Background: an optimization exercise with open tools, aiming at small area, a short achievable clock period and few clock cycles. Do not read the settings as production practice.
In this exercise RTL edits were held to simulation tests only and were not proved equivalent to the original.
Not every run is shown, and edits may drop behaviour that the tests do not exercise.

File: config.mk
export PLATFORM = sky130hd
export DESIGN_NAME = mips
export DESIGN_NICKNAME = mips
export VERILOG_FILES = /design/flow/design.v
export SDC_FILE = /design/flow/constraint.sdc
export NUM_CORES = 4
export LEC_CHECK = 0
export CAP_MARGIN = 20
export CORE_MARGIN = 2
export CORE_UTILIZATION = 40
export SLEW_MARGIN = 20
File: run.sh
#!/bin/bash
# synth_recipe.tcl (not shown) runs the flow's synth.tcl, then flattens the netlist and writes it again
# the make line also repeats each setting of config.mk as NAME=value (left out here)
make -C /OpenROAD-flow-scripts/flow DESIGN_CONFIG=/design/flow/config.mk WORK_HOME=/design/flow/orfs CLKGATE_MAP_FILE= SYNTH_SCRIPT=/design/flow/synth_recipe.tcl finish
File: design.v
module ADD4 (
    input [31:0] pc,
    output reg [31:0] pc4 
);
    always @(*) begin
        pc4 = pc + 4;
    end
endmodule
module ALU(
    input [3:0] ALUop,
    input [31:0] A,
    input [31:0] B,
    output reg [31:0] AO
);
    always @(*) begin
        case(ALUop) 
			4'b0000: AO = A + B;
            4'b0001: AO = A - B;
            4'b0010: AO = A | B; 
            4'b0011: AO = A & B;
            4'b0100: AO = ($signed(A) < $signed(B)) ? $signed(1) : $signed(0);
            4'b0101: AO = ({1'b0, A} < {1'b0,B}) ? 32'd1 : 32'd0;
            default: AO = 0;
        endcase
    end
endmodule
module CMP(
    input [31:0] A,
    input [31:0] B,
    output reg nequal,
    output reg equal
);
    always @(*) begin
        equal = (A == B);
        nequal = (A != B);
    end
endmodule
module CTRL(																																															
    input [5:0] op,
    input [5:0] funct,
    input [4:0] a1,
    input [4:0] a2,
	input busy,
	input start_i,
    input [1:0] E_Tnew,
    input [4:0] E_a3,
    input  E_we,
    input [1:0] M_Tnew,
	input [4:0] M_a3,
	input M_we,
    output reg useImm,
    output reg [1:0] EXTop,
    output reg [3:0] ALUop,
	output reg [1:0] WBHop,
    output reg RegWE,
    output reg [1:0] a3_sel,
    output reg MemWE,
    output reg [1:0] Tnew,
    output reg [1:0] wd_sel,
    output reg stall,
	output reg [3:0] HILOop,
	output reg start_o,
	output reg [1:0] readHL,
	output reg [1:0] writeHL
);
    reg [1:0] Tuse_rs;
    reg [1:0] Tuse_rt;
    always @(*) begin
		useImm=0;
		EXTop=0;
		ALUop=0;
		WBHop=0;
		RegWE=0;
		a3_sel=0;
		MemWE=0;
		Tnew=0;
		wd_sel=0;
		Tuse_rs = 3;
		Tuse_rt = 3;
		WBHop = 0;
		HILOop=0;
		start_o=0;
		readHL=0;
		writeHL=0;
        case(op)
            6'b00_0000: begin
                case(funct)
                6'b10_0000 : begin
					useImm=0;
					EXTop=0;
					ALUop=4'b0000;
					WBHop=0;
					RegWE=1;
					a3_sel=1;
					MemWE=0;
					Tnew=1;
					wd_sel=0;
					Tuse_rs = 1;
					Tuse_rt = 1;
					wd_sel=1;
				end
                6'b10_0010 : begin
					useImm=0;
					EXTop=0;
					ALUop=4'b0001;
					WBHop=0;
					RegWE=1;
					a3_sel=1;
					MemWE=0;
					Tnew=1;
					wd_sel=0;
					Tuse_rs = 1;
					Tuse_rt = 1;
					wd_sel=1;
				end
				6'b00_1000 : begin
					useImm=0;
					EXTop=0;
					ALUop=0;
					WBHop = 0;
					RegWE=0;
					a3_sel=0;
					MemWE=0;
					Tnew=0;
					wd_sel=0;
					Tuse_rs = 0;
					Tuse_rt = 3;
					wd_sel=0;
				end
				6'b10_0100 : begin
					useImm=0;
					EXTop=0;
					ALUop=4'b0011;
					WBHop=0;
					RegWE=1;
					a3_sel=1;
					MemWE=0;
					Tnew=1;
					wd_sel=0;
					Tuse_rs = 1;
					Tuse_rt = 1;
					wd_sel=1;
				end
				6'b10_0101 : begin
					useImm=0;
					EXTop=0;
					ALUop=4'b0010;
					WBHop=0;
					RegWE=1;
					a3_sel=1;
					MemWE=0;
					Tnew=1;
					wd_sel=0;
					Tuse_rs = 1;
					Tuse_rt = 1;
					wd_sel=1;
				end
				6'b10_1010 : begin
					useImm=0;
					EXTop=0;
					ALUop=4'b0100;
					WBHop=0;
					RegWE=1;
					a3_sel=1;
					MemWE=0;
					Tnew=1;
					wd_sel=0;
					Tuse_rs = 1;
					Tuse_rt = 1;
					wd_sel=1;
				end
				6'b10_1011 : begin
					useImm=0;
					EXTop=0;
					ALUop=4'b0101;
					WBHop=0;
					RegWE=1;
					a3_sel=1;
					MemWE=0;
					Tnew=1;
					wd_sel=0;
					Tuse_rs = 1;
					Tuse_rt = 1;
					wd_sel=1;
				end
				6'b01_1000 : begin
					useImm=0;
					EXTop=0;
					ALUop=0;
					WBHop=0;
					RegWE=0;
					a3_sel=1;
					MemWE=0;
					Tnew=0;
					wd_sel=0;
					Tuse_rs = 1;
					Tuse_rt = 1;
					wd_sel=1;
					start_o=1;
					HILOop=4'b0000;
				end
				6'b01_1001 : begin
					useImm=0;
					EXTop=0;
					ALUop=0;
					WBHop=0;
					RegWE=0;
					a3_sel=1;
					MemWE=0;
					Tnew=0;
					wd_sel=0;
					Tuse_rs = 1;
					Tuse_rt = 1;
					wd_sel=1;
					start_o=1;
					HILOop=4'b0001;
				end
				6'b01_1010 : begin
					useImm=0;
					EXTop=0;
					ALUop=0;
					WBHop=0;
					RegWE=0;
					a3_sel=1;
					MemWE=0;
					Tnew=0;
					wd_sel=0;
					Tuse_rs = 1;
					Tuse_rt = 1;
					wd_sel=1;
					start_o=1;
					HILOop=4'b0010;
				end
				6'b01_1011 : begin
					useImm=0;
					EXTop=0;
					ALUop=0;
					WBHop=0;
					RegWE=0;
					a3_sel=1;
					MemWE=0;
					Tnew=0;
					wd_sel=0;
					Tuse_rs = 1;
					Tuse_rt = 1;
					wd_sel=1;
					start_o=1;
					HILOop=4'b0011;
				end
				6'b01_0000 : begin  
					useImm=0;
					EXTop=0;
					ALUop=0;
					WBHop=0;
					RegWE=1;
					a3_sel=1;
					MemWE=0;
					Tnew=1;
					Tuse_rs=1;
					Tuse_rt=3;
					wd_sel=1;
					start_o=0;
					HILOop=0;
					readHL=2'b01;
				end
				6'b01_0010 : begin  
					useImm=0;
					EXTop=0;
					ALUop=0;
					WBHop=0;
					RegWE=1;
					a3_sel=1;
					MemWE=0;
					Tnew=1;
					Tuse_rs=1;
					Tuse_rt=3;
					wd_sel=1;
					start_o=0;
					HILOop=0;
					readHL=2'b11;
				end
				6'b01_0001 : begin  
					useImm=0;
					EXTop=0;
					ALUop=0;
					WBHop=0;
					RegWE=0;
					a3_sel=0;
					MemWE=0;
					Tnew=0;
					wd_sel=0;
					Tuse_rs = 1;
					Tuse_rt = 3;
					start_o=0;
					HILOop=0;
					writeHL=2'b01;
				end
				6'b01_0011 : begin  
					useImm=0;
					EXTop=0;
					ALUop=0;
					WBHop=0;
					RegWE=0;
					a3_sel=1;
					MemWE=0;
					Tnew=0;
					wd_sel=0;
					Tuse_rs = 1;
					Tuse_rt = 3;
					wd_sel=1;
					start_o=0;
					HILOop=0;
					writeHL=2'b11;
				end
				default: begin
					useImm=0;
					EXTop=0;
					ALUop=0;
					WBHop=0;
					RegWE=0;
					a3_sel=0;
					MemWE=0;
					Tnew=0;
					wd_sel=0;
					Tuse_rs = 3;
					Tuse_rt = 3;
					WBHop = 0;
					HILOop=0;
					start_o=0;
					readHL=0;
					writeHL=0;
				end								
                endcase
            end
            6'b00_1101 : begin
				useImm=1;
				EXTop=2'b00;
				ALUop=4'b0010;
				WBHop = 0;
				RegWE=1;
				a3_sel=0;
				MemWE=0;
				Tnew=1;
				Tuse_rs = 1;
				Tuse_rt = 3;
				wd_sel=1;
			end
            6'b00_1111 : begin
				useImm=1;
				EXTop=2'b10;
				ALUop=4'b0000;
				WBHop = 0;
				RegWE=1;
				a3_sel=0;
				MemWE=0;
				Tnew=1;
				Tuse_rs = 3;
				Tuse_rt = 3;
				wd_sel=1;
			end
            6'b00_1000 : begin
				useImm=1;
				EXTop=2'b01;
				ALUop=4'b0000;
				WBHop = 0;
				RegWE=1;
				a3_sel=0;
				MemWE=0;
				Tnew=1;
				Tuse_rs = 1;
				Tuse_rt = 3;
				wd_sel=1;
			end			
            6'b00_1100 : begin
				useImm=1;
				EXTop=2'b00;
				ALUop=4'b0011;
				WBHop=0;
				RegWE=1;
				a3_sel=0;
				MemWE=0;
				Tnew=1;
				Tuse_rs = 1;
				Tuse_rt = 3;
				wd_sel=1;
			end				
            6'b10_0011 : begin
				useImm=1;
				EXTop=2'b01;
				ALUop=4'b0000;
				WBHop = 2'b00;
				RegWE=1;
				a3_sel=0;
				MemWE=0;
				Tnew=2;
				Tuse_rs = 1;
				Tuse_rt = 3;
				wd_sel=0;
			end
            6'b10_1011 : begin
				useImm=1;
				EXTop=2'b01;
				ALUop=4'b0000;
				WBHop=2'b00;
				RegWE=0;
				a3_sel=0;
				MemWE=1;
				Tnew=0;
				Tuse_rs = 1;
				Tuse_rt = 2;
				wd_sel=0;
			end
            6'b10_0000 : begin
				useImm=1;
				EXTop=2'b01;
				ALUop=4'b0000;
				WBHop = 2'b01;
				RegWE=1;
				a3_sel=0;
				MemWE=0;
				Tnew=2;
				Tuse_rs = 1;
				Tuse_rt = 3;
				wd_sel=0;
			end
			6'b10_1000 : begin
				useImm=1;
				EXTop=2'b01;
				ALUop=4'b0000;
				WBHop = 2'b01;
				RegWE=0;
				a3_sel=0;
				MemWE=1;
				Tnew=0;
				Tuse_rs = 1;
				Tuse_rt = 2;
				wd_sel=0;
			end
            6'b10_0001 : begin
				useImm=1;
				EXTop=2'b01;
				ALUop=4'b0000;
				WBHop = 2'b10;
				RegWE=1;
				a3_sel=0;
				MemWE=0;
				Tnew=2;
				Tuse_rs = 1;
				Tuse_rt = 3;
				wd_sel=0;
			end
			6'b10_1001 : begin
				useImm=1;
				EXTop=2'b01;
				ALUop=4'b0000;
				WBHop = 2'b10;
				RegWE=0;
				a3_sel=0;
				MemWE=1;
				Tnew=0;
				Tuse_rs = 1;
				Tuse_rt = 2;
				wd_sel=0;
			end
            6'b00_0100 : begin
				useImm=0;
				EXTop=0;
				ALUop=0;
				WBHop=0;
				RegWE=0;
				a3_sel=0;
				MemWE=0;
				Tnew=0;
				Tuse_rs=0;
				Tuse_rt=0;
				wd_sel=1;
			end
			6'b00_0101 : begin
				useImm=0;
				EXTop=0;
				ALUop=0;
				WBHop=0;
				RegWE=0;
				a3_sel=0;
				MemWE=0;
				Tnew=0;
				Tuse_rs=0;
				Tuse_rt=0;
				wd_sel=1;
			end
            6'b00_0011 : begin
				useImm=0;
				EXTop=0;
				ALUop=0;
				RegWE=1;
				a3_sel=2'b10;
				MemWE=0;
				Tnew=2;
				Tuse_rs = 3;
				Tuse_rt = 3;
				wd_sel=2'b10;
			end
			default: begin
				useImm=0;
				EXTop=0;
				ALUop=0;
				WBHop=0;
				RegWE=0;
				a3_sel=0;
				MemWE=0;
				Tnew=0;
				wd_sel=0;
				Tuse_rs = 3;
				Tuse_rt = 3;
				WBHop = 0;
				HILOop=0;
				start_o=0;
				readHL=0;
				writeHL=0;
			end
        endcase
    end
    always @(*) begin
        if ((Tuse_rs == 2'b00 && (E_Tnew == 2'b01 || E_Tnew == 2'b10) || Tuse_rs == 2'b01 && E_Tnew == 2'b10) && E_we == 1 && a1 == E_a3 && a1 != 0) begin
            stall = 1;
		end else if ((Tuse_rs == 2'b00 && (M_Tnew == 2'b01 || M_Tnew == 2'b10) || Tuse_rs == 2'b01 && M_Tnew == 2'b10) && M_we == 1 && a1 == M_a3 && a1 != 0) begin
			stall = 1;
		end else if ((Tuse_rt == 2'b00 && (E_Tnew == 2'b01 || E_Tnew == 2'b10) || Tuse_rt == 2'b01 && E_Tnew == 2'b10) && E_we == 1 && a2 == E_a3 && a2 != 0) begin
            stall = 1;
        end else if ((Tuse_rt == 2'b00 && (M_Tnew == 2'b01 || M_Tnew == 2'b10) || Tuse_rt == 2'b01 && M_Tnew == 2'b10) && M_we == 1 && a2 == M_a3 && a2 != 0) begin
            stall = 1;
        end else if ((busy == 1 || start_i == 1) && (op == 6'b00_0000 && (funct == 6'b01_1000 || funct == 6'b01_1001 || funct == 6'b01_1010 || funct == 6'b01_1011 || funct == 6'b01_0000 || funct == 6'b01_0010 || funct == 6'b01_0001 || funct == 6'b01_0011))) begin
			stall = 1;
		end else begin
            stall = 0;
        end
    end
endmodule
module D(
	input [31:0] pc_i,
    input clk,
    input reset,
    input Dstall,
    input Dclear,
    input [31:0] instr_i,
    input [31:0] pc4_i,
	output reg [31:0] pc_o,
    output reg [31:0] instr_o,
    output reg [31:0] pc4_o
);
    always @(posedge clk) begin
        if (reset == 1) begin
            instr_o <= 0;
            pc4_o <= 0;
			pc_o <= 0;
        end else begin
            if (Dstall == 1) begin
                instr_o <= instr_o;
                pc4_o <= pc4_o;
				pc_o <= pc_o;
            end else if (Dclear == 1) begin
                instr_o <= 0;
                pc4_o <= 0;
				pc_o <= 0;
            end else begin
                instr_o <= instr_i;
                pc4_o <= pc4_i;
				pc_o <= pc_i;
            end
        end
    end
endmodule
module DATAEXT(
    input [1:0] A,
    input [31:0] Din,
    input [2:0] Op,
    output reg [31:0] Dout
);
    always @(*) begin
        if (Op == 3'b000) begin
            Dout = Din;
        end else if (Op == 3'b001) begin  
            if (A[1] == 1'b1) begin
                Dout = {{16{Din[31]}}, Din[31:16]};
            end else begin
                Dout = {{16{Din[15]}}, Din[15:0]};
            end
        end else if (Op == 3'b010) begin  
            if (A == 2'b00) begin
                Dout = {{24{Din[7]}}, Din[7:0]};
            end else if (A == 2'b01) begin
                Dout = {{24{Din[15]}}, Din[15:8]};
            end else if (A == 2'b10) begin
                Dout = {{24{Din[23]}}, Din[23:16]};
            end else begin
                Dout = {{24{Din[31]}}, Din[31:24]};
            end
        end else begin
            Dout = Din;
        end
    end
endmodule
module E(
    input Eclear,
	input [31:0] pc_i,
    input [4:0] a1_i,
    input [4:0] a2_i,
    input clk,
    input reset,
    input useImm_i,
    input [3:0] ALUop_i,
	input [1:0] WBHop_i,
    input RegWE_i,
    input [1:0] a3_sel_i,
    input MemWE_i,
    input [1:0] Tnew_i,
    input [31:0] RD1_i,
    input [31:0] RD2_i,
    input [1:0] wd_sel_i,
    input [31:0] ext32_i,
    input [4:0] rt_i,
    input [4:0] rd_i,
    input [31:0] pc8_i,
    input [3:0] HILOop_i,
    input start_i,
    input [1:0] readHL_i,
    input [1:0] writeHL_i,
	output reg [31:0] pc_o,
    output reg [4:0] a1_o,
    output reg [4:0] a2_o,
    output reg useImm_o,
    output reg [3:0] ALUop_o,
	output reg [1:0] WBHop_o,
    output reg RegWE_o,
    output reg [1:0] a3_sel_o,
    output reg MemWE_o,
    output reg [1:0] Tnew_o,
    output reg [31:0] RD1_o,
    output reg [31:0] RD2_o,
    output reg [1:0] wd_sel_o,
    output reg [31:0] ext32_o,
    output reg [4:0] rt_o,
    output reg [4:0] rd_o,
    output reg [31:0] pc8_o,
    output reg [3:0] HILOop_o,
    output reg start_o,
    output reg [1:0] readHL_o,
    output reg [1:0] writeHL_o
);
always @(posedge clk) begin
    if (reset == 1 || Eclear == 1) begin
        useImm_o <= 0;
        ALUop_o <= 0;
        RegWE_o <= 0;
        a3_sel_o <= 0;
        MemWE_o <= 0;
        Tnew_o <= 0;
        RD1_o <= 0;
        RD2_o <= 0;
        wd_sel_o <= 0;
        ext32_o <= 0;
        rt_o <= 0;
        rd_o <= 0;
        pc8_o <= 0;
		pc_o <= 0;
        a1_o <= 0;
        a2_o <= 0;
		WBHop_o <= 0;
        HILOop_o <= 0;
        start_o <= 0;
        readHL_o <= 0;
        writeHL_o <= 0;
    end else begin
            useImm_o <= useImm_i;
            ALUop_o <= ALUop_i;
			WBHop_o <= WBHop_i;
            RegWE_o <= RegWE_i;
            a3_sel_o <= a3_sel_i;
            MemWE_o <= MemWE_i;
            Tnew_o <= Tnew_i;
            RD1_o <= RD1_i;
            RD2_o <= RD2_i;
            wd_sel_o <= wd_sel_i;
            ext32_o <= ext32_i;
            rt_o <= rt_i;
            rd_o <= rd_i;
            pc8_o <= pc8_i;
			pc_o <= pc_i;
            a1_o <= a1_i;
            a2_o <= a2_i;
            HILOop_o <= HILOop_i;
            start_o <= start_i;
            readHL_o <= readHL_i;
            writeHL_o <= writeHL_i;
    end
end
endmodule
module EXT(
    input [15:0] imm16,
    input [1:0] extop,
    output reg [31:0] ext32
); 
    always @(*) begin
        case(extop)
            2'b00 : ext32 = {{16{1'b0}}, imm16};
            2'b01 : ext32 = {{16{imm16[15]}}, imm16};
            2'b10  : ext32 = {imm16, {16{1'b0}}};
            default : ext32 = 0;
        endcase
    end
endmodule
module FWD(
    input [4:0] a1,
    input [4:0] a2,
	input [4:0] M_a3,
	input M_we,
	input [4:0] W_a3,
	input W_we,
    output reg [1:0] v1_sel,
    output reg [1:0] v2_sel
);
    always @(*) begin
        if (a1 == M_a3 && M_we == 1 && M_a3 != 0 && a1 != 0) begin
            v1_sel = 2;
        end else if (a1 == W_a3 && W_we == 1 && W_a3 != 0 && a1 != 0) begin
            v1_sel = 1;
        end else begin
            v1_sel = 0;
        end
    end
     always @(*) begin
        if (a2 == M_a3 && M_we == 1 && M_a3 != 0 && a2 != 0) begin
            v2_sel = 2;
        end else if (a2 == W_a3 && W_we == 1 && W_a3 != 0 && a2 != 0) begin
            v2_sel = 1;
        end else begin
            v2_sel = 0;
        end
    end
endmodule
module GRF(
	input [31:0] pc,
    input clk,
    input reset,
    input [4:0] a1,
    input [4:0] a2,
    input [4:0] a3,
    input [31:0]wd,
    input we,
    output reg [31:0] RD1,
    output reg [31:0] RD2
);
    reg [31:0] regs [0:31];
    always @(*) begin
        if (a1 == a3 && we == 1 && a1 != 0) begin
            RD1 = wd;
        end else begin
            RD1 = regs[a1];
        end
        if (a2 == a3 && we == 1 && a2 != 0) begin
            RD2 = wd;
        end else begin
            RD2 = regs[a2];
        end
    end
    integer i;
    always @(posedge clk) begin
        if (reset == 1) begin
            for (i = 0 ; i < 32; i = i + 1) begin
                regs[i] <= 0;
            end
        end else begin
            if (we == 1 && a3 != 0) begin
                regs[a3] <= wd;
            end else begin
                regs[a3] <= regs[a3];
            end
        end
    end
endmodule
module HILO(
    input clk,
    input reset,
    input start_i,
    input [3:0] op,
    input [31:0] D1,
    input [31:0] D2,
    input [1:0] we,
    input [31:0] wd,
    output reg [31:0] HI,
    output reg [31:0] LO,
    output reg busy,
    output reg start_o
);
    reg [3:0] timer;
    reg [63:0] temp;
    always @(*) begin
        start_o=start_i;
    end
    always @(posedge clk) begin
        if (reset == 1) begin
            HI <= 0;
            LO <= 0;
            busy <= 0;
            timer <= 0;
            temp <= 0;
        end else begin
            if (timer == 0) begin
                if (start_i == 1) begin
                    busy <= 1;
                    if (op == 4'b0000) begin
                        temp <= $signed(D1) * $signed(D2);
                        timer <= 5;
                    end else if (op == 4'b0001) begin
                        temp <= D1 *  D2;    
                        timer <= 5;       
                    end else if (op == 4'b0010) begin
                        temp[63:32] <= $signed(D1) % $signed(D2);
                        temp[31:0] <= $signed(D1) / $signed(D2);
                        timer <= 10;
                    end else if (op == 4'b0011) begin
                        temp[63:32] <= D1 % D2;
                        temp[31:0] <= D1 / D2;           
                        timer <= 10;       
                    end
                end else if (we[0] == 1) begin
                    if  (we[1] == 1) begin 
                        LO <= wd; 
                    end else begin 
                        HI <= wd; 
                    end
                end else begin
                    timer <= 0;
                end
            end else begin
                if (timer == 1) begin
                    HI <= temp[63:32];
                    LO <= temp[31:0];
                    busy <= 1'b0;
                    timer <= 1'b0;
                end else begin
                    HI <= HI;
                    LO <= LO;
                    timer <= timer - 1;
                end
            end
        end
    end
endmodule
module M(
	input [31:0] pc_i,
    input clk,
    input reset,
    input [31:0] AO_i,
    input [31:0] RD2_i,
    input [4:0] a2_i,
    input [4:0] a3_i, 
    input RegWE_i,
    input [1:0] Tnew_i,
    input [31:0] pc8_i,
    input MemWE_i,
    input [1:0] wd_sel_i,
	input [1:0] WBHop_i,
	output reg [31:0] pc_o,
    output reg [31:0] AO_o,  
    output reg [31:0] RD2_o,
    output reg [4:0] a2_o,
    output reg [4:0] a3_o,  
    output reg RegWE_o,  
    output reg [1:0] Tnew_o,  
    output reg [31:0] pc8_o,
    output reg MemWE_o,
    output reg [1:0] wd_sel_o,
	output reg [1:0] WBHop_o
);
    always @(posedge clk) begin
        if (reset == 1) begin
            AO_o <= 0;
            RD2_o <= 0;
            a3_o <= 0;
            RegWE_o <= 0;
            Tnew_o <= 0;
            pc8_o <= 0;
            MemWE_o <= 0;
            wd_sel_o <= 0;
			pc_o <= 0;
            a2_o <= 0;
			WBHop_o <=0 ;
        end else begin
            AO_o <= AO_i;
            RD2_o <= RD2_i;
            a3_o <= a3_i;
            RegWE_o <= RegWE_i;
            Tnew_o <= Tnew_i - 2'd1;
            pc8_o <= pc8_i;
            MemWE_o <= MemWE_i;
            wd_sel_o <= wd_sel_i;
			pc_o <= pc_i;
            a2_o <= a2_i;
			WBHop_o <= WBHop_i;
		end
    end
endmodule
module NPC(
    input equal,
    input nequal,
    input [5:0] op,
    input [5:0] funct,
    input [31:0] pc4,
    input [25:0] dst,
    input [31:0] regdst,
    input [15:0] offset,
    output reg [31:0] npc,
    output reg Dclear,
    output reg [31:0] pc8,
    output reg branch
);
    wire [31:0] beq;
    wire [31:0] j;
	wire [31:0] pc;
    assign beq = {{14{offset[15]}}, offset, {2{1'b0}}} + pc4;
    assign pc = pc4-32'd4;
	assign j = {pc[31:28], dst, 1'b0, 1'b0};
    always @(*) begin
        Dclear = 0;
        pc8 = pc4 + 4;
        branch = 0;
        npc =  32'h00003000;
        case (op)
        6'b00_0000 : begin
            case (funct)
                6'b00_1000 : begin
                    Dclear = 0;
                    npc = regdst;
                    branch = 1;
                end
            endcase
        end
        6'b00_0100 : begin
            if (equal == 1) begin
                Dclear = 0;
                npc = beq;
                branch =  1;
            end
        end
        6'b00_0011 : begin
            Dclear = 0;
            npc = j;
            branch = 1;
        end
        6'b00_0101 : begin
            if (nequal == 1) begin
                Dclear = 0;
                npc = beq;
                branch =  1;
            end
        end
        default : begin
            Dclear = 0;
            npc = 0;
            branch =  0;
        end
        endcase
    end
endmodule
module PC(
    input clk,
    input reset,
    input PCstall,
    input [31:0] npc,
    output reg [31:0] pc
);
    always @(posedge clk) begin
        if (reset == 1) begin
            pc <= 32'h00003000;
        end else begin 
            if (PCstall == 1) begin
                pc <= pc;
            end else begin
                pc <= npc;
            end    
        end
    end
endmodule
module W(
	input [31:0] pc_i,
    input clk,
    input reset,
    input [1:0]  Tnew_i,
    input [31:0] mrd_i,
    input [31:0] ao_i,
    input [31:0] pc8_i,
    input RegWE_i,
    input [1:0] wd_sel_i,
    input [4:0] a3_i,
	output reg [31:0] pc_o,
    output reg RegWE_o,  
    output reg [31:0] wd_o,
    output reg [4:0] a3_o  
);
    always @(posedge clk) begin
        if (reset == 1) begin
            RegWE_o <= 0;
            wd_o <= 0;
            a3_o <= 0;
			pc_o <= 0;
        end else begin
            RegWE_o <= RegWE_i;
            a3_o <= a3_i;
			pc_o <= pc_i;
            case(wd_sel_i) 
                2'b00: wd_o <= mrd_i;
                2'b01: wd_o <= ao_i;
                2'b10: wd_o <= pc8_i;
                default : wd_o <= 0;
            endcase
        end
    end
endmodule
module mips(
    input clk,
    input reset,
    input [31:0] i_inst_rdata,
    input [31:0] m_data_rdata,
    output [31:0] i_inst_addr,
    output [31:0] m_data_addr,
    output [31:0] m_data_wdata,
    output [3 :0] m_data_byteen,
    output [31:0] m_inst_addr,
    output w_grf_we,
    output [4:0] w_grf_addr,
    output [31:0] w_grf_wdata,
    output [31:0] w_inst_addr
);
    assign i_inst_addr = PC_pc;
    assign m_data_addr = M_AO;
    assign m_data_wdata =  (M_MemWE == 1 && M_WBHop == 2'b00)                       ?  RD2 : 
                           (M_MemWE == 1 && M_WBHop == 2'b10 && M_AO[1] == 1'b1)    ? {RD2[15:0],RD2[15:0]} :
						   (M_MemWE == 1 && M_WBHop == 2'b10 && M_AO[1] == 1'b0)    ? {RD2[15:0],RD2[15:0]} : 
                           (M_MemWE == 1 && M_WBHop == 2'b01 && M_AO[1:0] == 2'b00) ? {RD2[7:0],RD2[7:0],RD2[7:0],RD2[7:0]} :
                           (M_MemWE == 1 && M_WBHop == 2'b01 && M_AO[1:0] == 2'b01) ? {RD2[7:0],RD2[7:0],RD2[7:0],RD2[7:0]} :
                           (M_MemWE == 1 && M_WBHop == 2'b01 && M_AO[1:0] == 2'b10) ? {RD2[7:0],RD2[7:0],RD2[7:0],RD2[7:0]} :
                           (M_MemWE == 1 && M_WBHop == 2'b01 && M_AO[1:0] == 2'b11) ? {RD2[7:0],RD2[7:0],RD2[7:0],RD2[7:0]} : 0;
    assign m_data_byteen = (M_MemWE == 1 && M_WBHop == 2'b00)                       ? 4'b1111 : 
                           (M_MemWE == 1 && M_WBHop == 2'b10 && M_AO[1] == 1'b1)    ? 4'b1100 :
						   (M_MemWE == 1 && M_WBHop == 2'b10 && M_AO[1] == 1'b0)    ? 4'b0011 : 
                           (M_MemWE == 1 && M_WBHop == 2'b01 && M_AO[1:0] == 2'b00) ? 4'b0001 :
                           (M_MemWE == 1 && M_WBHop == 2'b01 && M_AO[1:0] == 2'b01) ? 4'b0010 :
                           (M_MemWE == 1 && M_WBHop == 2'b01 && M_AO[1:0] == 2'b10) ? 4'b0100 :
                           (M_MemWE == 1 && M_WBHop == 2'b01 && M_AO[1:0] == 2'b11) ? 4'b1000 : 4'd0;
    assign m_inst_addr = M_pc;
    assign w_grf_we = W_RegWE;
    assign w_grf_addr = W_a3;
    assign w_grf_wdata = W_wd;
    assign w_inst_addr = W_pc;
	wire stall;
    wire [31:0] PC_pc, IM_instr, ADD4_pc4, D_instr, D_pc4, GRF_RD1_0, GRF_RD2_0, EXT_ext32, 
                E_RD1, E_RD2, E_ext32, ALU_AO, M_AO, M_RD2, M_pc8, DM_RD, W_wd, NPC_npc, NPC_pc8, 
                E_pc8, D_pc, E_pc, M_pc, W_pc, GRF_RD1, GRF_RD2, HILO_HI, HILO_LO, next_pc, A, B, 
                AO, RD2_0, RD2, rdata;
    wire CTRL_useimm, CTRL_RegWE, CTRL_MemWE, E_useImm, E_RegWE, E_MemWE, M_RegWE, M_MemWE, 
         W_RegWE, CMP_equal, CMP_nequal, NPC_Dclear, HILO_busy, HILO_start_o, CTRL_start, NPC_branch;
    wire [1:0] CTRL_EXTop, CTRL_a3_sel, CTRL_Tnew, FWD_v1_sel, FWD_v2_sel, CTRL_wd_sel, E_a3_sel, 
               E_Tnew, E_wd_sel, M_Tnew, M_wd_sel, grf_v1_sel, grf_v2_sel, dm_v2_sel, 
               CTRL_WBHop, E_WBHop, M_WBHop, CTRL_writeHL, CTRL_readHL, E_writeHL, E_readHL;
    wire [3:0] CTRL_ALUop, E_ALUop, CTRL_HILOop, E_HILOop;
    wire [4:0] E_rt, E_rd, M_a3, W_a3, E_a1, E_a2, M_a2, a3;
    wire [2:0] deop;
    assign next_pc = (NPC_branch == 1) ? NPC_npc : ADD4_pc4;
    PC pc0(
        .clk(clk),
        .reset(reset),
        .PCstall(stall),
        .npc(next_pc),
        .pc(PC_pc)
    );
    ADD4 add4(
        .pc(PC_pc),
        .pc4(ADD4_pc4)
    );
    D d0(
        .pc_i(PC_pc),
        .clk(clk),
        .reset(reset),
        .Dstall(stall),
        .Dclear(NPC_Dclear),
        .instr_i(i_inst_rdata),
        .pc4_i(ADD4_pc4),
        .instr_o(D_instr),
        .pc4_o(D_pc4),
        .pc_o(D_pc)
    );
    CTRL ctrl0(
        .op(D_instr[31:26]),
        .funct(D_instr[5:0]),
        .a1(D_instr[25:21]),
        .a2(D_instr[20:16]),
        .busy(HILO_busy),
        .start_i(HILO_start_o),
        .E_Tnew(E_Tnew),
        .E_a3(a3),
        .E_we(E_RegWE),
        .M_Tnew(M_Tnew),
        .M_a3(M_a3),
        .M_we(M_RegWE),
        .useImm(CTRL_useimm),
        .EXTop(CTRL_EXTop),
        .ALUop(CTRL_ALUop),
        .WBHop(CTRL_WBHop),
        .RegWE(CTRL_RegWE),
        .a3_sel(CTRL_a3_sel),
        .MemWE(CTRL_MemWE),
        .Tnew(CTRL_Tnew),
        .wd_sel(CTRL_wd_sel),
        .stall(stall),
        .HILOop(CTRL_HILOop),
        .start_o(CTRL_start),
        .readHL(CTRL_readHL),
        .writeHL(CTRL_writeHL)
    );
    GRF grf0(
        .pc(W_pc),
        .clk(clk),
        .reset(reset),
        .a1(D_instr[25:21]),
        .a2(D_instr[20:16]),
        .a3(W_a3),
        .wd(W_wd),
        .we(W_RegWE),
        .RD1(GRF_RD1_0),
        .RD2(GRF_RD2_0)
    );
    FWD fwd0(
        .a1(D_instr[25:21]),
        .a2(D_instr[20:16]),
        .M_a3(M_a3),
        .M_we(M_RegWE),
        .W_a3(W_a3),
        .W_we(W_RegWE),
        .v1_sel(grf_v1_sel),
        .v2_sel(grf_v2_sel)
    );
    assign GRF_RD1 = (grf_v1_sel == 2'b00) ? GRF_RD1_0 :
                     (grf_v1_sel == 2'b01) ? W_wd      :
                     (grf_v1_sel == 2'b10) ? M_AO      : 0 ;
    assign GRF_RD2 = (grf_v2_sel == 2'b00) ? GRF_RD2_0 :
                     (grf_v2_sel == 2'b01) ? W_wd      :
                     (grf_v2_sel == 2'b10) ? M_AO      : 0 ;
    EXT ext0(
        .imm16(D_instr[15:0]),
        .extop(CTRL_EXTop),
        .ext32(EXT_ext32)
    );
    CMP cmp0(
        .A(GRF_RD1),
        .B(GRF_RD2),
        .equal(CMP_equal),
        .nequal(CMP_nequal)
    );
    NPC npc0(
        .equal(CMP_equal),
        .nequal(CMP_nequal),
        .op(D_instr[31:26]),
        .funct(D_instr[5:0]),
        .pc4(D_pc4),
        .dst(D_instr[25:0]),
        .offset(D_instr[15:0]),
        .npc(NPC_npc),
        .Dclear(NPC_Dclear),
        .pc8(NPC_pc8),
        .branch(NPC_branch),
        .regdst(GRF_RD1)
    );
    E e0(
        .Eclear(stall),
        .a1_i(D_instr[25:21]),
        .a2_i(D_instr[20:16]),
        .pc_i(D_pc),
        .clk(clk),
        .reset(reset),
        .useImm_i(CTRL_useimm),
        .ALUop_i(CTRL_ALUop),
        .WBHop_i(CTRL_WBHop),
        .RegWE_i(CTRL_RegWE),
        .a3_sel_i(CTRL_a3_sel),
        .MemWE_i(CTRL_MemWE),
        .Tnew_i(CTRL_Tnew),
        .RD1_i(GRF_RD1),
        .RD2_i(GRF_RD2),
        .wd_sel_i(CTRL_wd_sel),
        .ext32_i(EXT_ext32),
        .rt_i(D_instr[20:16]),
        .rd_i(D_instr[15:11]),
        .pc8_i(NPC_pc8),
        .HILOop_i(CTRL_HILOop),
        .start_i(CTRL_start),
        .readHL_i(CTRL_readHL),
        .writeHL_i(CTRL_writeHL),
        .a1_o(E_a1),
        .a2_o(E_a2),
        .useImm_o(E_useImm),
        .ALUop_o(E_ALUop),
        .WBHop_o(E_WBHop),
        .RegWE_o(E_RegWE),
        .a3_sel_o(E_a3_sel),
        .MemWE_o(E_MemWE),
        .Tnew_o(E_Tnew),
        .RD1_o(E_RD1),
        .RD2_o(E_RD2),
        .wd_sel_o(E_wd_sel),
        .ext32_o(E_ext32),
        .rt_o(E_rt),
        .rd_o(E_rd),
        .pc8_o(E_pc8),
        .pc_o(E_pc),
        .HILOop_o(E_HILOop),
        .start_o(E_start),
        .readHL_o(E_readHL),
        .writeHL_o(E_writeHL)
    );
    FWD fwd1(
        .a1(E_a1),
        .a2(E_a2),
        .M_a3(M_a3),
        .M_we(M_RegWE),
        .W_a3(W_a3),
        .W_we(W_RegWE),
        .v1_sel(FWD_v1_sel),
        .v2_sel(FWD_v2_sel)
    );
    assign A = (FWD_v1_sel == 2'b00) ? E_RD1 :
               (FWD_v1_sel == 2'b01) ? W_wd  :
               (FWD_v1_sel == 2'b10) ? M_AO  : 0 ;
    assign B = (E_useImm == 1'b1)  ? E_ext32 : 
               (E_useImm == 0 && FWD_v2_sel == 2'b00) ? E_RD2 :
               (E_useImm == 0 && FWD_v2_sel == 2'b01) ? W_wd  :
               (E_useImm == 0 && FWD_v2_sel == 2'b10) ? M_AO: 0 ;
    HILO hilo0(
        .clk(clk),
        .reset(reset),
        .start_i(E_start),
        .op(E_HILOop),
        .D1(A),
        .D2(B),
        .we(E_writeHL),
        .wd(A),
        .HI(HILO_HI),
        .LO(HILO_LO),
        .busy(HILO_busy),
        .start_o(HILO_start_o)
    );
    ALU alu0(
        .ALUop(E_ALUop),
        .A(A),
        .B(B),
        .AO(ALU_AO)
    );
    assign AO = (E_readHL == 2'b00)   ? ALU_AO  :
                (E_readHL == 2'b01) ? HILO_HI :
                (E_readHL == 2'b11) ? HILO_LO : 0 ;
    assign a3 = (E_a3_sel == 2'b00) ? E_rt :
                (E_a3_sel == 2'b01) ? E_rd :
                (E_a3_sel == 2'b10) ? 5'd31 : 5'd0;
    assign RD2_0 = (FWD_v2_sel == 2'b00) ? E_RD2 :
                    (FWD_v2_sel == 2'b01)    ? W_wd  :
                    (FWD_v2_sel == 2'b10)    ? M_AO  : 0 ;
    M m0(
        .pc_i(E_pc),
        .clk(clk),
        .reset(reset),
        .a2_i(E_a2),
        .AO_i(AO),
        .RD2_i(RD2_0),
        .a3_i(a3),
        .WBHop_i(E_WBHop),
        .RegWE_i(E_RegWE),
        .Tnew_i(E_Tnew),
        .pc8_i(E_pc8),
        .MemWE_i(E_MemWE),
        .wd_sel_i(E_wd_sel),
        .WBHop_o(M_WBHop),
        .a2_o(M_a2),
        .AO_o(M_AO),  
        .RD2_o(M_RD2),
        .a3_o(M_a3),  
        .RegWE_o(M_RegWE),  
        .Tnew_o(M_Tnew),  
        .pc8_o(M_pc8),
        .MemWE_o(M_MemWE),
        .wd_sel_o(M_wd_sel),
        .pc_o(M_pc)
    );
    assign RD2 = (dm_v2_sel == 2'b00) ? M_RD2 : 
                 (dm_v2_sel == 2'b10) ? M_AO  :                 
                 (dm_v2_sel == 2'b01) ? W_wd  : 0 ;
    FWD fwd2(
        .a1(5'd0),
        .a2(M_a2),
        .M_a3(5'd0),
        .M_we(1'd0),
        .W_a3(W_a3),
        .W_we(W_RegWE),
        .v2_sel(dm_v2_sel)
    );
    assign deop = (M_WBHop == 2'b00) ?  3'b000 : 
                  (M_WBHop == 2'b10) ?  3'b001 :
                  (M_WBHop == 2'b01) ?  3'b010 : 3'd0 ;
    DATAEXT dataext(
        .A(M_AO[1:0]),
        .Din(m_data_rdata),
        .Op(deop),
        .Dout(rdata)
    );
    W w0(
        .pc_i(M_pc),
        .clk(clk),
        .reset(reset),
        .Tnew_i(M_Tnew),
        .mrd_i(rdata),
        .ao_i(M_AO),
        .pc8_i(M_pc8),
        .RegWE_i(M_RegWE),
        .wd_sel_i(M_wd_sel),
        .a3_i(M_a3),
        .RegWE_o(W_RegWE),  
        .wd_o(W_wd),  
        .a3_o(W_a3),  
        .pc_o(W_pc)
    );
endmodule
File: constraint.sdc
create_clock -name core_clock -period 100.0 [get_ports {clk}]
set_input_delay 20.0000 -clock core_clock [delete_from_list [all_inputs] [get_ports {clk}]]
set_output_delay 20.0000 -clock core_clock [all_outputs]
set_load 0.01 [all_outputs]
==> results by group, run 1 <==
Status
  • Outcome: complete, no violations

CTS
  • Root Driver: clkbuf_16
  • Clock sink count: 1716
  • CTS H-tree depth: 4
  • Total CTS buffers: 191
  • Max clock buf depth: 4
  • Worst skew pair latency: 0.92 ns

Synthesis
  • Most used DFF post-synth: edfxtp_1
  • Syn avg cell area: 8.971 sq um
  • Mapped Cells: between 20000 and 25000
  • Fraction of registers with async set/reset: 0%
  • Syn. warnings: 16
  • Area leader, netlist: edfxtp_1
  • Synth unique cells: around 110
  • Synth area leaders: edfxtp_1 (15%), fa_1 (15%), ha_1 (10%)

Die
  • Die height: approximately 710 microns
  • Die width: 710.3 microns
  • Rows: about 260
  • Die footprint: 0.5045 sq mm

Setup path
  • CP Depth: 445
  • CP bufs+invs: 62
  • Max FO, Critical Path: 25
  • Reg2reg setup slack: 4.51 ns
  • Data arrival time of the worst path: 96.26 ns
  • Cell mode on critical path: buf_4
  • CP max-delay cell: xnor2_1

Cells and area
  • Most common cell after layout, fill and taps aside: nand2_1
  • Area grow syn2layout: 15.78%
  • Fillers: 47943

Global routing
  • Initial antenna violation count: 92
  • GR Overflow Total: 0

Detailed routing
  • Routed len/inst: 31.99 microns

STA
  • Worst-margin pin slew: around 1.3 ns
  • Headroom to the max-slew limit: a little under an eighth
  • Tmin final: 95.49 ns
  • Final Skew: between 0.1 and 0.15 ns

Placement
  • # port buffers: 267

Run
  • Maxcap violations: 0
Testbench counts for the RTL of run 1, summed over its fixed seeds: cycles 125,233.
==> run 1: synth_stat cells (all sizes together) (103+ instances only) <==
| cell | number |
|---|---|
| nand4 | 165 |
| o21a | 387 |
| ha | 1595 |
| nand2 | 2219 |
| nor2 | 2059 |
| dfxtp | 692 |
| inv | 1899 |
| or2 | 143 |
| xnor2 | 667 |
| a21o | 388 |
| o211ai | 109 |
| nand2b | 134 |
| nor4 | 132 |
| a211oi | 232 |
| o21bai | 103 |
| mux2 | 155 |
| edfxtp | 1024 |
| mux4 | 641 |
| fa | 1477 |
| buf | 292 |
| xor2 | 390 |
| mux2i | 244 |
| nand3 | 306 |
| and3 | 159 |
| a21oi | 1309 |
| or3 | 155 |
| o21ai | 805 |
| clkbuf | 1020 |
| o31ai | 122 |
| nor3 | 911 |
| nor2b | 283 |
| a31oi | 200 |
| and2 | 761 |
==> run 1: cell families (layout without fill, tap and decap cells) <==
logic type | count (synthesis) | in the layout | share of synthesized area, %
AOI/OAI and AO/OA | 4529 | 4531 | 14.81
buffers and inverters | 3228 | 4763 | 6.133
xor gates and xnor gates | 1057 | 1057 | 4.639
and+or+nand+nor | 7599 | 7601 | 17.91
muxes | 1040 | 1040 | 9.335
adders and majority gates | 3072 | 3072 | 24.82
other | 1 | 107 | 0.001879
DFF | 1716 | 1716 | 22.35
==> run 1: layer usage <==
layer | up-vias | track usage (%) | share of wire [%]
li1 | 81097 | - | -
met1 | 93069 | 46.24 | 37
met2 | 12182 | 56.27 | 42
met3 | 3131 | 11.59 | 12
met4 | 57 | 26.98 | 9.0
met5 | - | 0.1904 | 0.069
==> run 1: layout make-up <==
| type | count | area, sq um | share of cell area (%) |
|---|---|---|---|
| timing repair buffer | 2503 | 19710 | 8.533 |
| clock inverter | 81 | 757.0 | 0.3277 |
| clock buffer | 264 | 5385 | 2.331 |
| antenna | 75 | 187.7 | 0.08124 |
| sequential | 1716 | 44670 | 19.34 |
| tap | 6655 | 8327 | 3.604 |
| inverter | 1915 | 7189 | 3.112 |
| multi-input combinational | 17333 | 144800 | 62.67 |
==> run 1: timing repair <==
item / CTS / global route
setup endpoints to repair: 21 / 64
hold buffers: 0 / 0
setup buffers: 0 / 28
pin swaps: 0 / 36
cloned: 0 / 4
gates resized for setup: 4 / 229
==> run 1: worst paths after layout <==
check               start             end
max            m0.a3_o[3]  hilo0.temp[63]
min reg2reg  e0.Tnew_o[0]    m0.Tnew_o[0]
min          e0.Tnew_o[0]    m0.Tnew_o[0]
max reg2reg    m0.a3_o[3]  hilo0.temp[63]
==> run 1: metrics by stage <==
step | setup WS, ns | hold WS [ns] | cell area (sq um) | utilization, %
3_5_place_dp | 0.01587 | 0.4120 | 223400 | 44.94
3_3_place_gp | 0.1450 | 0.4164 | 223300 | 44.93
2_1_floorplan | 1.381 | 0.3925 | 199700 | -
5_1_grt | -0.2282 | 0.4410 | 230900 | 46.44
4_1_cts | 0.007240 | 0.4179 | 229600 | 46.18
6_report | 4.514 | 0.4173 | 231000 | 46.47
==> run 1: registers in the layout (all words and copies together) (netlist names), 30 cells and up, named ones only <==
| register | flops |
|---|---|
| m0.pc_o | 30 |
| e0.RD2_o | 32 |
| d0.pc4_o | 30 |
| w0.pc_o | 32 |
| m0.pc8_o | 32 |
| hilo0.LO | 32 |
| pc0.pc | 32 |
| grf0.regs | 1024 |
| e0.RD1_o | 32 |
| m0.AO_o | 32 |
| m0.RD2_o | 32 |
| e0.ext32_o | 32 |
| hilo0.HI | 32 |
| d0.instr_o | 32 |
| e0.pc8_o | 32 |
| e0.pc_o | 30 |
| hilo0.temp | 64 |
| d0.pc_o | 32 |
| w0.wd_o | 32 |
Fig. 1: run 1, cells coloured by class
Scale bar: 200 microns.
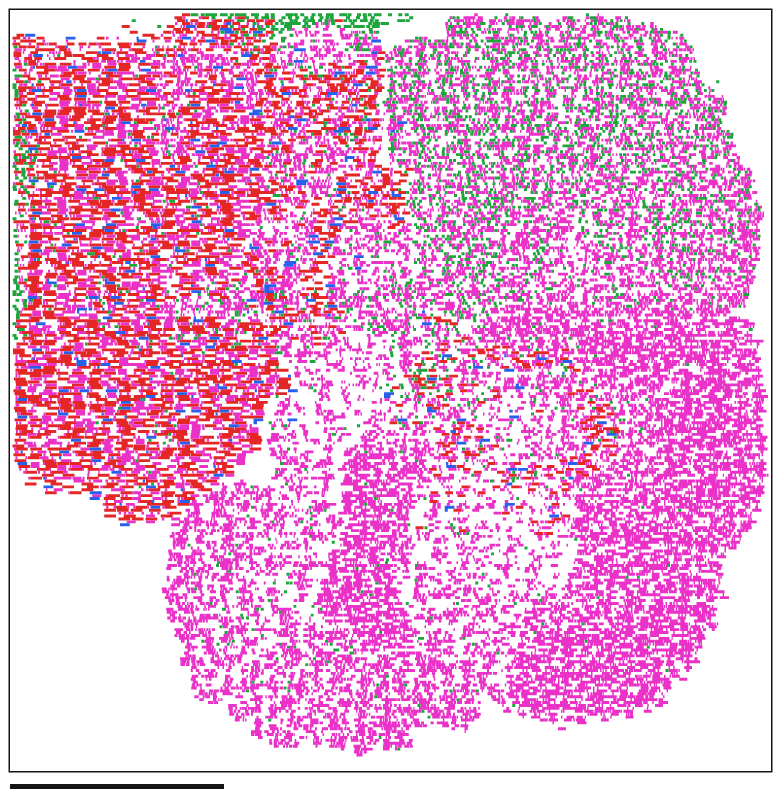
flops: marked red, cells 1716. all other logic: marked magenta, cells 19248. other buffers and delay cells: marked green, cells 2503. clock drivers and dummy loads: marked blue, cells 345.

Fig. 2: run 1, placement view
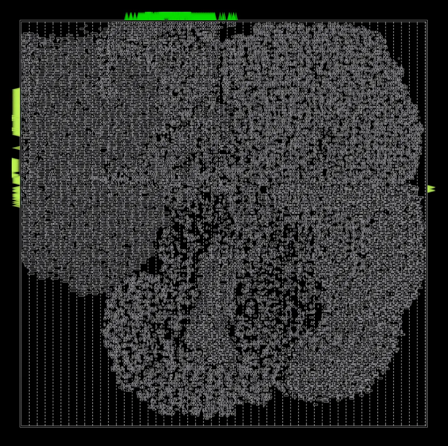
Core Util, Final: 46.47%
final std cells w/o fill: 30542
Seq area share: 19.34%
core area: 0.4971 sq mm

Fig. 3: run 1, register map, names as in the netlist
Scale bar: 200 microns.
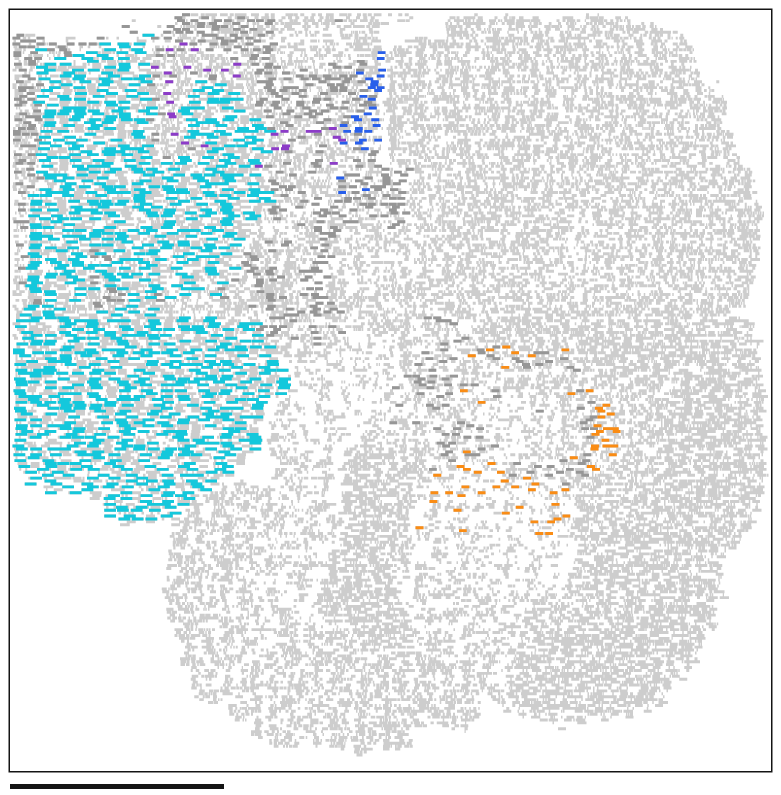
hilo0.temp: marked orange, placed flops 64. grf0.regs: marked cyan, placed flops 1024. d0.pc4_o: marked purple, placed flops 30, where top left. m0.RD2_o: marked blue, placed flops 32, where top middle.
Another 566 sequential cells are not coloured.

--- run 2 (changed files replaced; the others as in run 1) ---
removed: run.sh
==> design.v <==
module mips(
    input clk,
    input reset,
    input [31:0] i_inst_rdata,
    input [31:0] m_data_rdata,
    output [31:0] i_inst_addr,
    output [31:0] m_data_addr,
    output [31:0] m_data_wdata,
    output [3 :0] m_data_byteen,
    output [31:0] m_inst_addr,
    output w_grf_we,
    output [4:0] w_grf_addr,
    output [31:0] w_grf_wdata,
    output [31:0] w_inst_addr
);
    reg [31:0] pc;                        
    reg [31:0] ir, x_pc;                  
    reg [31:0] m_pc, m_res, m_wd;         
    reg [3:0]  m_be;
    reg [4:0]  m_rd;
    reg        m_we, m_ld;
    reg [1:0]  m_lt;                      
    reg [31:0] w_pc, w_wd;                
    reg [4:0]  w_rd;
    reg        w_we;
    assign i_inst_addr   = pc;
    assign m_data_addr   = m_res;
    assign m_data_wdata  = m_wd;
    assign m_data_byteen = m_be;
    assign m_inst_addr   = m_pc;
    assign w_grf_we      = w_we;
    assign w_grf_addr    = w_rd;
    assign w_grf_wdata   = w_wd;
    assign w_inst_addr   = w_pc;
    wire [5:0]  op = ir[31:26];
    wire [5:0]  fn = ir[5:0];
    wire [4:0]  rs = ir[25:21];
    wire [4:0]  rt = ir[20:16];
    wire [4:0]  rd = ir[15:11];
    wire [15:0] imm = ir[15:0];
    wire rtype  = (op == 6'h00);
    wire i_add  = rtype & (fn == 6'h20);
    wire i_sub  = rtype & (fn == 6'h22);
    wire i_and  = rtype & (fn == 6'h24);
    wire i_or   = rtype & (fn == 6'h25);
    wire i_slt  = rtype & (fn == 6'h2a);
    wire i_sltu = rtype & (fn == 6'h2b);
    wire i_jr   = rtype & (fn == 6'h08);
    wire i_mult = rtype & (fn == 6'h18);
    wire i_multu= rtype & (fn == 6'h19);
    wire i_div  = rtype & (fn == 6'h1a);
    wire i_divu = rtype & (fn == 6'h1b);
    wire i_mfhi = rtype & (fn == 6'h10);
    wire i_mthi = rtype & (fn == 6'h11);
    wire i_mflo = rtype & (fn == 6'h12);
    wire i_mtlo = rtype & (fn == 6'h13);
    wire i_ori  = (op == 6'h0d);
    wire i_andi = (op == 6'h0c);
    wire i_addi = (op == 6'h08);
    wire i_lui  = (op == 6'h0f);
    wire i_lw   = (op == 6'h23);
    wire i_lh   = (op == 6'h21);
    wire i_lb   = (op == 6'h20);
    wire i_sw   = (op == 6'h2b);
    wire i_sh   = (op == 6'h29);
    wire i_sb   = (op == 6'h28);
    wire i_beq  = (op == 6'h04);
    wire i_bne  = (op == 6'h05);
    wire i_jal  = (op == 6'h03);
    wire r_alu  = i_add | i_sub | i_and | i_or | i_slt | i_sltu;
    wire load   = i_lw | i_lh | i_lb;
    wire store  = i_sw | i_sh | i_sb;
    wire md_op  = i_mult | i_multu | i_div | i_divu;
    wire hl_op  = md_op | i_mfhi | i_mflo | i_mthi | i_mtlo;
    wire use_rs = r_alu | i_jr | md_op | i_mthi | i_mtlo | i_ori | i_andi | i_addi |
                  load | store | i_beq | i_bne;
    wire use_rt = r_alu | md_op | store | i_beq | i_bne;
    wire [4:0] dst = (r_alu | i_mfhi | i_mflo) ? rd :
                     (i_ori | i_andi | i_addi | i_lui | load) ? rt :
                     i_jal ? 5'd31 : 5'd0;
    wire [31:0] rf_rs, rf_rt;
    reg reset_q;
    always @(posedge clk) reset_q <= reset;
    regfile rf (.clk(clk), .reset(reset_q), .ra1(rs), .ra2(rt),
                .we(w_we), .wa(w_rd), .wd(w_wd), .rd1(rf_rs), .rd2(rf_rt));
    wire m_fwd_rs = m_we & (m_rd != 5'd0) & (m_rd == rs);
    wire m_fwd_rt = m_we & (m_rd != 5'd0) & (m_rd == rt);
    wire w_fwd_rs = w_we & (w_rd != 5'd0) & (w_rd == rs);
    wire w_fwd_rt = w_we & (w_rd != 5'd0) & (w_rd == rt);
    wire [31:0] vs = m_fwd_rs ? m_res : w_fwd_rs ? w_wd : rf_rs;
    wire [31:0] vt = m_fwd_rt ? m_res : w_fwd_rt ? w_wd : rf_rt;
    wire md_busy;
    wire ld_haz = m_ld & ((use_rs & m_fwd_rs) | (use_rt & m_fwd_rt));
    wire stall  = ld_haz | ((i_mfhi | i_mflo | i_mthi | i_mtlo) & md_busy);
    wire        imm_z = i_ori | i_andi;
    wire [31:0] ext   = {{16{imm[15] & ~imm_z}}, imm};
    wire [31:0] b     = (r_alu | store & 1'b0) ? vt : ext;
    wire        sub   = i_sub | i_slt | i_sltu;
    wire [32:0] sum   = {1'b0, vs} + {1'b0, sub ? ~b : b} + {32'd0, sub};
    wire        lt_s  = (vs[31] ^ b[31]) ? vs[31] : sum[31];
    wire        lt_u  = ~sum[32];
    wire [31:0] hl_val;
    wire [31:0] res = (i_and | i_andi) ? (vs & b) :
                      (i_or  | i_ori)  ? (vs | b) :
                      i_slt  ? {31'd0, lt_s} :
                      i_sltu ? {31'd0, lt_u} :
                      i_lui  ? {imm, 16'd0} :
                      (i_mfhi | i_mflo) ? hl_val :
                      i_jal  ? pc4 :
                      sum[31:0];
    wire        eq     = (vs == vt);
    wire        taken  = (i_beq & eq) | (i_bne & ~eq) | i_jal | i_jr;
    wire [31:0] pc4, btgt;
    wire        pc4_co, btgt_co;
    assign pc4[1:0]  = pc[1:0];
    assign btgt[1:0] = pc[1:0];
    rc_add #(.W(30)) pc_inc (.a(pc[31:2]), .b(30'd0), .ci(1'b1), .s(pc4[31:2]), .co(pc4_co));
    rc_add #(.W(30)) br_add (.a(pc[31:2]), .b({{14{imm[15]}}, imm}), .ci(1'b0), .s(btgt[31:2]), .co(btgt_co));
    wire [31:0] target = i_jr ? vs : i_jal ? {x_pc[31:28], ir[25:0], 2'b00} : btgt;
    wire go = ~stall;
    muldiv md (.clk(clk), .reset(reset_q),
               .start_mul(go & (i_mult | i_multu)), .start_div(go & (i_div | i_divu)),
               .sgn(i_mult | i_div), .a(vs), .b(vt),
               .wr_hi(go & i_mthi), .wr_lo(go & i_mtlo),
               .rd_hi(i_mfhi), .busy(md_busy), .rdata(hl_val));
    wire [1:0] al = sum[1:0];
    wire [3:0] be = i_sw ? 4'b1111 :
                    i_sh ? (al[1] ? 4'b1100 : 4'b0011) :
                    i_sb ? (4'b0001 << al) : 4'b0000;
    wire [31:0] sdat = i_sw ? vt : i_sh ? {2{vt[15:0]}} : {4{vt[7:0]}};
    reg [31:0] ldat;
    always @(*) begin
        case (m_lt)
            2'd1: ldat = m_res[1] ? {{16{m_data_rdata[31]}}, m_data_rdata[31:16]}
                                  : {{16{m_data_rdata[15]}}, m_data_rdata[15:0]};
            2'd2: case (m_res[1:0])
                      2'd0: ldat = {{24{m_data_rdata[7]}},  m_data_rdata[7:0]};
                      2'd1: ldat = {{24{m_data_rdata[15]}}, m_data_rdata[15:8]};
                      2'd2: ldat = {{24{m_data_rdata[23]}}, m_data_rdata[23:16]};
                      default: ldat = {{24{m_data_rdata[31]}}, m_data_rdata[31:24]};
                  endcase
            default: ldat = m_data_rdata;
        endcase
    end
    always @(posedge clk) begin
        if (reset) begin
            pc <= 32'h00003000;
            ir[31:26] <= 6'd0;
            ir[5:0] <= 6'd0;
            m_we <= 1'b0; m_ld <= 1'b0; m_be <= 4'd0;
            w_we <= 1'b0;
        end else begin
            if (!stall) begin
                pc   <= taken ? target : pc4;
                ir   <= i_inst_rdata;
                x_pc <= pc;
            end
            m_we <= ~stall & (dst != 5'd0);
            m_ld <= ~stall & load;
            m_be <= stall ? 4'd0 : be;
            w_we <= m_we;
        end
        m_pc  <= x_pc;
        m_res <= res;
        m_wd  <= sdat;
        m_rd  <= dst;
        m_lt  <= i_lh ? 2'd1 : i_lb ? 2'd2 : 2'd0;
        w_pc  <= m_pc;
        w_rd  <= m_rd;
        w_wd  <= m_ld ? ldat : m_res;
    end
endmodule
module regfile(
    input clk,
    input reset,
    input [4:0] ra1,
    input [4:0] ra2,
    input we,
    input [4:0] wa,
    input [31:0] wd,
    output [31:0] rd1,
    output [31:0] rd2
);
    wire [31:0] q [0:31];
    wire [31:0] wdz = reset ? 32'd0 : wd;
    assign q[0] = 32'd0;
    genvar i;
    generate for (i = 1; i < 32; i = i + 1) begin : r
        reg [31:0] v;
        always @(posedge clk)
            if (reset | (we & (wa == i))) v <= wdz;
        assign q[i] = v;
    end endgenerate
    assign rd1 = q[ra1];
    assign rd2 = q[ra2];
endmodule
module muldiv #(parameter MW = 8) (
    input clk,
    input reset,
    input start_mul,
    input start_div,
    input sgn,
    input [31:0] a,
    input [31:0] b,
    input wr_hi,
    input wr_lo,
    input rd_hi,
    output busy,
    output [31:0] rdata
);
    reg [31:0] hi, lo, ma, mb;
    reg neg_hi, neg_lo, msgn, mfirst, mbusy, dbusy;
    reg [4:0] mk;
    reg [4:0] dcnt;
    assign busy = mbusy | dbusy;
    wire [31:0] rv = rd_hi ? hi : lo;
    wire        rn = rd_hi ? neg_hi : neg_lo;
    cneg rneg (.x(rv), .n(rn), .y(rdata));
    localparam NC = 32 / MW;
    function [4:0] nch(input [31:0] x, input s);
        integer c;
        reg [31:0] hs, hz;
        begin
            nch = NC - 1;
            for (c = NC - 2; c >= 0; c = c - 1) begin
                hs = $signed(x) >>> (MW * (c + 1) - 1);
                hz = x >> (MW * (c + 1));
                if (s ? (&hs | ~|hs) : ~|hz) nch = c;
            end
        end
    endfunction
    wire [4:0] na = nch(a, sgn);
    wire [4:0] nb = nch(b, sgn);
    wire       swp = na < nb;
    wire [MW-1:0] ch = mb[mk*MW +: MW];
    wire        cs = msgn & mfirst;
    wire signed [32:0] sma = {msgn & ma[31], ma};
    wire signed [MW:0] sch = {cs & ch[MW-1], ch};
    wire signed [63:0] sma64 = sma;
    wire signed [63:0] sch64 = sch;
    wire [63:0] acc_in = mfirst ? 64'd0 : {hi, lo};
    wire [63:0] acc    = (acc_in << MW) + sma64 * sch64;
    wire sn = sgn & a[31];
    wire sd = sgn & b[31];
    wire [31:0] an, ad;
    cneg aneg (.x(a), .n(sn), .y(an));
    cneg bneg (.x(b), .n(sd), .y(ad));
    function [5:0] clz(input [31:0] x);
        integer i;
        begin
            clz = 6'd32;
            for (i = 0; i < 32; i = i + 1)
                if (x[i]) clz = 6'd31 - i;
        end
    endfunction
    wire [6:0] sh   = {1'b0, clz(ad)} - {1'b0, clz(an)};
    wire       dnow = sh[6];                   
    wire       bz   = ~|b;
    wire [31:0] dsh = ad << sh[4:0];
    wire [31:0] df;
    wire        dge;                           
    rc_add #(.W(32)) dsub (.a(hi), .b(~ma), .ci(1'b1), .s(df), .co(dge));
    always @(posedge clk) begin
        if (reset) begin
            hi <= 32'd0; lo <= 32'd0;
            neg_hi <= 1'b0; neg_lo <= 1'b0;
            mbusy <= 1'b0; dbusy <= 1'b0;
        end else if (start_mul) begin
            ma <= swp ? b : a;
            mb <= swp ? a : b;
            mk <= swp ? na : nb;
            msgn <= sgn; mfirst <= 1'b1; mbusy <= 1'b1; dbusy <= 1'b0;
            neg_hi <= 1'b0; neg_lo <= 1'b0;
        end else if (start_div) begin
            if (dnow | bz) begin
                hi <= bz ? 32'd0 : a; lo <= 32'd0;
                mbusy <= 1'b0; dbusy <= 1'b0;
                neg_hi <= 1'b0; neg_lo <= 1'b0;
            end else begin
                hi <= an; lo <= 32'd0;
                ma <= dsh;
                dcnt <= sh[4:0];
                dbusy <= 1'b1; mbusy <= 1'b0;
                neg_hi <= sn; neg_lo <= sn ^ sd;
            end
        end else if (mbusy) begin
            {hi, lo} <= acc;
            mfirst <= 1'b0;
            mk <= mk - 5'd1;
            if (mk == 5'd0) mbusy <= 1'b0;
        end else if (dbusy) begin
            if (dge) hi <= df;
            lo <= {lo[30:0], dge};
            ma <= {1'b0, ma[31:1]};
            dcnt <= dcnt - 5'd1;
            if (dcnt == 5'd0) dbusy <= 1'b0;
        end else begin
            if (wr_hi) begin hi <= a; neg_hi <= 1'b0; end
            if (wr_lo) begin lo <= a; neg_lo <= 1'b0; end
        end
    end
endmodule
module rc_add #(parameter W = 32) (
    input [W-1:0] a,
    input [W-1:0] b,
    input ci,
    output [W-1:0] s,
    output co
);
    wire [W:0] c;
    assign c[0] = ci;
    genvar i;
    generate for (i = 0; i < W; i = i + 1) begin : gb
        assign s[i]   = a[i] ^ b[i] ^ c[i];
        assign c[i+1] = (a[i] & b[i]) | (c[i] & (a[i] ^ b[i]));
    end endgenerate
    assign co = c[W];
endmodule
module cneg (
    input [31:0] x,
    input n,
    output [31:0] y
);
    wire [31:0] low;
    assign low[0] = 1'b0;
    genvar i;
    generate for (i = 1; i < 32; i = i + 1) begin : gb
        assign low[i] = low[i-1] | x[i-1];
    end endgenerate
    assign y = x ^ ({32{n}} & low);
endmodule
==> flow/run.sh <==
#!/bin/bash
# The standard layout (standard.sh, standard synthesis), except that
# the input and output ports are buffered with buf_2 cells rather than the
# placer's default choice. Each tool's output is in standard_flow.log.
set -euo pipefail
export BUFFER_PORTS_ARGS="-buffer_cell sky130_fd_sc_hd__buf_2"
bash standard.sh "BUFFER_PORTS_ARGS=-buffer_cell sky130_fd_sc_hd__buf_2" finish > standard_flow.log 2>&1
==> standard.sh <==
#!/bin/bash
# synth_recipe.tcl (not shown) runs the flow's synth.tcl, then flattens the netlist and writes it again
# the make line also repeats each setting of config.mk as NAME=value (left out here)
make -C /OpenROAD-flow-scripts/flow DESIGN_CONFIG=/design/flow/config.mk WORK_HOME=/design/flow/orfs CLKGATE_MAP_FILE= SYNTH_SCRIPT=/design/flow/synth_recipe.tcl "${@:-finish}"
==> config.mk <==
export PLATFORM = sky130hd
export DESIGN_NAME = mips
export DESIGN_NICKNAME = mips
export VERILOG_FILES = /design/flow/design.v
export SDC_FILE = /design/flow/constraint.sdc
export NUM_CORES = 4
export LEC_CHECK = 0
export CAP_MARGIN = 30
export CELL_PAD_IN_SITES_DETAIL_PLACEMENT = 1
export CELL_PAD_IN_SITES_GLOBAL_PLACEMENT = 2
export CORE_MARGIN = 2
export CORE_UTILIZATION = 40
export CTS_CLUSTER_DIAMETER = 100
export CTS_CLUSTER_SIZE = 16
export SLEW_MARGIN = 40
Fig. 4: run 2, register map, names as in the netlist
Scale bar: 100 microns.
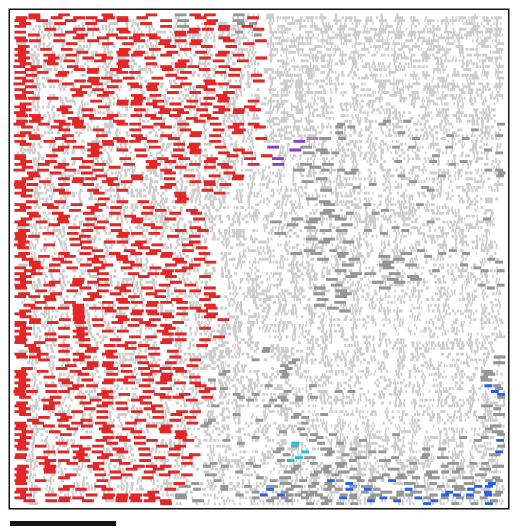
m_pc: marked blue, placed flops 32, where bottom right. m_be: marked cyan, placed flops 4, where bottom middle. md.dcnt: marked purple, placed flops 5, where top middle. rf.r.v: marked red, placed flops 992.

Fig. 5: run 2, cells coloured by class
Scale bar: 100 microns.
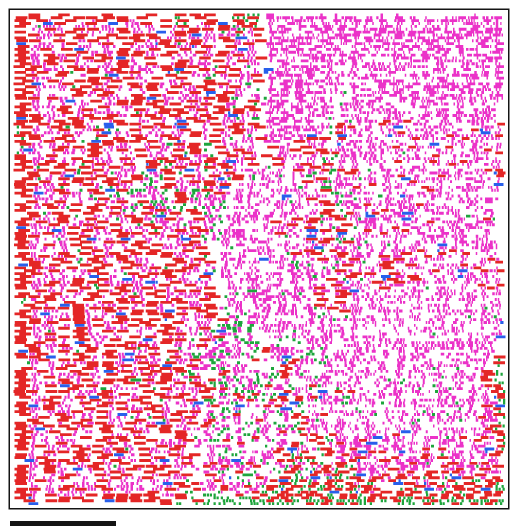
flops: marked red, cells 1412. clock drivers and dummy loads: marked blue, cells 165. all other logic: marked magenta, cells 6500. other buffers and delay cells: marked green, cells 673.
fin area: 0.09730 sq mm
Core Util, Final: 44.85%

==> run 2 against run 1 <==
Effect of this change:
- worst setup slack improved by 73 ns
- synthesized area fell by 56%
- cell count fell by 62%
- highest routed layer unchanged
- routed wire length fell by 48%
- synthesized cell count fell by 61%
- maximum frequency rose to 4.3 times the previous value
- hold slack got worse by 0.070 ns
- utilization fell by 1.6 points
- still clean
- non-clock buffer count fell by 1830
==> results by group, run 2 <==
CTS
  • Post-CTS Setup Inserts: 0
  • Max clock buf depth: 3
  • CTS H-tree depth: 3
  • Post_cts resized: 0
  • Hold-fix buffers, CTS: 0
  • Total CTS buffers: 108
  • Worst skew pair latency: a little under 0.9 ns

Global routing
  • GR Util met1: between 50% and 60%
  • GR Overflow Total: 0
  • Top Usage Layer GRT: met2
  • GR Util met2: 67.24%
  • Initial antenna violation count: 62
  • Met3 Use GR: 12.48%

Setup path
  • CP max-delay cell: dfxtp_1
  • CP bufs+invs: 1
  • Reg2reg setup slack: 85.24 ns
  • Max FO, Critical Path: 6
  • Worst reg2reg endpoint: md.hi[31]
  • R2r startpoint: md.ma[0]
  • Data arrival time of the worst path: 2.05 ns

Cells and area
  • Reg with most FFs: rf.r.v
  • Number of flip-flops in the largest register: 992
  • Most common cell after layout, fill and taps aside: edfxtp_1
  • Sequential Area: 0.03949 sq mm
  • Area grow syn2layout: 11.48%
  • Fillers: around 24000

Synthesis
  • Synth area leaders: edfxtp_1 (39%), fa_1 (6.9%), dfxtp_1 (6.7%)
  • Mapped Cells: 8591
  • Syn. warnings: 3
  • Syn avg cell area: 10.16 sq um
  • Seq/Total Area, Yosys: 45.23%
  • Most used DFF post-synth: edfxtp_1
  • Area leader, netlist: edfxtp_1
  • Synth top cells by count: edfxtp_1 (1120), nand3_1 (659), nor2_1 (602)
  • Fraction of registers with async set/reset: 0%
  • Synth unique cells: 101

Status
  • Outcome: complete, no violations

Die
  • Die width: approximately 470 microns
  • Rows: approximately 170
  • Core area: 0.2170 sq mm
  • Die footprint: 0.2220 sq mm
  • Die height: 471.1 microns

Worst hold path
  • Hold_sp: x_pc[13]
  • Worst Hold End: m_pc[13]

STA
  • Worst-margin pin slew: 0.9984 ns
  • Crit share post-route: between 20 and 25%
  • Final Skew: approximately 0.09 ns
  • Headroom to the max-slew limit: 33.44%
  • TNS Setup: 0 ns

Run
  • Maxcap violations: 0

Placement
  • # port buffers: 267
Testbench counts for the RTL of run 2, summed over its fixed seeds: cycles 98,879.
==> run 2: cell families (layout without fill, tap and decap cells) <==
| group | count (synthesis) | count (layout) | synth area share, % |
|---|---|---|---|
| and+or+nand+nor | 3071 | 3071 | 17.87 |
| AOI/OAI and AO/OA | 2058 | 2058 | 16.70 |
| DFF | 1412 | 1412 | 45.23 |
| buffers and inverters | 1051 | 1210 | 4.729 |
| adders and majority gates | 517 | 517 | 10.00 |
| xor gates and xnor gates | 305 | 305 | 3.060 |
| muxes | 177 | 177 | 2.417 |
| other | 0 | 36 | 0 |
==> run 2: how the worst max path moves through the flow <==
stage	slack, ns	start	cells after the start	end
2_1_floorplan	78.19	reset	3	ir[10]
3_3_place_gp	77.82	reset	5	ir[10]
3_5_place_dp	77.74	reset	5	ir[6]
4_1_cts	78.01	w_wd[9]	1	w_grf_wdata[9]
5_1_grt	77.98	w_wd[9]	1	w_grf_wdata[9]
6_report	77.95	w_wd[9]	1	w_grf_wdata[9]
==> run 2: routing by layer <==
metal  vias to the layer above  wire [microns]
met3                      1986           57910
met4                        36           48730
met1                     42154          181500
met2                      6236          220900
li1                      32581               -
met5                         -             383
==> run 2: per-stage QoR <==
stage / worst slack (ns) / instances / area (sq um) / hold WS, ns
3_5_place_dp: 77.74 / 11435 / 93920 / 0.3302
6_report: 77.95 / 11640 / 97300 / 0.3468
2_1_floorplan: 78.19 / 8591 / 87290 / 0.3233
4_1_cts: 78.01 / 11600 / 97130 / 0.3461
3_3_place_gp: 77.82 / 11410 / 93220 / 0.3294
5_1_grt: 77.98 / 11615 / 97240 / 0.3529
==> run 2: layout make-up <==
cell class	count	area share, %
Tap cell	2854	3.670
Clock inverter	24	0.3562
Antenna cell	36	0.09258
Timing Repair Buffer	673	4.817
Multi-Input combinational cell	6128	46.10
Inverter	372	1.438
Clock buffer	141	2.947
Sequential cell	1412	40.58
==> run 2: worst register-to-register path: cells and delay by family (launching register included) <==
| family | cells | cell delay [ns] |
|---|---|---|
| fa+ha+maj | 32 | 12.16 |
| simple gates | 5 | 0.99 |
| flops | 1 | 0.65 |
| buf+inv | 4 | 0.56 |
| compound gates | 2 | 0.36 |
==> inputs of run 3 (changes only) <==
--- a/design.v
+++ b/design.v
@@ -23,14 +23,17 @@
     reg [31:0] w_pc, w_wd;                
     reg [4:0]  w_rd;
     reg        w_we;
-    assign i_inst_addr   = pc;
-    assign m_data_addr   = m_res;
+    reg [31:0] pc_o, m_res_o, w_wd_o;
+    reg [4:0]  w_rd_o;
+    reg        w_we_o;
+    assign i_inst_addr   = pc_o;
+    assign m_data_addr   = m_res_o;
     assign m_data_wdata  = m_wd;
     assign m_data_byteen = m_be;
     assign m_inst_addr   = m_pc;
-    assign w_grf_we      = w_we;
-    assign w_grf_addr    = w_rd;
-    assign w_grf_wdata   = w_wd;
+    assign w_grf_we      = w_we_o;
+    assign w_grf_addr    = w_rd_o;
+    assign w_grf_wdata   = w_wd_o;
     assign w_inst_addr   = w_pc;
     wire [5:0]  op = ir[31:26];
     wire [5:0]  fn = ir[5:0];
@@ -145,29 +148,36 @@
     always @(posedge clk) begin
         if (reset) begin
             pc <= 32'h00003000;
+            pc_o <= 32'h00003000;
             ir[31:26] <= 6'd0;
             ir[5:0] <= 6'd0;
             m_we <= 1'b0; m_ld <= 1'b0; m_be <= 4'd0;
             w_we <= 1'b0;
+            w_we_o <= 1'b0;
         end else begin
+            pc   <= stall ? pc_o : taken ? target : pc4;
+            pc_o <= stall ? pc   : taken ? target : pc4;
             if (!stall) begin
-                pc   <= taken ? target : pc4;
                 ir   <= i_inst_rdata;
                 x_pc <= pc;
             end
             m_we <= ~stall & (dst != 5'd0);
             m_ld <= ~stall & load;
             m_be <= stall ? 4'd0 : be;
-            w_we <= m_we;
+            w_we <= m_we & (m_rd != 5'd0);
+            w_we_o <= m_we;
         end
         m_pc  <= x_pc;
         m_res <= res;
+        if (!stall & (load | store)) m_res_o <= res;
         m_wd  <= sdat;
         m_rd  <= dst;
         m_lt  <= i_lh ? 2'd1 : i_lb ? 2'd2 : 2'd0;
         w_pc  <= m_pc;
         w_rd  <= m_rd;
+        if (m_we) w_rd_o <= m_rd;
         w_wd  <= m_ld ? ldat : m_res;
+        if (m_we) w_wd_o <= m_ld ? ldat : m_res;
     end
 endmodule
 module regfile(
==> run.sh (new file) <==
#!/bin/bash
# synth_recipe.tcl (not shown) runs the flow's synth.tcl, then flattens the netlist and writes it again
# the make line also repeats each setting of config.mk as NAME=value (left out here)
make -C /OpenROAD-flow-scripts/flow DESIGN_CONFIG=/design/flow/config.mk WORK_HOME=/design/flow/orfs CLKGATE_MAP_FILE= SYNTH_SCRIPT=/design/flow/synth_recipe.tcl finish
removed: flow/run.sh
removed: standard.sh
Fig. 6: run 3, placement view
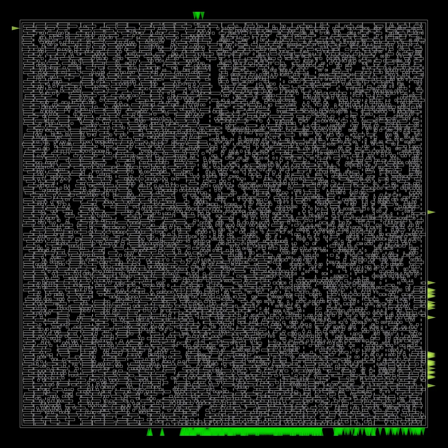
Tap Cells: 2992
Seq area share: 41.32%
FFs & Latches: 1514
Rows: 174

Fig. 7: run 3, cells coloured by class
Scale bar: 100 microns.
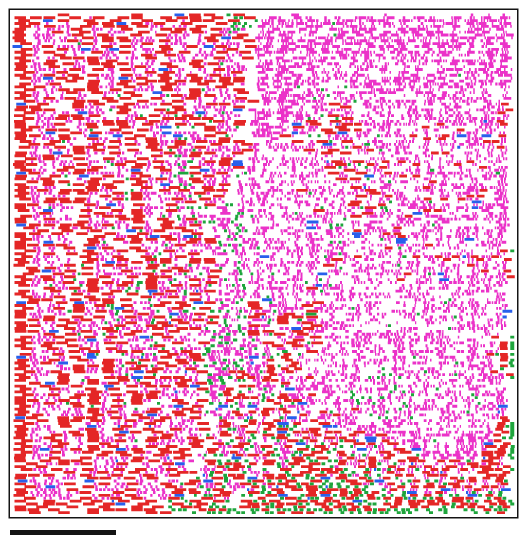
flops: marked red, cells 1514. all other logic: marked magenta, cells 6504. clock drivers and dummy loads: marked blue, cells 166. other buffers and delay cells: marked green, cells 649.
Core Util, Final: 45.48%
fin area: 0.1022 sq mm
core area: 0.2247 sq mm

==> run 3 against run 2 <==
Effect of this change:
- still clean
- clock skew up 0.055 ns
- hold slack got worse by 0.0035 ns
- register-to-register slack better by 0.29 ns
- critical path type unchanged
==> results by group, run 3 <==
Status
  • Outcome: complete, no violations

Synthesis
  • Most used DFF post-synth: edfxtp_1
  • Syn avg cell area: between 10 and 15 sq um
  • Synth unique cells: 102
  • Area leader, netlist: edfxtp_1
  • Most frequent cell after synthesis: edfxtp_1
  • Mapped Cells: 8686
  • Synth area leaders: edfxtp_1 (40%), dfxtp_1 (7.2%), fa_1 (6.7%)
  • Syn. warnings: 3

Global routing
  • Initial antenna violation count: 78

CTS
  • CTS H-tree depth: 3
  • Hold-fix buffers, CTS: 0
  • Clock sink count: 1514
  • Total CTS buffers: 111
  • Worst skew pair latency: 0.91 ns
  • Root Driver: clkbuf_16
  • Max clock buf depth: 3
  • Post_cts resized: 0

Die
  • Die width: 479.3 microns
  • Die height: 479.3 microns

STA
  • Headroom to the max-slew limit: 28.44%
  • TNS Setup: 0 ns
  • Worst-margin pin slew: 1.066 ns
  • Crit share post-route: 21.83%

Cells and area
  • Number of flip-flops in the largest register: between 900 and 1000
  • Area grow syn2layout: 13.11%
  • Reg with most FFs: rf.r.v
  • Final std cells w/o fill: ~12000
  • Fillers: 24330

Placement
  • Area after DPL: 0.09869 sq mm
  • # port buffers: 267

Run
  • Maxcap violations: 0

Setup path
  • Data arrival time of the worst path: 1.83 ns
Testbench counts for the RTL of run 3, summed over its fixed seeds: cycles 98,879.
[run 3: changes by cell type after synthesis, sizes merged, moves of 33 or more]
cell / previous run / this run
a2111oi: 80 / 181
a21oi: 426 / 460
edfxtp: 1120 / 1189
and3: 355 / 703
nor2: 602 / 674
nand3: 661 / 199
a22o: 111 / 21
a22oi: 418 / 575
xnor2: 188 / 234
xor2: 117 / 74
nand4: 234 / 142
a31oi: 89 / 54
dfxtp: 292 / 325
[run 3: per-stage QoR]
step                hold slack [ns]  setup slack (ns)
floorplan                    0.3233             77.31
global placement             0.3259             77.98
detailed placement           0.3286             77.96
CTS                          0.3440             78.16
global route                 0.3590             78.10
finish                       0.3434             78.17
[run 3: final cells by class]
class                   instances  area [sq um]  area share [%]
diodes                         55         137.6          0.1347
clock inverters                21         380.4          0.3722
clock buffers                 145          2905           2.843
well taps                    2992          3744           3.663
inverters                     382          1434           1.403
flip-flops and latches       1514         42220           41.32
repair buffers                649          5752           5.629
multi-input cells            6122         45610           44.64
[run 3: worst paths after layout]
check / startpoint / to / slack (ns) / cells past startpoint
worst min-delay path: x_pc[6] / m_pc[6] / 0.34 / 0
worst max-delay path: pc_o[27] / i_inst_addr[27] / 78.17 / 1
worst max register to register: md.ma[1] / md.hi[30] / 85.53 / 42
worst min register to register: x_pc[6] / m_pc[6] / 0.34 / 0
[run 3: per-layer routing]
metal / global-route usage [%] / vias up / share of wire, %
met5: 0 / - / 0.038
met4: 31.46 / 30 / 8.9
met3: 11.95 / 1969 / 11
met2: 67.08 / 6518 / 44
met1: 52.81 / 42864 / 36
li1: - / 33010 / -
[run 3: logic make-up after synthesis]
logic type | count (synthesis) | share of synthesized area [%]
multiplexers | 158 | 1.922
XOR/XNOR | 308 | 2.994
AO/OA/AOI/OAI | 2260 | 17.72
adder cells (fa/ha/maj) | 517 | 9.661
buffers and inverters | 1050 | 4.545
flip-flops | 1514 | 46.72
AND/OR/NAND/NOR | 2879 | 16.44
==> inputs of run 4 (changes only) <==
--- a/design.v
+++ b/design.v
@@ -23,17 +23,14 @@
     reg [31:0] w_pc, w_wd;                
     reg [4:0]  w_rd;
     reg        w_we;
-    reg [31:0] pc_o, m_res_o, w_wd_o;
-    reg [4:0]  w_rd_o;
-    reg        w_we_o;
-    assign i_inst_addr   = pc_o;
-    assign m_data_addr   = m_res_o;
+    assign i_inst_addr   = pc;
+    assign m_data_addr   = m_res;
     assign m_data_wdata  = m_wd;
     assign m_data_byteen = m_be;
     assign m_inst_addr   = m_pc;
-    assign w_grf_we      = w_we_o;
-    assign w_grf_addr    = w_rd_o;
-    assign w_grf_wdata   = w_wd_o;
+    assign w_grf_we      = w_we;
+    assign w_grf_addr    = w_rd;
+    assign w_grf_wdata   = w_wd;
     assign w_inst_addr   = w_pc;
     wire [5:0]  op = ir[31:26];
     wire [5:0]  fn = ir[5:0];
@@ -148,36 +145,29 @@
     always @(posedge clk) begin
         if (reset) begin
             pc <= 32'h00003000;
-            pc_o <= 32'h00003000;
             ir[31:26] <= 6'd0;
             ir[5:0] <= 6'd0;
             m_we <= 1'b0; m_ld <= 1'b0; m_be <= 4'd0;
             w_we <= 1'b0;
-            w_we_o <= 1'b0;
         end else begin
-            pc   <= stall ? pc_o : taken ? target : pc4;
-            pc_o <= stall ? pc   : taken ? target : pc4;
             if (!stall) begin
+                pc   <= taken ? target : pc4;
                 ir   <= i_inst_rdata;
                 x_pc <= pc;
             end
             m_we <= ~stall & (dst != 5'd0);
             m_ld <= ~stall & load;
             m_be <= stall ? 4'd0 : be;
-            w_we <= m_we & (m_rd != 5'd0);
-            w_we_o <= m_we;
+            w_we <= m_we;
         end
         m_pc  <= x_pc;
         m_res <= res;
-        if (!stall & (load | store)) m_res_o <= res;
         m_wd  <= sdat;
         m_rd  <= dst;
         m_lt  <= i_lh ? 2'd1 : i_lb ? 2'd2 : 2'd0;
         w_pc  <= m_pc;
         w_rd  <= m_rd;
-        if (m_we) w_rd_o <= m_rd;
         w_wd  <= m_ld ? ldat : m_res;
-        if (m_we) w_wd_o <= m_ld ? ldat : m_res;
     end
 endmodule
 module regfile(
==> flow/run.sh (new file) <==
#!/bin/bash
# The standard layout (standard.sh, standard synthesis) with two
# changes to how it is made, none to the constraints:
#  - the input and output ports are buffered with buf_2 cells rather than
#    the placer's default choice;
#  - ORFS's timing repair aims for 78.4 ns of setup slack at the design's
#    100 ns clock (a 21.6 ns path), so that it sizes up and buffers the
#    paths to and from the ports; gate cloning is off, so every register
#    stays as synthesis made it (only its drive strength may change).
# Each tool's full output is in standard_flow.log (and ORFS's own logs).
set -euo pipefail
export BUFFER_PORTS_ARGS="-buffer_cell sky130_fd_sc_hd__buf_2"
export SETUP_SLACK_MARGIN=78.4
export SKIP_GATE_CLONING=1
bash standard.sh "BUFFER_PORTS_ARGS=-buffer_cell sky130_fd_sc_hd__buf_2" \
  "SETUP_SLACK_MARGIN=78.4" "SKIP_GATE_CLONING=1" finish > standard_flow.log 2>&1
==> standard.sh (new file) <==
#!/bin/bash
# synth_recipe.tcl (not shown) runs the flow's synth.tcl, then flattens the netlist and writes it again
# the make line also repeats each setting of config.mk as NAME=value (left out here)
make -C /OpenROAD-flow-scripts/flow DESIGN_CONFIG=/design/flow/config.mk WORK_HOME=/design/flow/orfs CLKGATE_MAP_FILE= SYNTH_SCRIPT=/design/flow/synth_recipe.tcl "${@:-finish}"
removed: run.sh
Fig. 8: run 4, M2 wires
Scale bar: 100 microns.
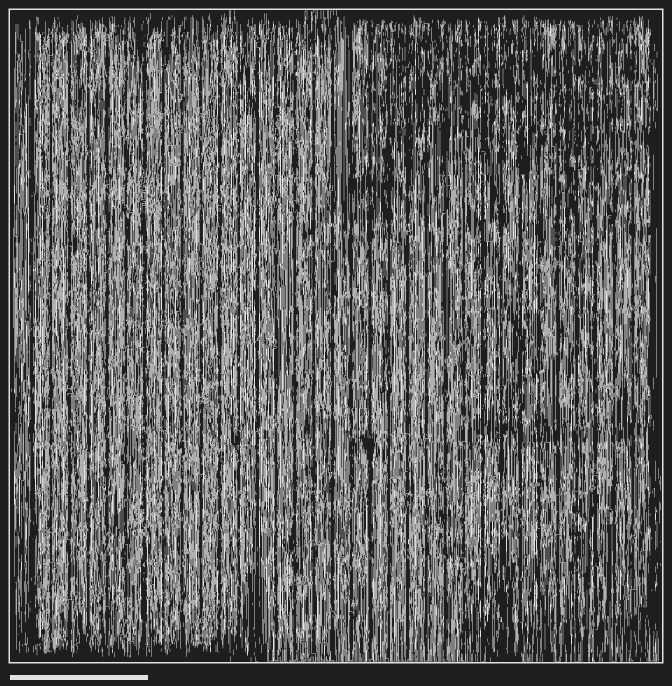
The layer holds 43% of the routed length. The wires run mostly vertical. The layer carries 220 mm of wire. 8123 nets have wire on it. The longest straight run is 184 microns.
Vias: 83297
final WL: 512000 microns
GR Util met2: 67.07%

Fig. 9: run 4, cells coloured by class
Scale bar: 100 microns.
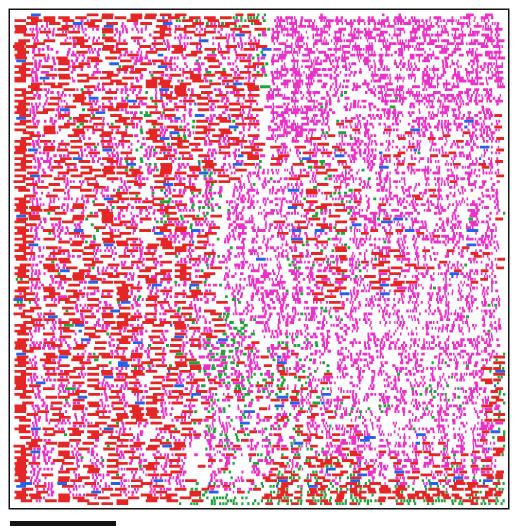
clock drivers and dummy loads: marked blue, cells 161. all other logic: marked magenta, cells 6500. other buffers and delay cells: marked green, cells 679. flops: marked red, cells 1412.

==> run 4 against run 3 <==
Effect of this change:
- sequential share of layout area fell by 0.72 points
- sequential cell count fell by 102
- critical path depth did not move
- largest cell class unchanged
==> results by group, run 4 <==
CTS
  • Hold-fix buffers, CTS: 0
  • Clock sink count: roughly 1400
  • Total CTS buffers: 105
  • Max clock buf depth: 3
  • Worst skew pair latency: ~0.86 ns

Synthesis
  • Synth top cells by count: edfxtp_1 (1120), nand3_1 (659), nor2_1 (602)
  • Syn avg cell area: 10.16 sq um
  • Fraction of registers with async set/reset: 0%
  • Syn. warnings: 3
  • Area leader, netlist: edfxtp_1
  • Synth area leaders: edfxtp_1 (39%), fa_1 (6.9%), dfxtp_1 (6.7%)
  • Most used DFF post-synth: edfxtp_1
  • Most frequent cell after synthesis: edfxtp_1
  • Synth unique cells: 101
  • Seq/Total Area, Yosys: 45.23%

Cells and area
  • Most common cell after layout, fill and taps aside: edfxtp_1
  • Fillers: 23698
  • Area grow syn2layout: 11.50%
  • Fin area: 0.09732 sq mm
  • Sequential Area: ~0.04 sq mm
  • Reg with most FFs: rf.r.v

Setup path
  • CP bufs+invs: 1
  • Data arrival time of the worst path: 1.59 ns
  • Worst Setup SP: w_wd[1]
  • CP max-delay cell: dfxtp_2
  • R2r startpoint: md.ma[0]

Die
  • Die footprint: about 0.22 sq mm
  • Core area: 0.2170 sq mm
  • Die height: between 400 and 500 microns
  • Rows: 171

STA
  • Crit share post-route: 21.59%
  • Final Skew: 0.08693 ns
  • Worst-margin pin slew: 1.034 ns
  • TNS Setup: 0 ns
  • Headroom to the max-slew limit: 30.68%

Global routing
  • Initial antenna violation count: 56
  • GR Overflow Total: 0

Run
  • Maxcap violations: 0

Worst hold path
  • Hold_sp: m_pc[2]

Placement
  • # port buffers: 267

Status
  • Outcome: complete, no violations

Detailed routing
  • Routed len/inst: about 44 microns
Testbench counts for the RTL of run 4, summed over its fixed seeds: cycles 98,879.
-- run 4: changes by cell type in the layout (fill, tap and decap cells not counted), sizes merged, moves of 35 or more --
cell	previous run	this run
buf	383	677
xnor2	234	188
and3	703	355
nand3	199	661
edfxtp	1189	1120
nand4	142	234
xor2	74	117
clkdlybuf4s50	266	0
a22o	21	111
nor2	674	602
a31oi	54	89
a22oi	575	418
a2111oi	181	80
-- run 4: what timing repair did --
| action | in CTS | in global routing |
|---|---|---|
| setup endpoints to repair | 24 | 5 |
| pin swaps | 0 | 0 |
| resized for setup | 26 | 4 |
| setup buffers | 0 | 1 |
-- run 4: routing by layer --
layer / vias to the layer above / part of all wire [%] / GRT usage [%]
met3: 2071 / 12 / 12.75
li1: 32584 / - / -
met5: - / 0.060 / 0
met1: 42183 / 36 / 53.64
met4: 42 / 9.8 / 36.06
met2: 6417 / 43 / 67.07
-- run 4: layout make-up --
| cell class | count | share of cell area, % |
|---|---|---|
| multi-input combinational | 6128 | 46.05 |
| sequential | 1412 | 40.60 |
| timing repair buffer | 679 | 4.884 |
| tap | 2854 | 3.669 |
| clock buffer | 138 | 2.869 |
| inverter | 372 | 1.439 |
| clock inverter | 23 | 0.3985 |
| antenna | 33 | 0.08485 |
-- run 4: stage by stage --
stage | cells | hold slack, ns | worst slack, ns
floorplan | 8591 | 0.3233 | 78.44
global placement | 11417 | 0.3295 | 77.80
detailed placement | 11436 | 0.3311 | 77.75
CTS | 11597 | 0.3472 | 78.33
global route | 11610 | 0.3514 | 78.41
finish | 11639 | 0.3437 | 78.41
-- run 4: final timing paths --
kind	end	slack [ns]	depth (start not counted)
setup / recovery	w_grf_wdata[1]	78.41	1
hold reg to reg	w_pc[2]	0.34	0
hold / removal	w_pc[2]	0.34	0
setup reg to reg	md.hi[31]	85.20	43
-- run 4: logic make-up after synthesis --
logic type | count (synthesis) | share of synthesized area [%]
xor+xnor | 305 | 3.060
mux | 177 | 2.417
buf+inv | 1051 | 4.729
fa+ha+maj | 517 | 10.00
simple gates | 3071 | 17.87
flops | 1412 | 45.23
compound gates | 2058 | 16.70
==> inputs of run 5 (changes only) <==
--- a/design.v
+++ b/design.v
@@ -194,7 +194,7 @@
     assign rd1 = q[ra1];
     assign rd2 = q[ra2];
 endmodule
-module muldiv #(parameter MW = 8) (
+module muldiv #(parameter MW = 4) (
     input clk,
     input reset,
     input start_mul,
Fig. 10: run 5, placement view
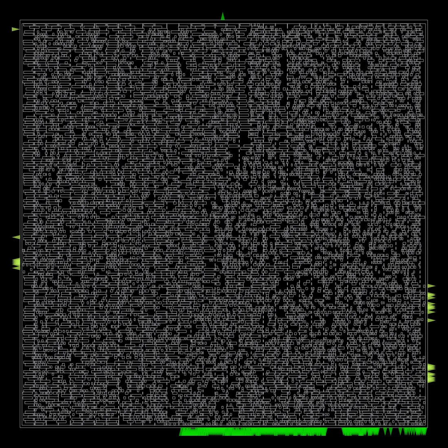
Tap Cells: 2821
core area: 0.2123 sq mm
Rows: 169

Fig. 11: run 5, M2 wires
Scale bar: 100 microns.
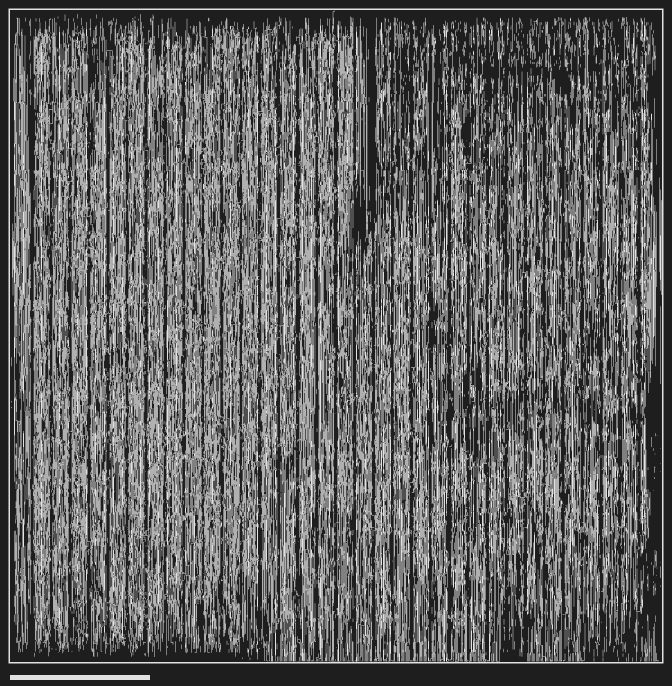
The layer carries 223 mm of wire. The longest straight run is 173 microns.
final WL: 508600 microns
Vias: 82385

==> run 5 against run 4 <==
Effect of this change:
- still clean on timing, DRC and antenna
- cell count fell by 0.88%
- synthesized area down 1.9%
- synthesized cell count decreased by 0.98%
- sequential share of layout area is 0.91 points higher
- routed wire length down 0.66%
- highest routed layer unchanged
==> results by group, run 5 <==
STA
  • Min Hold Slack: 0.3464 ns
  • Tmin final: 21.61 ns
  • Final setup margin: 78.39 ns
  • Final setup violation count: 0
  • Crit share post-route: 21.61%
  • Headroom to the max-slew limit: between 30% and 40%
  • TNS Setup: 0 ns
  • Worst-margin pin slew: 1.016 ns
  • Final Skew: 0.05725 ns

Setup path
  • Data arrival time of the worst path: 1.61 ns
  • CP bufs+invs: 1
  • Worst Setup SP: w_wd[13]
  • CP max-delay cell: dfxtp_2
  • CP Depth: 1
  • Worst R2R Path Depth: 42
  • Max FO, Critical Path: 7
  • R2r startpoint: md.ma[0]

Global routing
  • Initial antenna violation count: a little over 50
  • GR Util met2: approximately 69%
  • Top Usage Layer GRT: met2
  • Met3 Use GR: 12.09%
  • GR Util met1: between 50% and 60%
  • Pin count of the biggest net entering global routing: 83
  • GR Overflow Total: 0

Synthesis
  • Area leader, netlist: edfxtp_1
  • Synth top cells by count: edfxtp_1 (1120), nand3_1 (953), nor2_1 (563)
  • Seq/Total Area, Yosys: 46.13%
  • Syn avg cell area: 10.06 sq um
  • Most used DFF post-synth: edfxtp_1
  • Mapped Cells: 8507
  • Synth unique cells: roughly 110
  • Syn. warnings: 3
  • Fraction of registers with async set/reset: 0%

Detailed routing
  • Avg Vias per Cell: 7.142
  • Starting DRT DRC Count: 12366
  • Routed len/inst: 44.09 microns

Worst hold path
  • Hold_sp: x_pc[7]
  • WHS Path Cells: 0

Cells and area
  • Most common cell after layout, fill and taps aside: edfxtp_1
  • Reg with most FFs: rf.r.v
  • Number of flip-flops in the largest register: ~1000
  • Most frequent cells in the layout: edfxtp_1 (1120), nand3_1 (951), nor2_1 (524)
  • Area grow syn2layout: 11.20%

Die
  • Starting Density: between 40% and 50%
  • Die height: 466.6 microns
  • Die width: 466.6 microns
  • Die footprint: 0.2177 sq mm

CTS
  • Root Driver: clkbuf_16
  • Total CTS buffers: 104
  • Max clock buf depth: 3
  • CTS H-tree depth: 3
  • Clock sink count: 1412
  • Post-CTS Setup Inserts: 0

Status
  • Outcome: complete, no violations

Run
  • Maxcap violations: 0

Placement
  • Post-DP HPWL: 346300 microns
  • Pre-CTS setup slack: between 70 and 80 ns
Testbench counts for the RTL of run 5, summed over its fixed seeds: cycles 100,997.
[run 5: layer usage]
metal / vias up / wire length (microns)
met2: 6036 / 222600
li1: 32538 / -
met5: - / 133
met1: 41798 / 178500
met3: 1993 / 55180
met4: 20 / 52290
[run 5: through the flow]
step	std cells	utilization, %	area (sq um)
after detailed placement	11349	43.35	92030
final	11536	44.83	95170
after CTS	11503	44.78	95060
after floorplan	8507	-	85590
after global placement	11316	42.97	91230
after global routing	11506	44.79	95100
[run 5: what timing repair did]
action,in CTS,in global routing
hold buffers,0,0
endpoints found under the setup margin,17,3
resized for setup,18,3
hold endpoints to repair,0,0
[run 5: worst paths after layout]
check | slack (ns) | to
min reg2reg | 0.35 | m_pc[7]
min | 0.35 | m_pc[7]
max reg2reg | 85.59 | md.hi[26]
max | 78.39 | w_grf_wdata[13]
[run 5: final cells by class]
class	count	area (sq um)
clock buffer	137	2790
timing repair buffer	682	4878
multi-input combinational	6171	43180
clock inverter	17	211.5
tap	2821	3530
fill	23395	117100
sequential	1412	39510
inverter	264	991.0
antenna	32	80.08
[run 5: kinds of logic after synthesis]
logic type	count (synthesis)	share of synthesized area, %
and+or+nand+nor	3288	19.99
AOI/OAI and AO/OA	2007	16.46
DFF	1412	46.13
buffers and inverters	924	4.832
adders and majority gates	370	6.848
xor gates and xnor gates	311	3.183
muxes	195	2.567

==> afterwards: timing with drivers on the ports <==
Ports are ideal in the flow. The routed layouts listed here were re-timed in OpenROAD. Step 1 (the two cells are an assumption about what drives the block):
set clk [get_ports {clk}]
set_driving_cell -lib_cell sky130_fd_sc_hd__clkbuf_16 $clk
set_driving_cell -lib_cell sky130_fd_sc_hd__buf_2 [delete_from_list [all_inputs] $clk]
Step 2 times the ports against the registers' clock, not the clock port: input delays grow and output delays shrink by t, the midpoint of the rising clock arrivals with the driver on. Slacks: ideal ports / drivers / drivers and shift; pairs: ideal ports / drivers.
run	shift t [ns]	setup WS [ns]	worst setup path at the end
run 1	0.951	4.514 / 4.514 / 4.514	register to register
run 2	0.931	77.955 / 77.868 / 77.632	input to register
run 3	0.942	78.166 / 78.064 / 77.925	input to register
run 4	0.919	78.407 / 78.304 / 77.713	input to register
run 5	0.904	78.387 / 78.287 / 77.930	input to register
After both steps setup and hold are still met in every run listed. For run 4, which loses most, drivers alone change the setup slack by -0.103 ns; drivers and shift together by -0.694 ns.
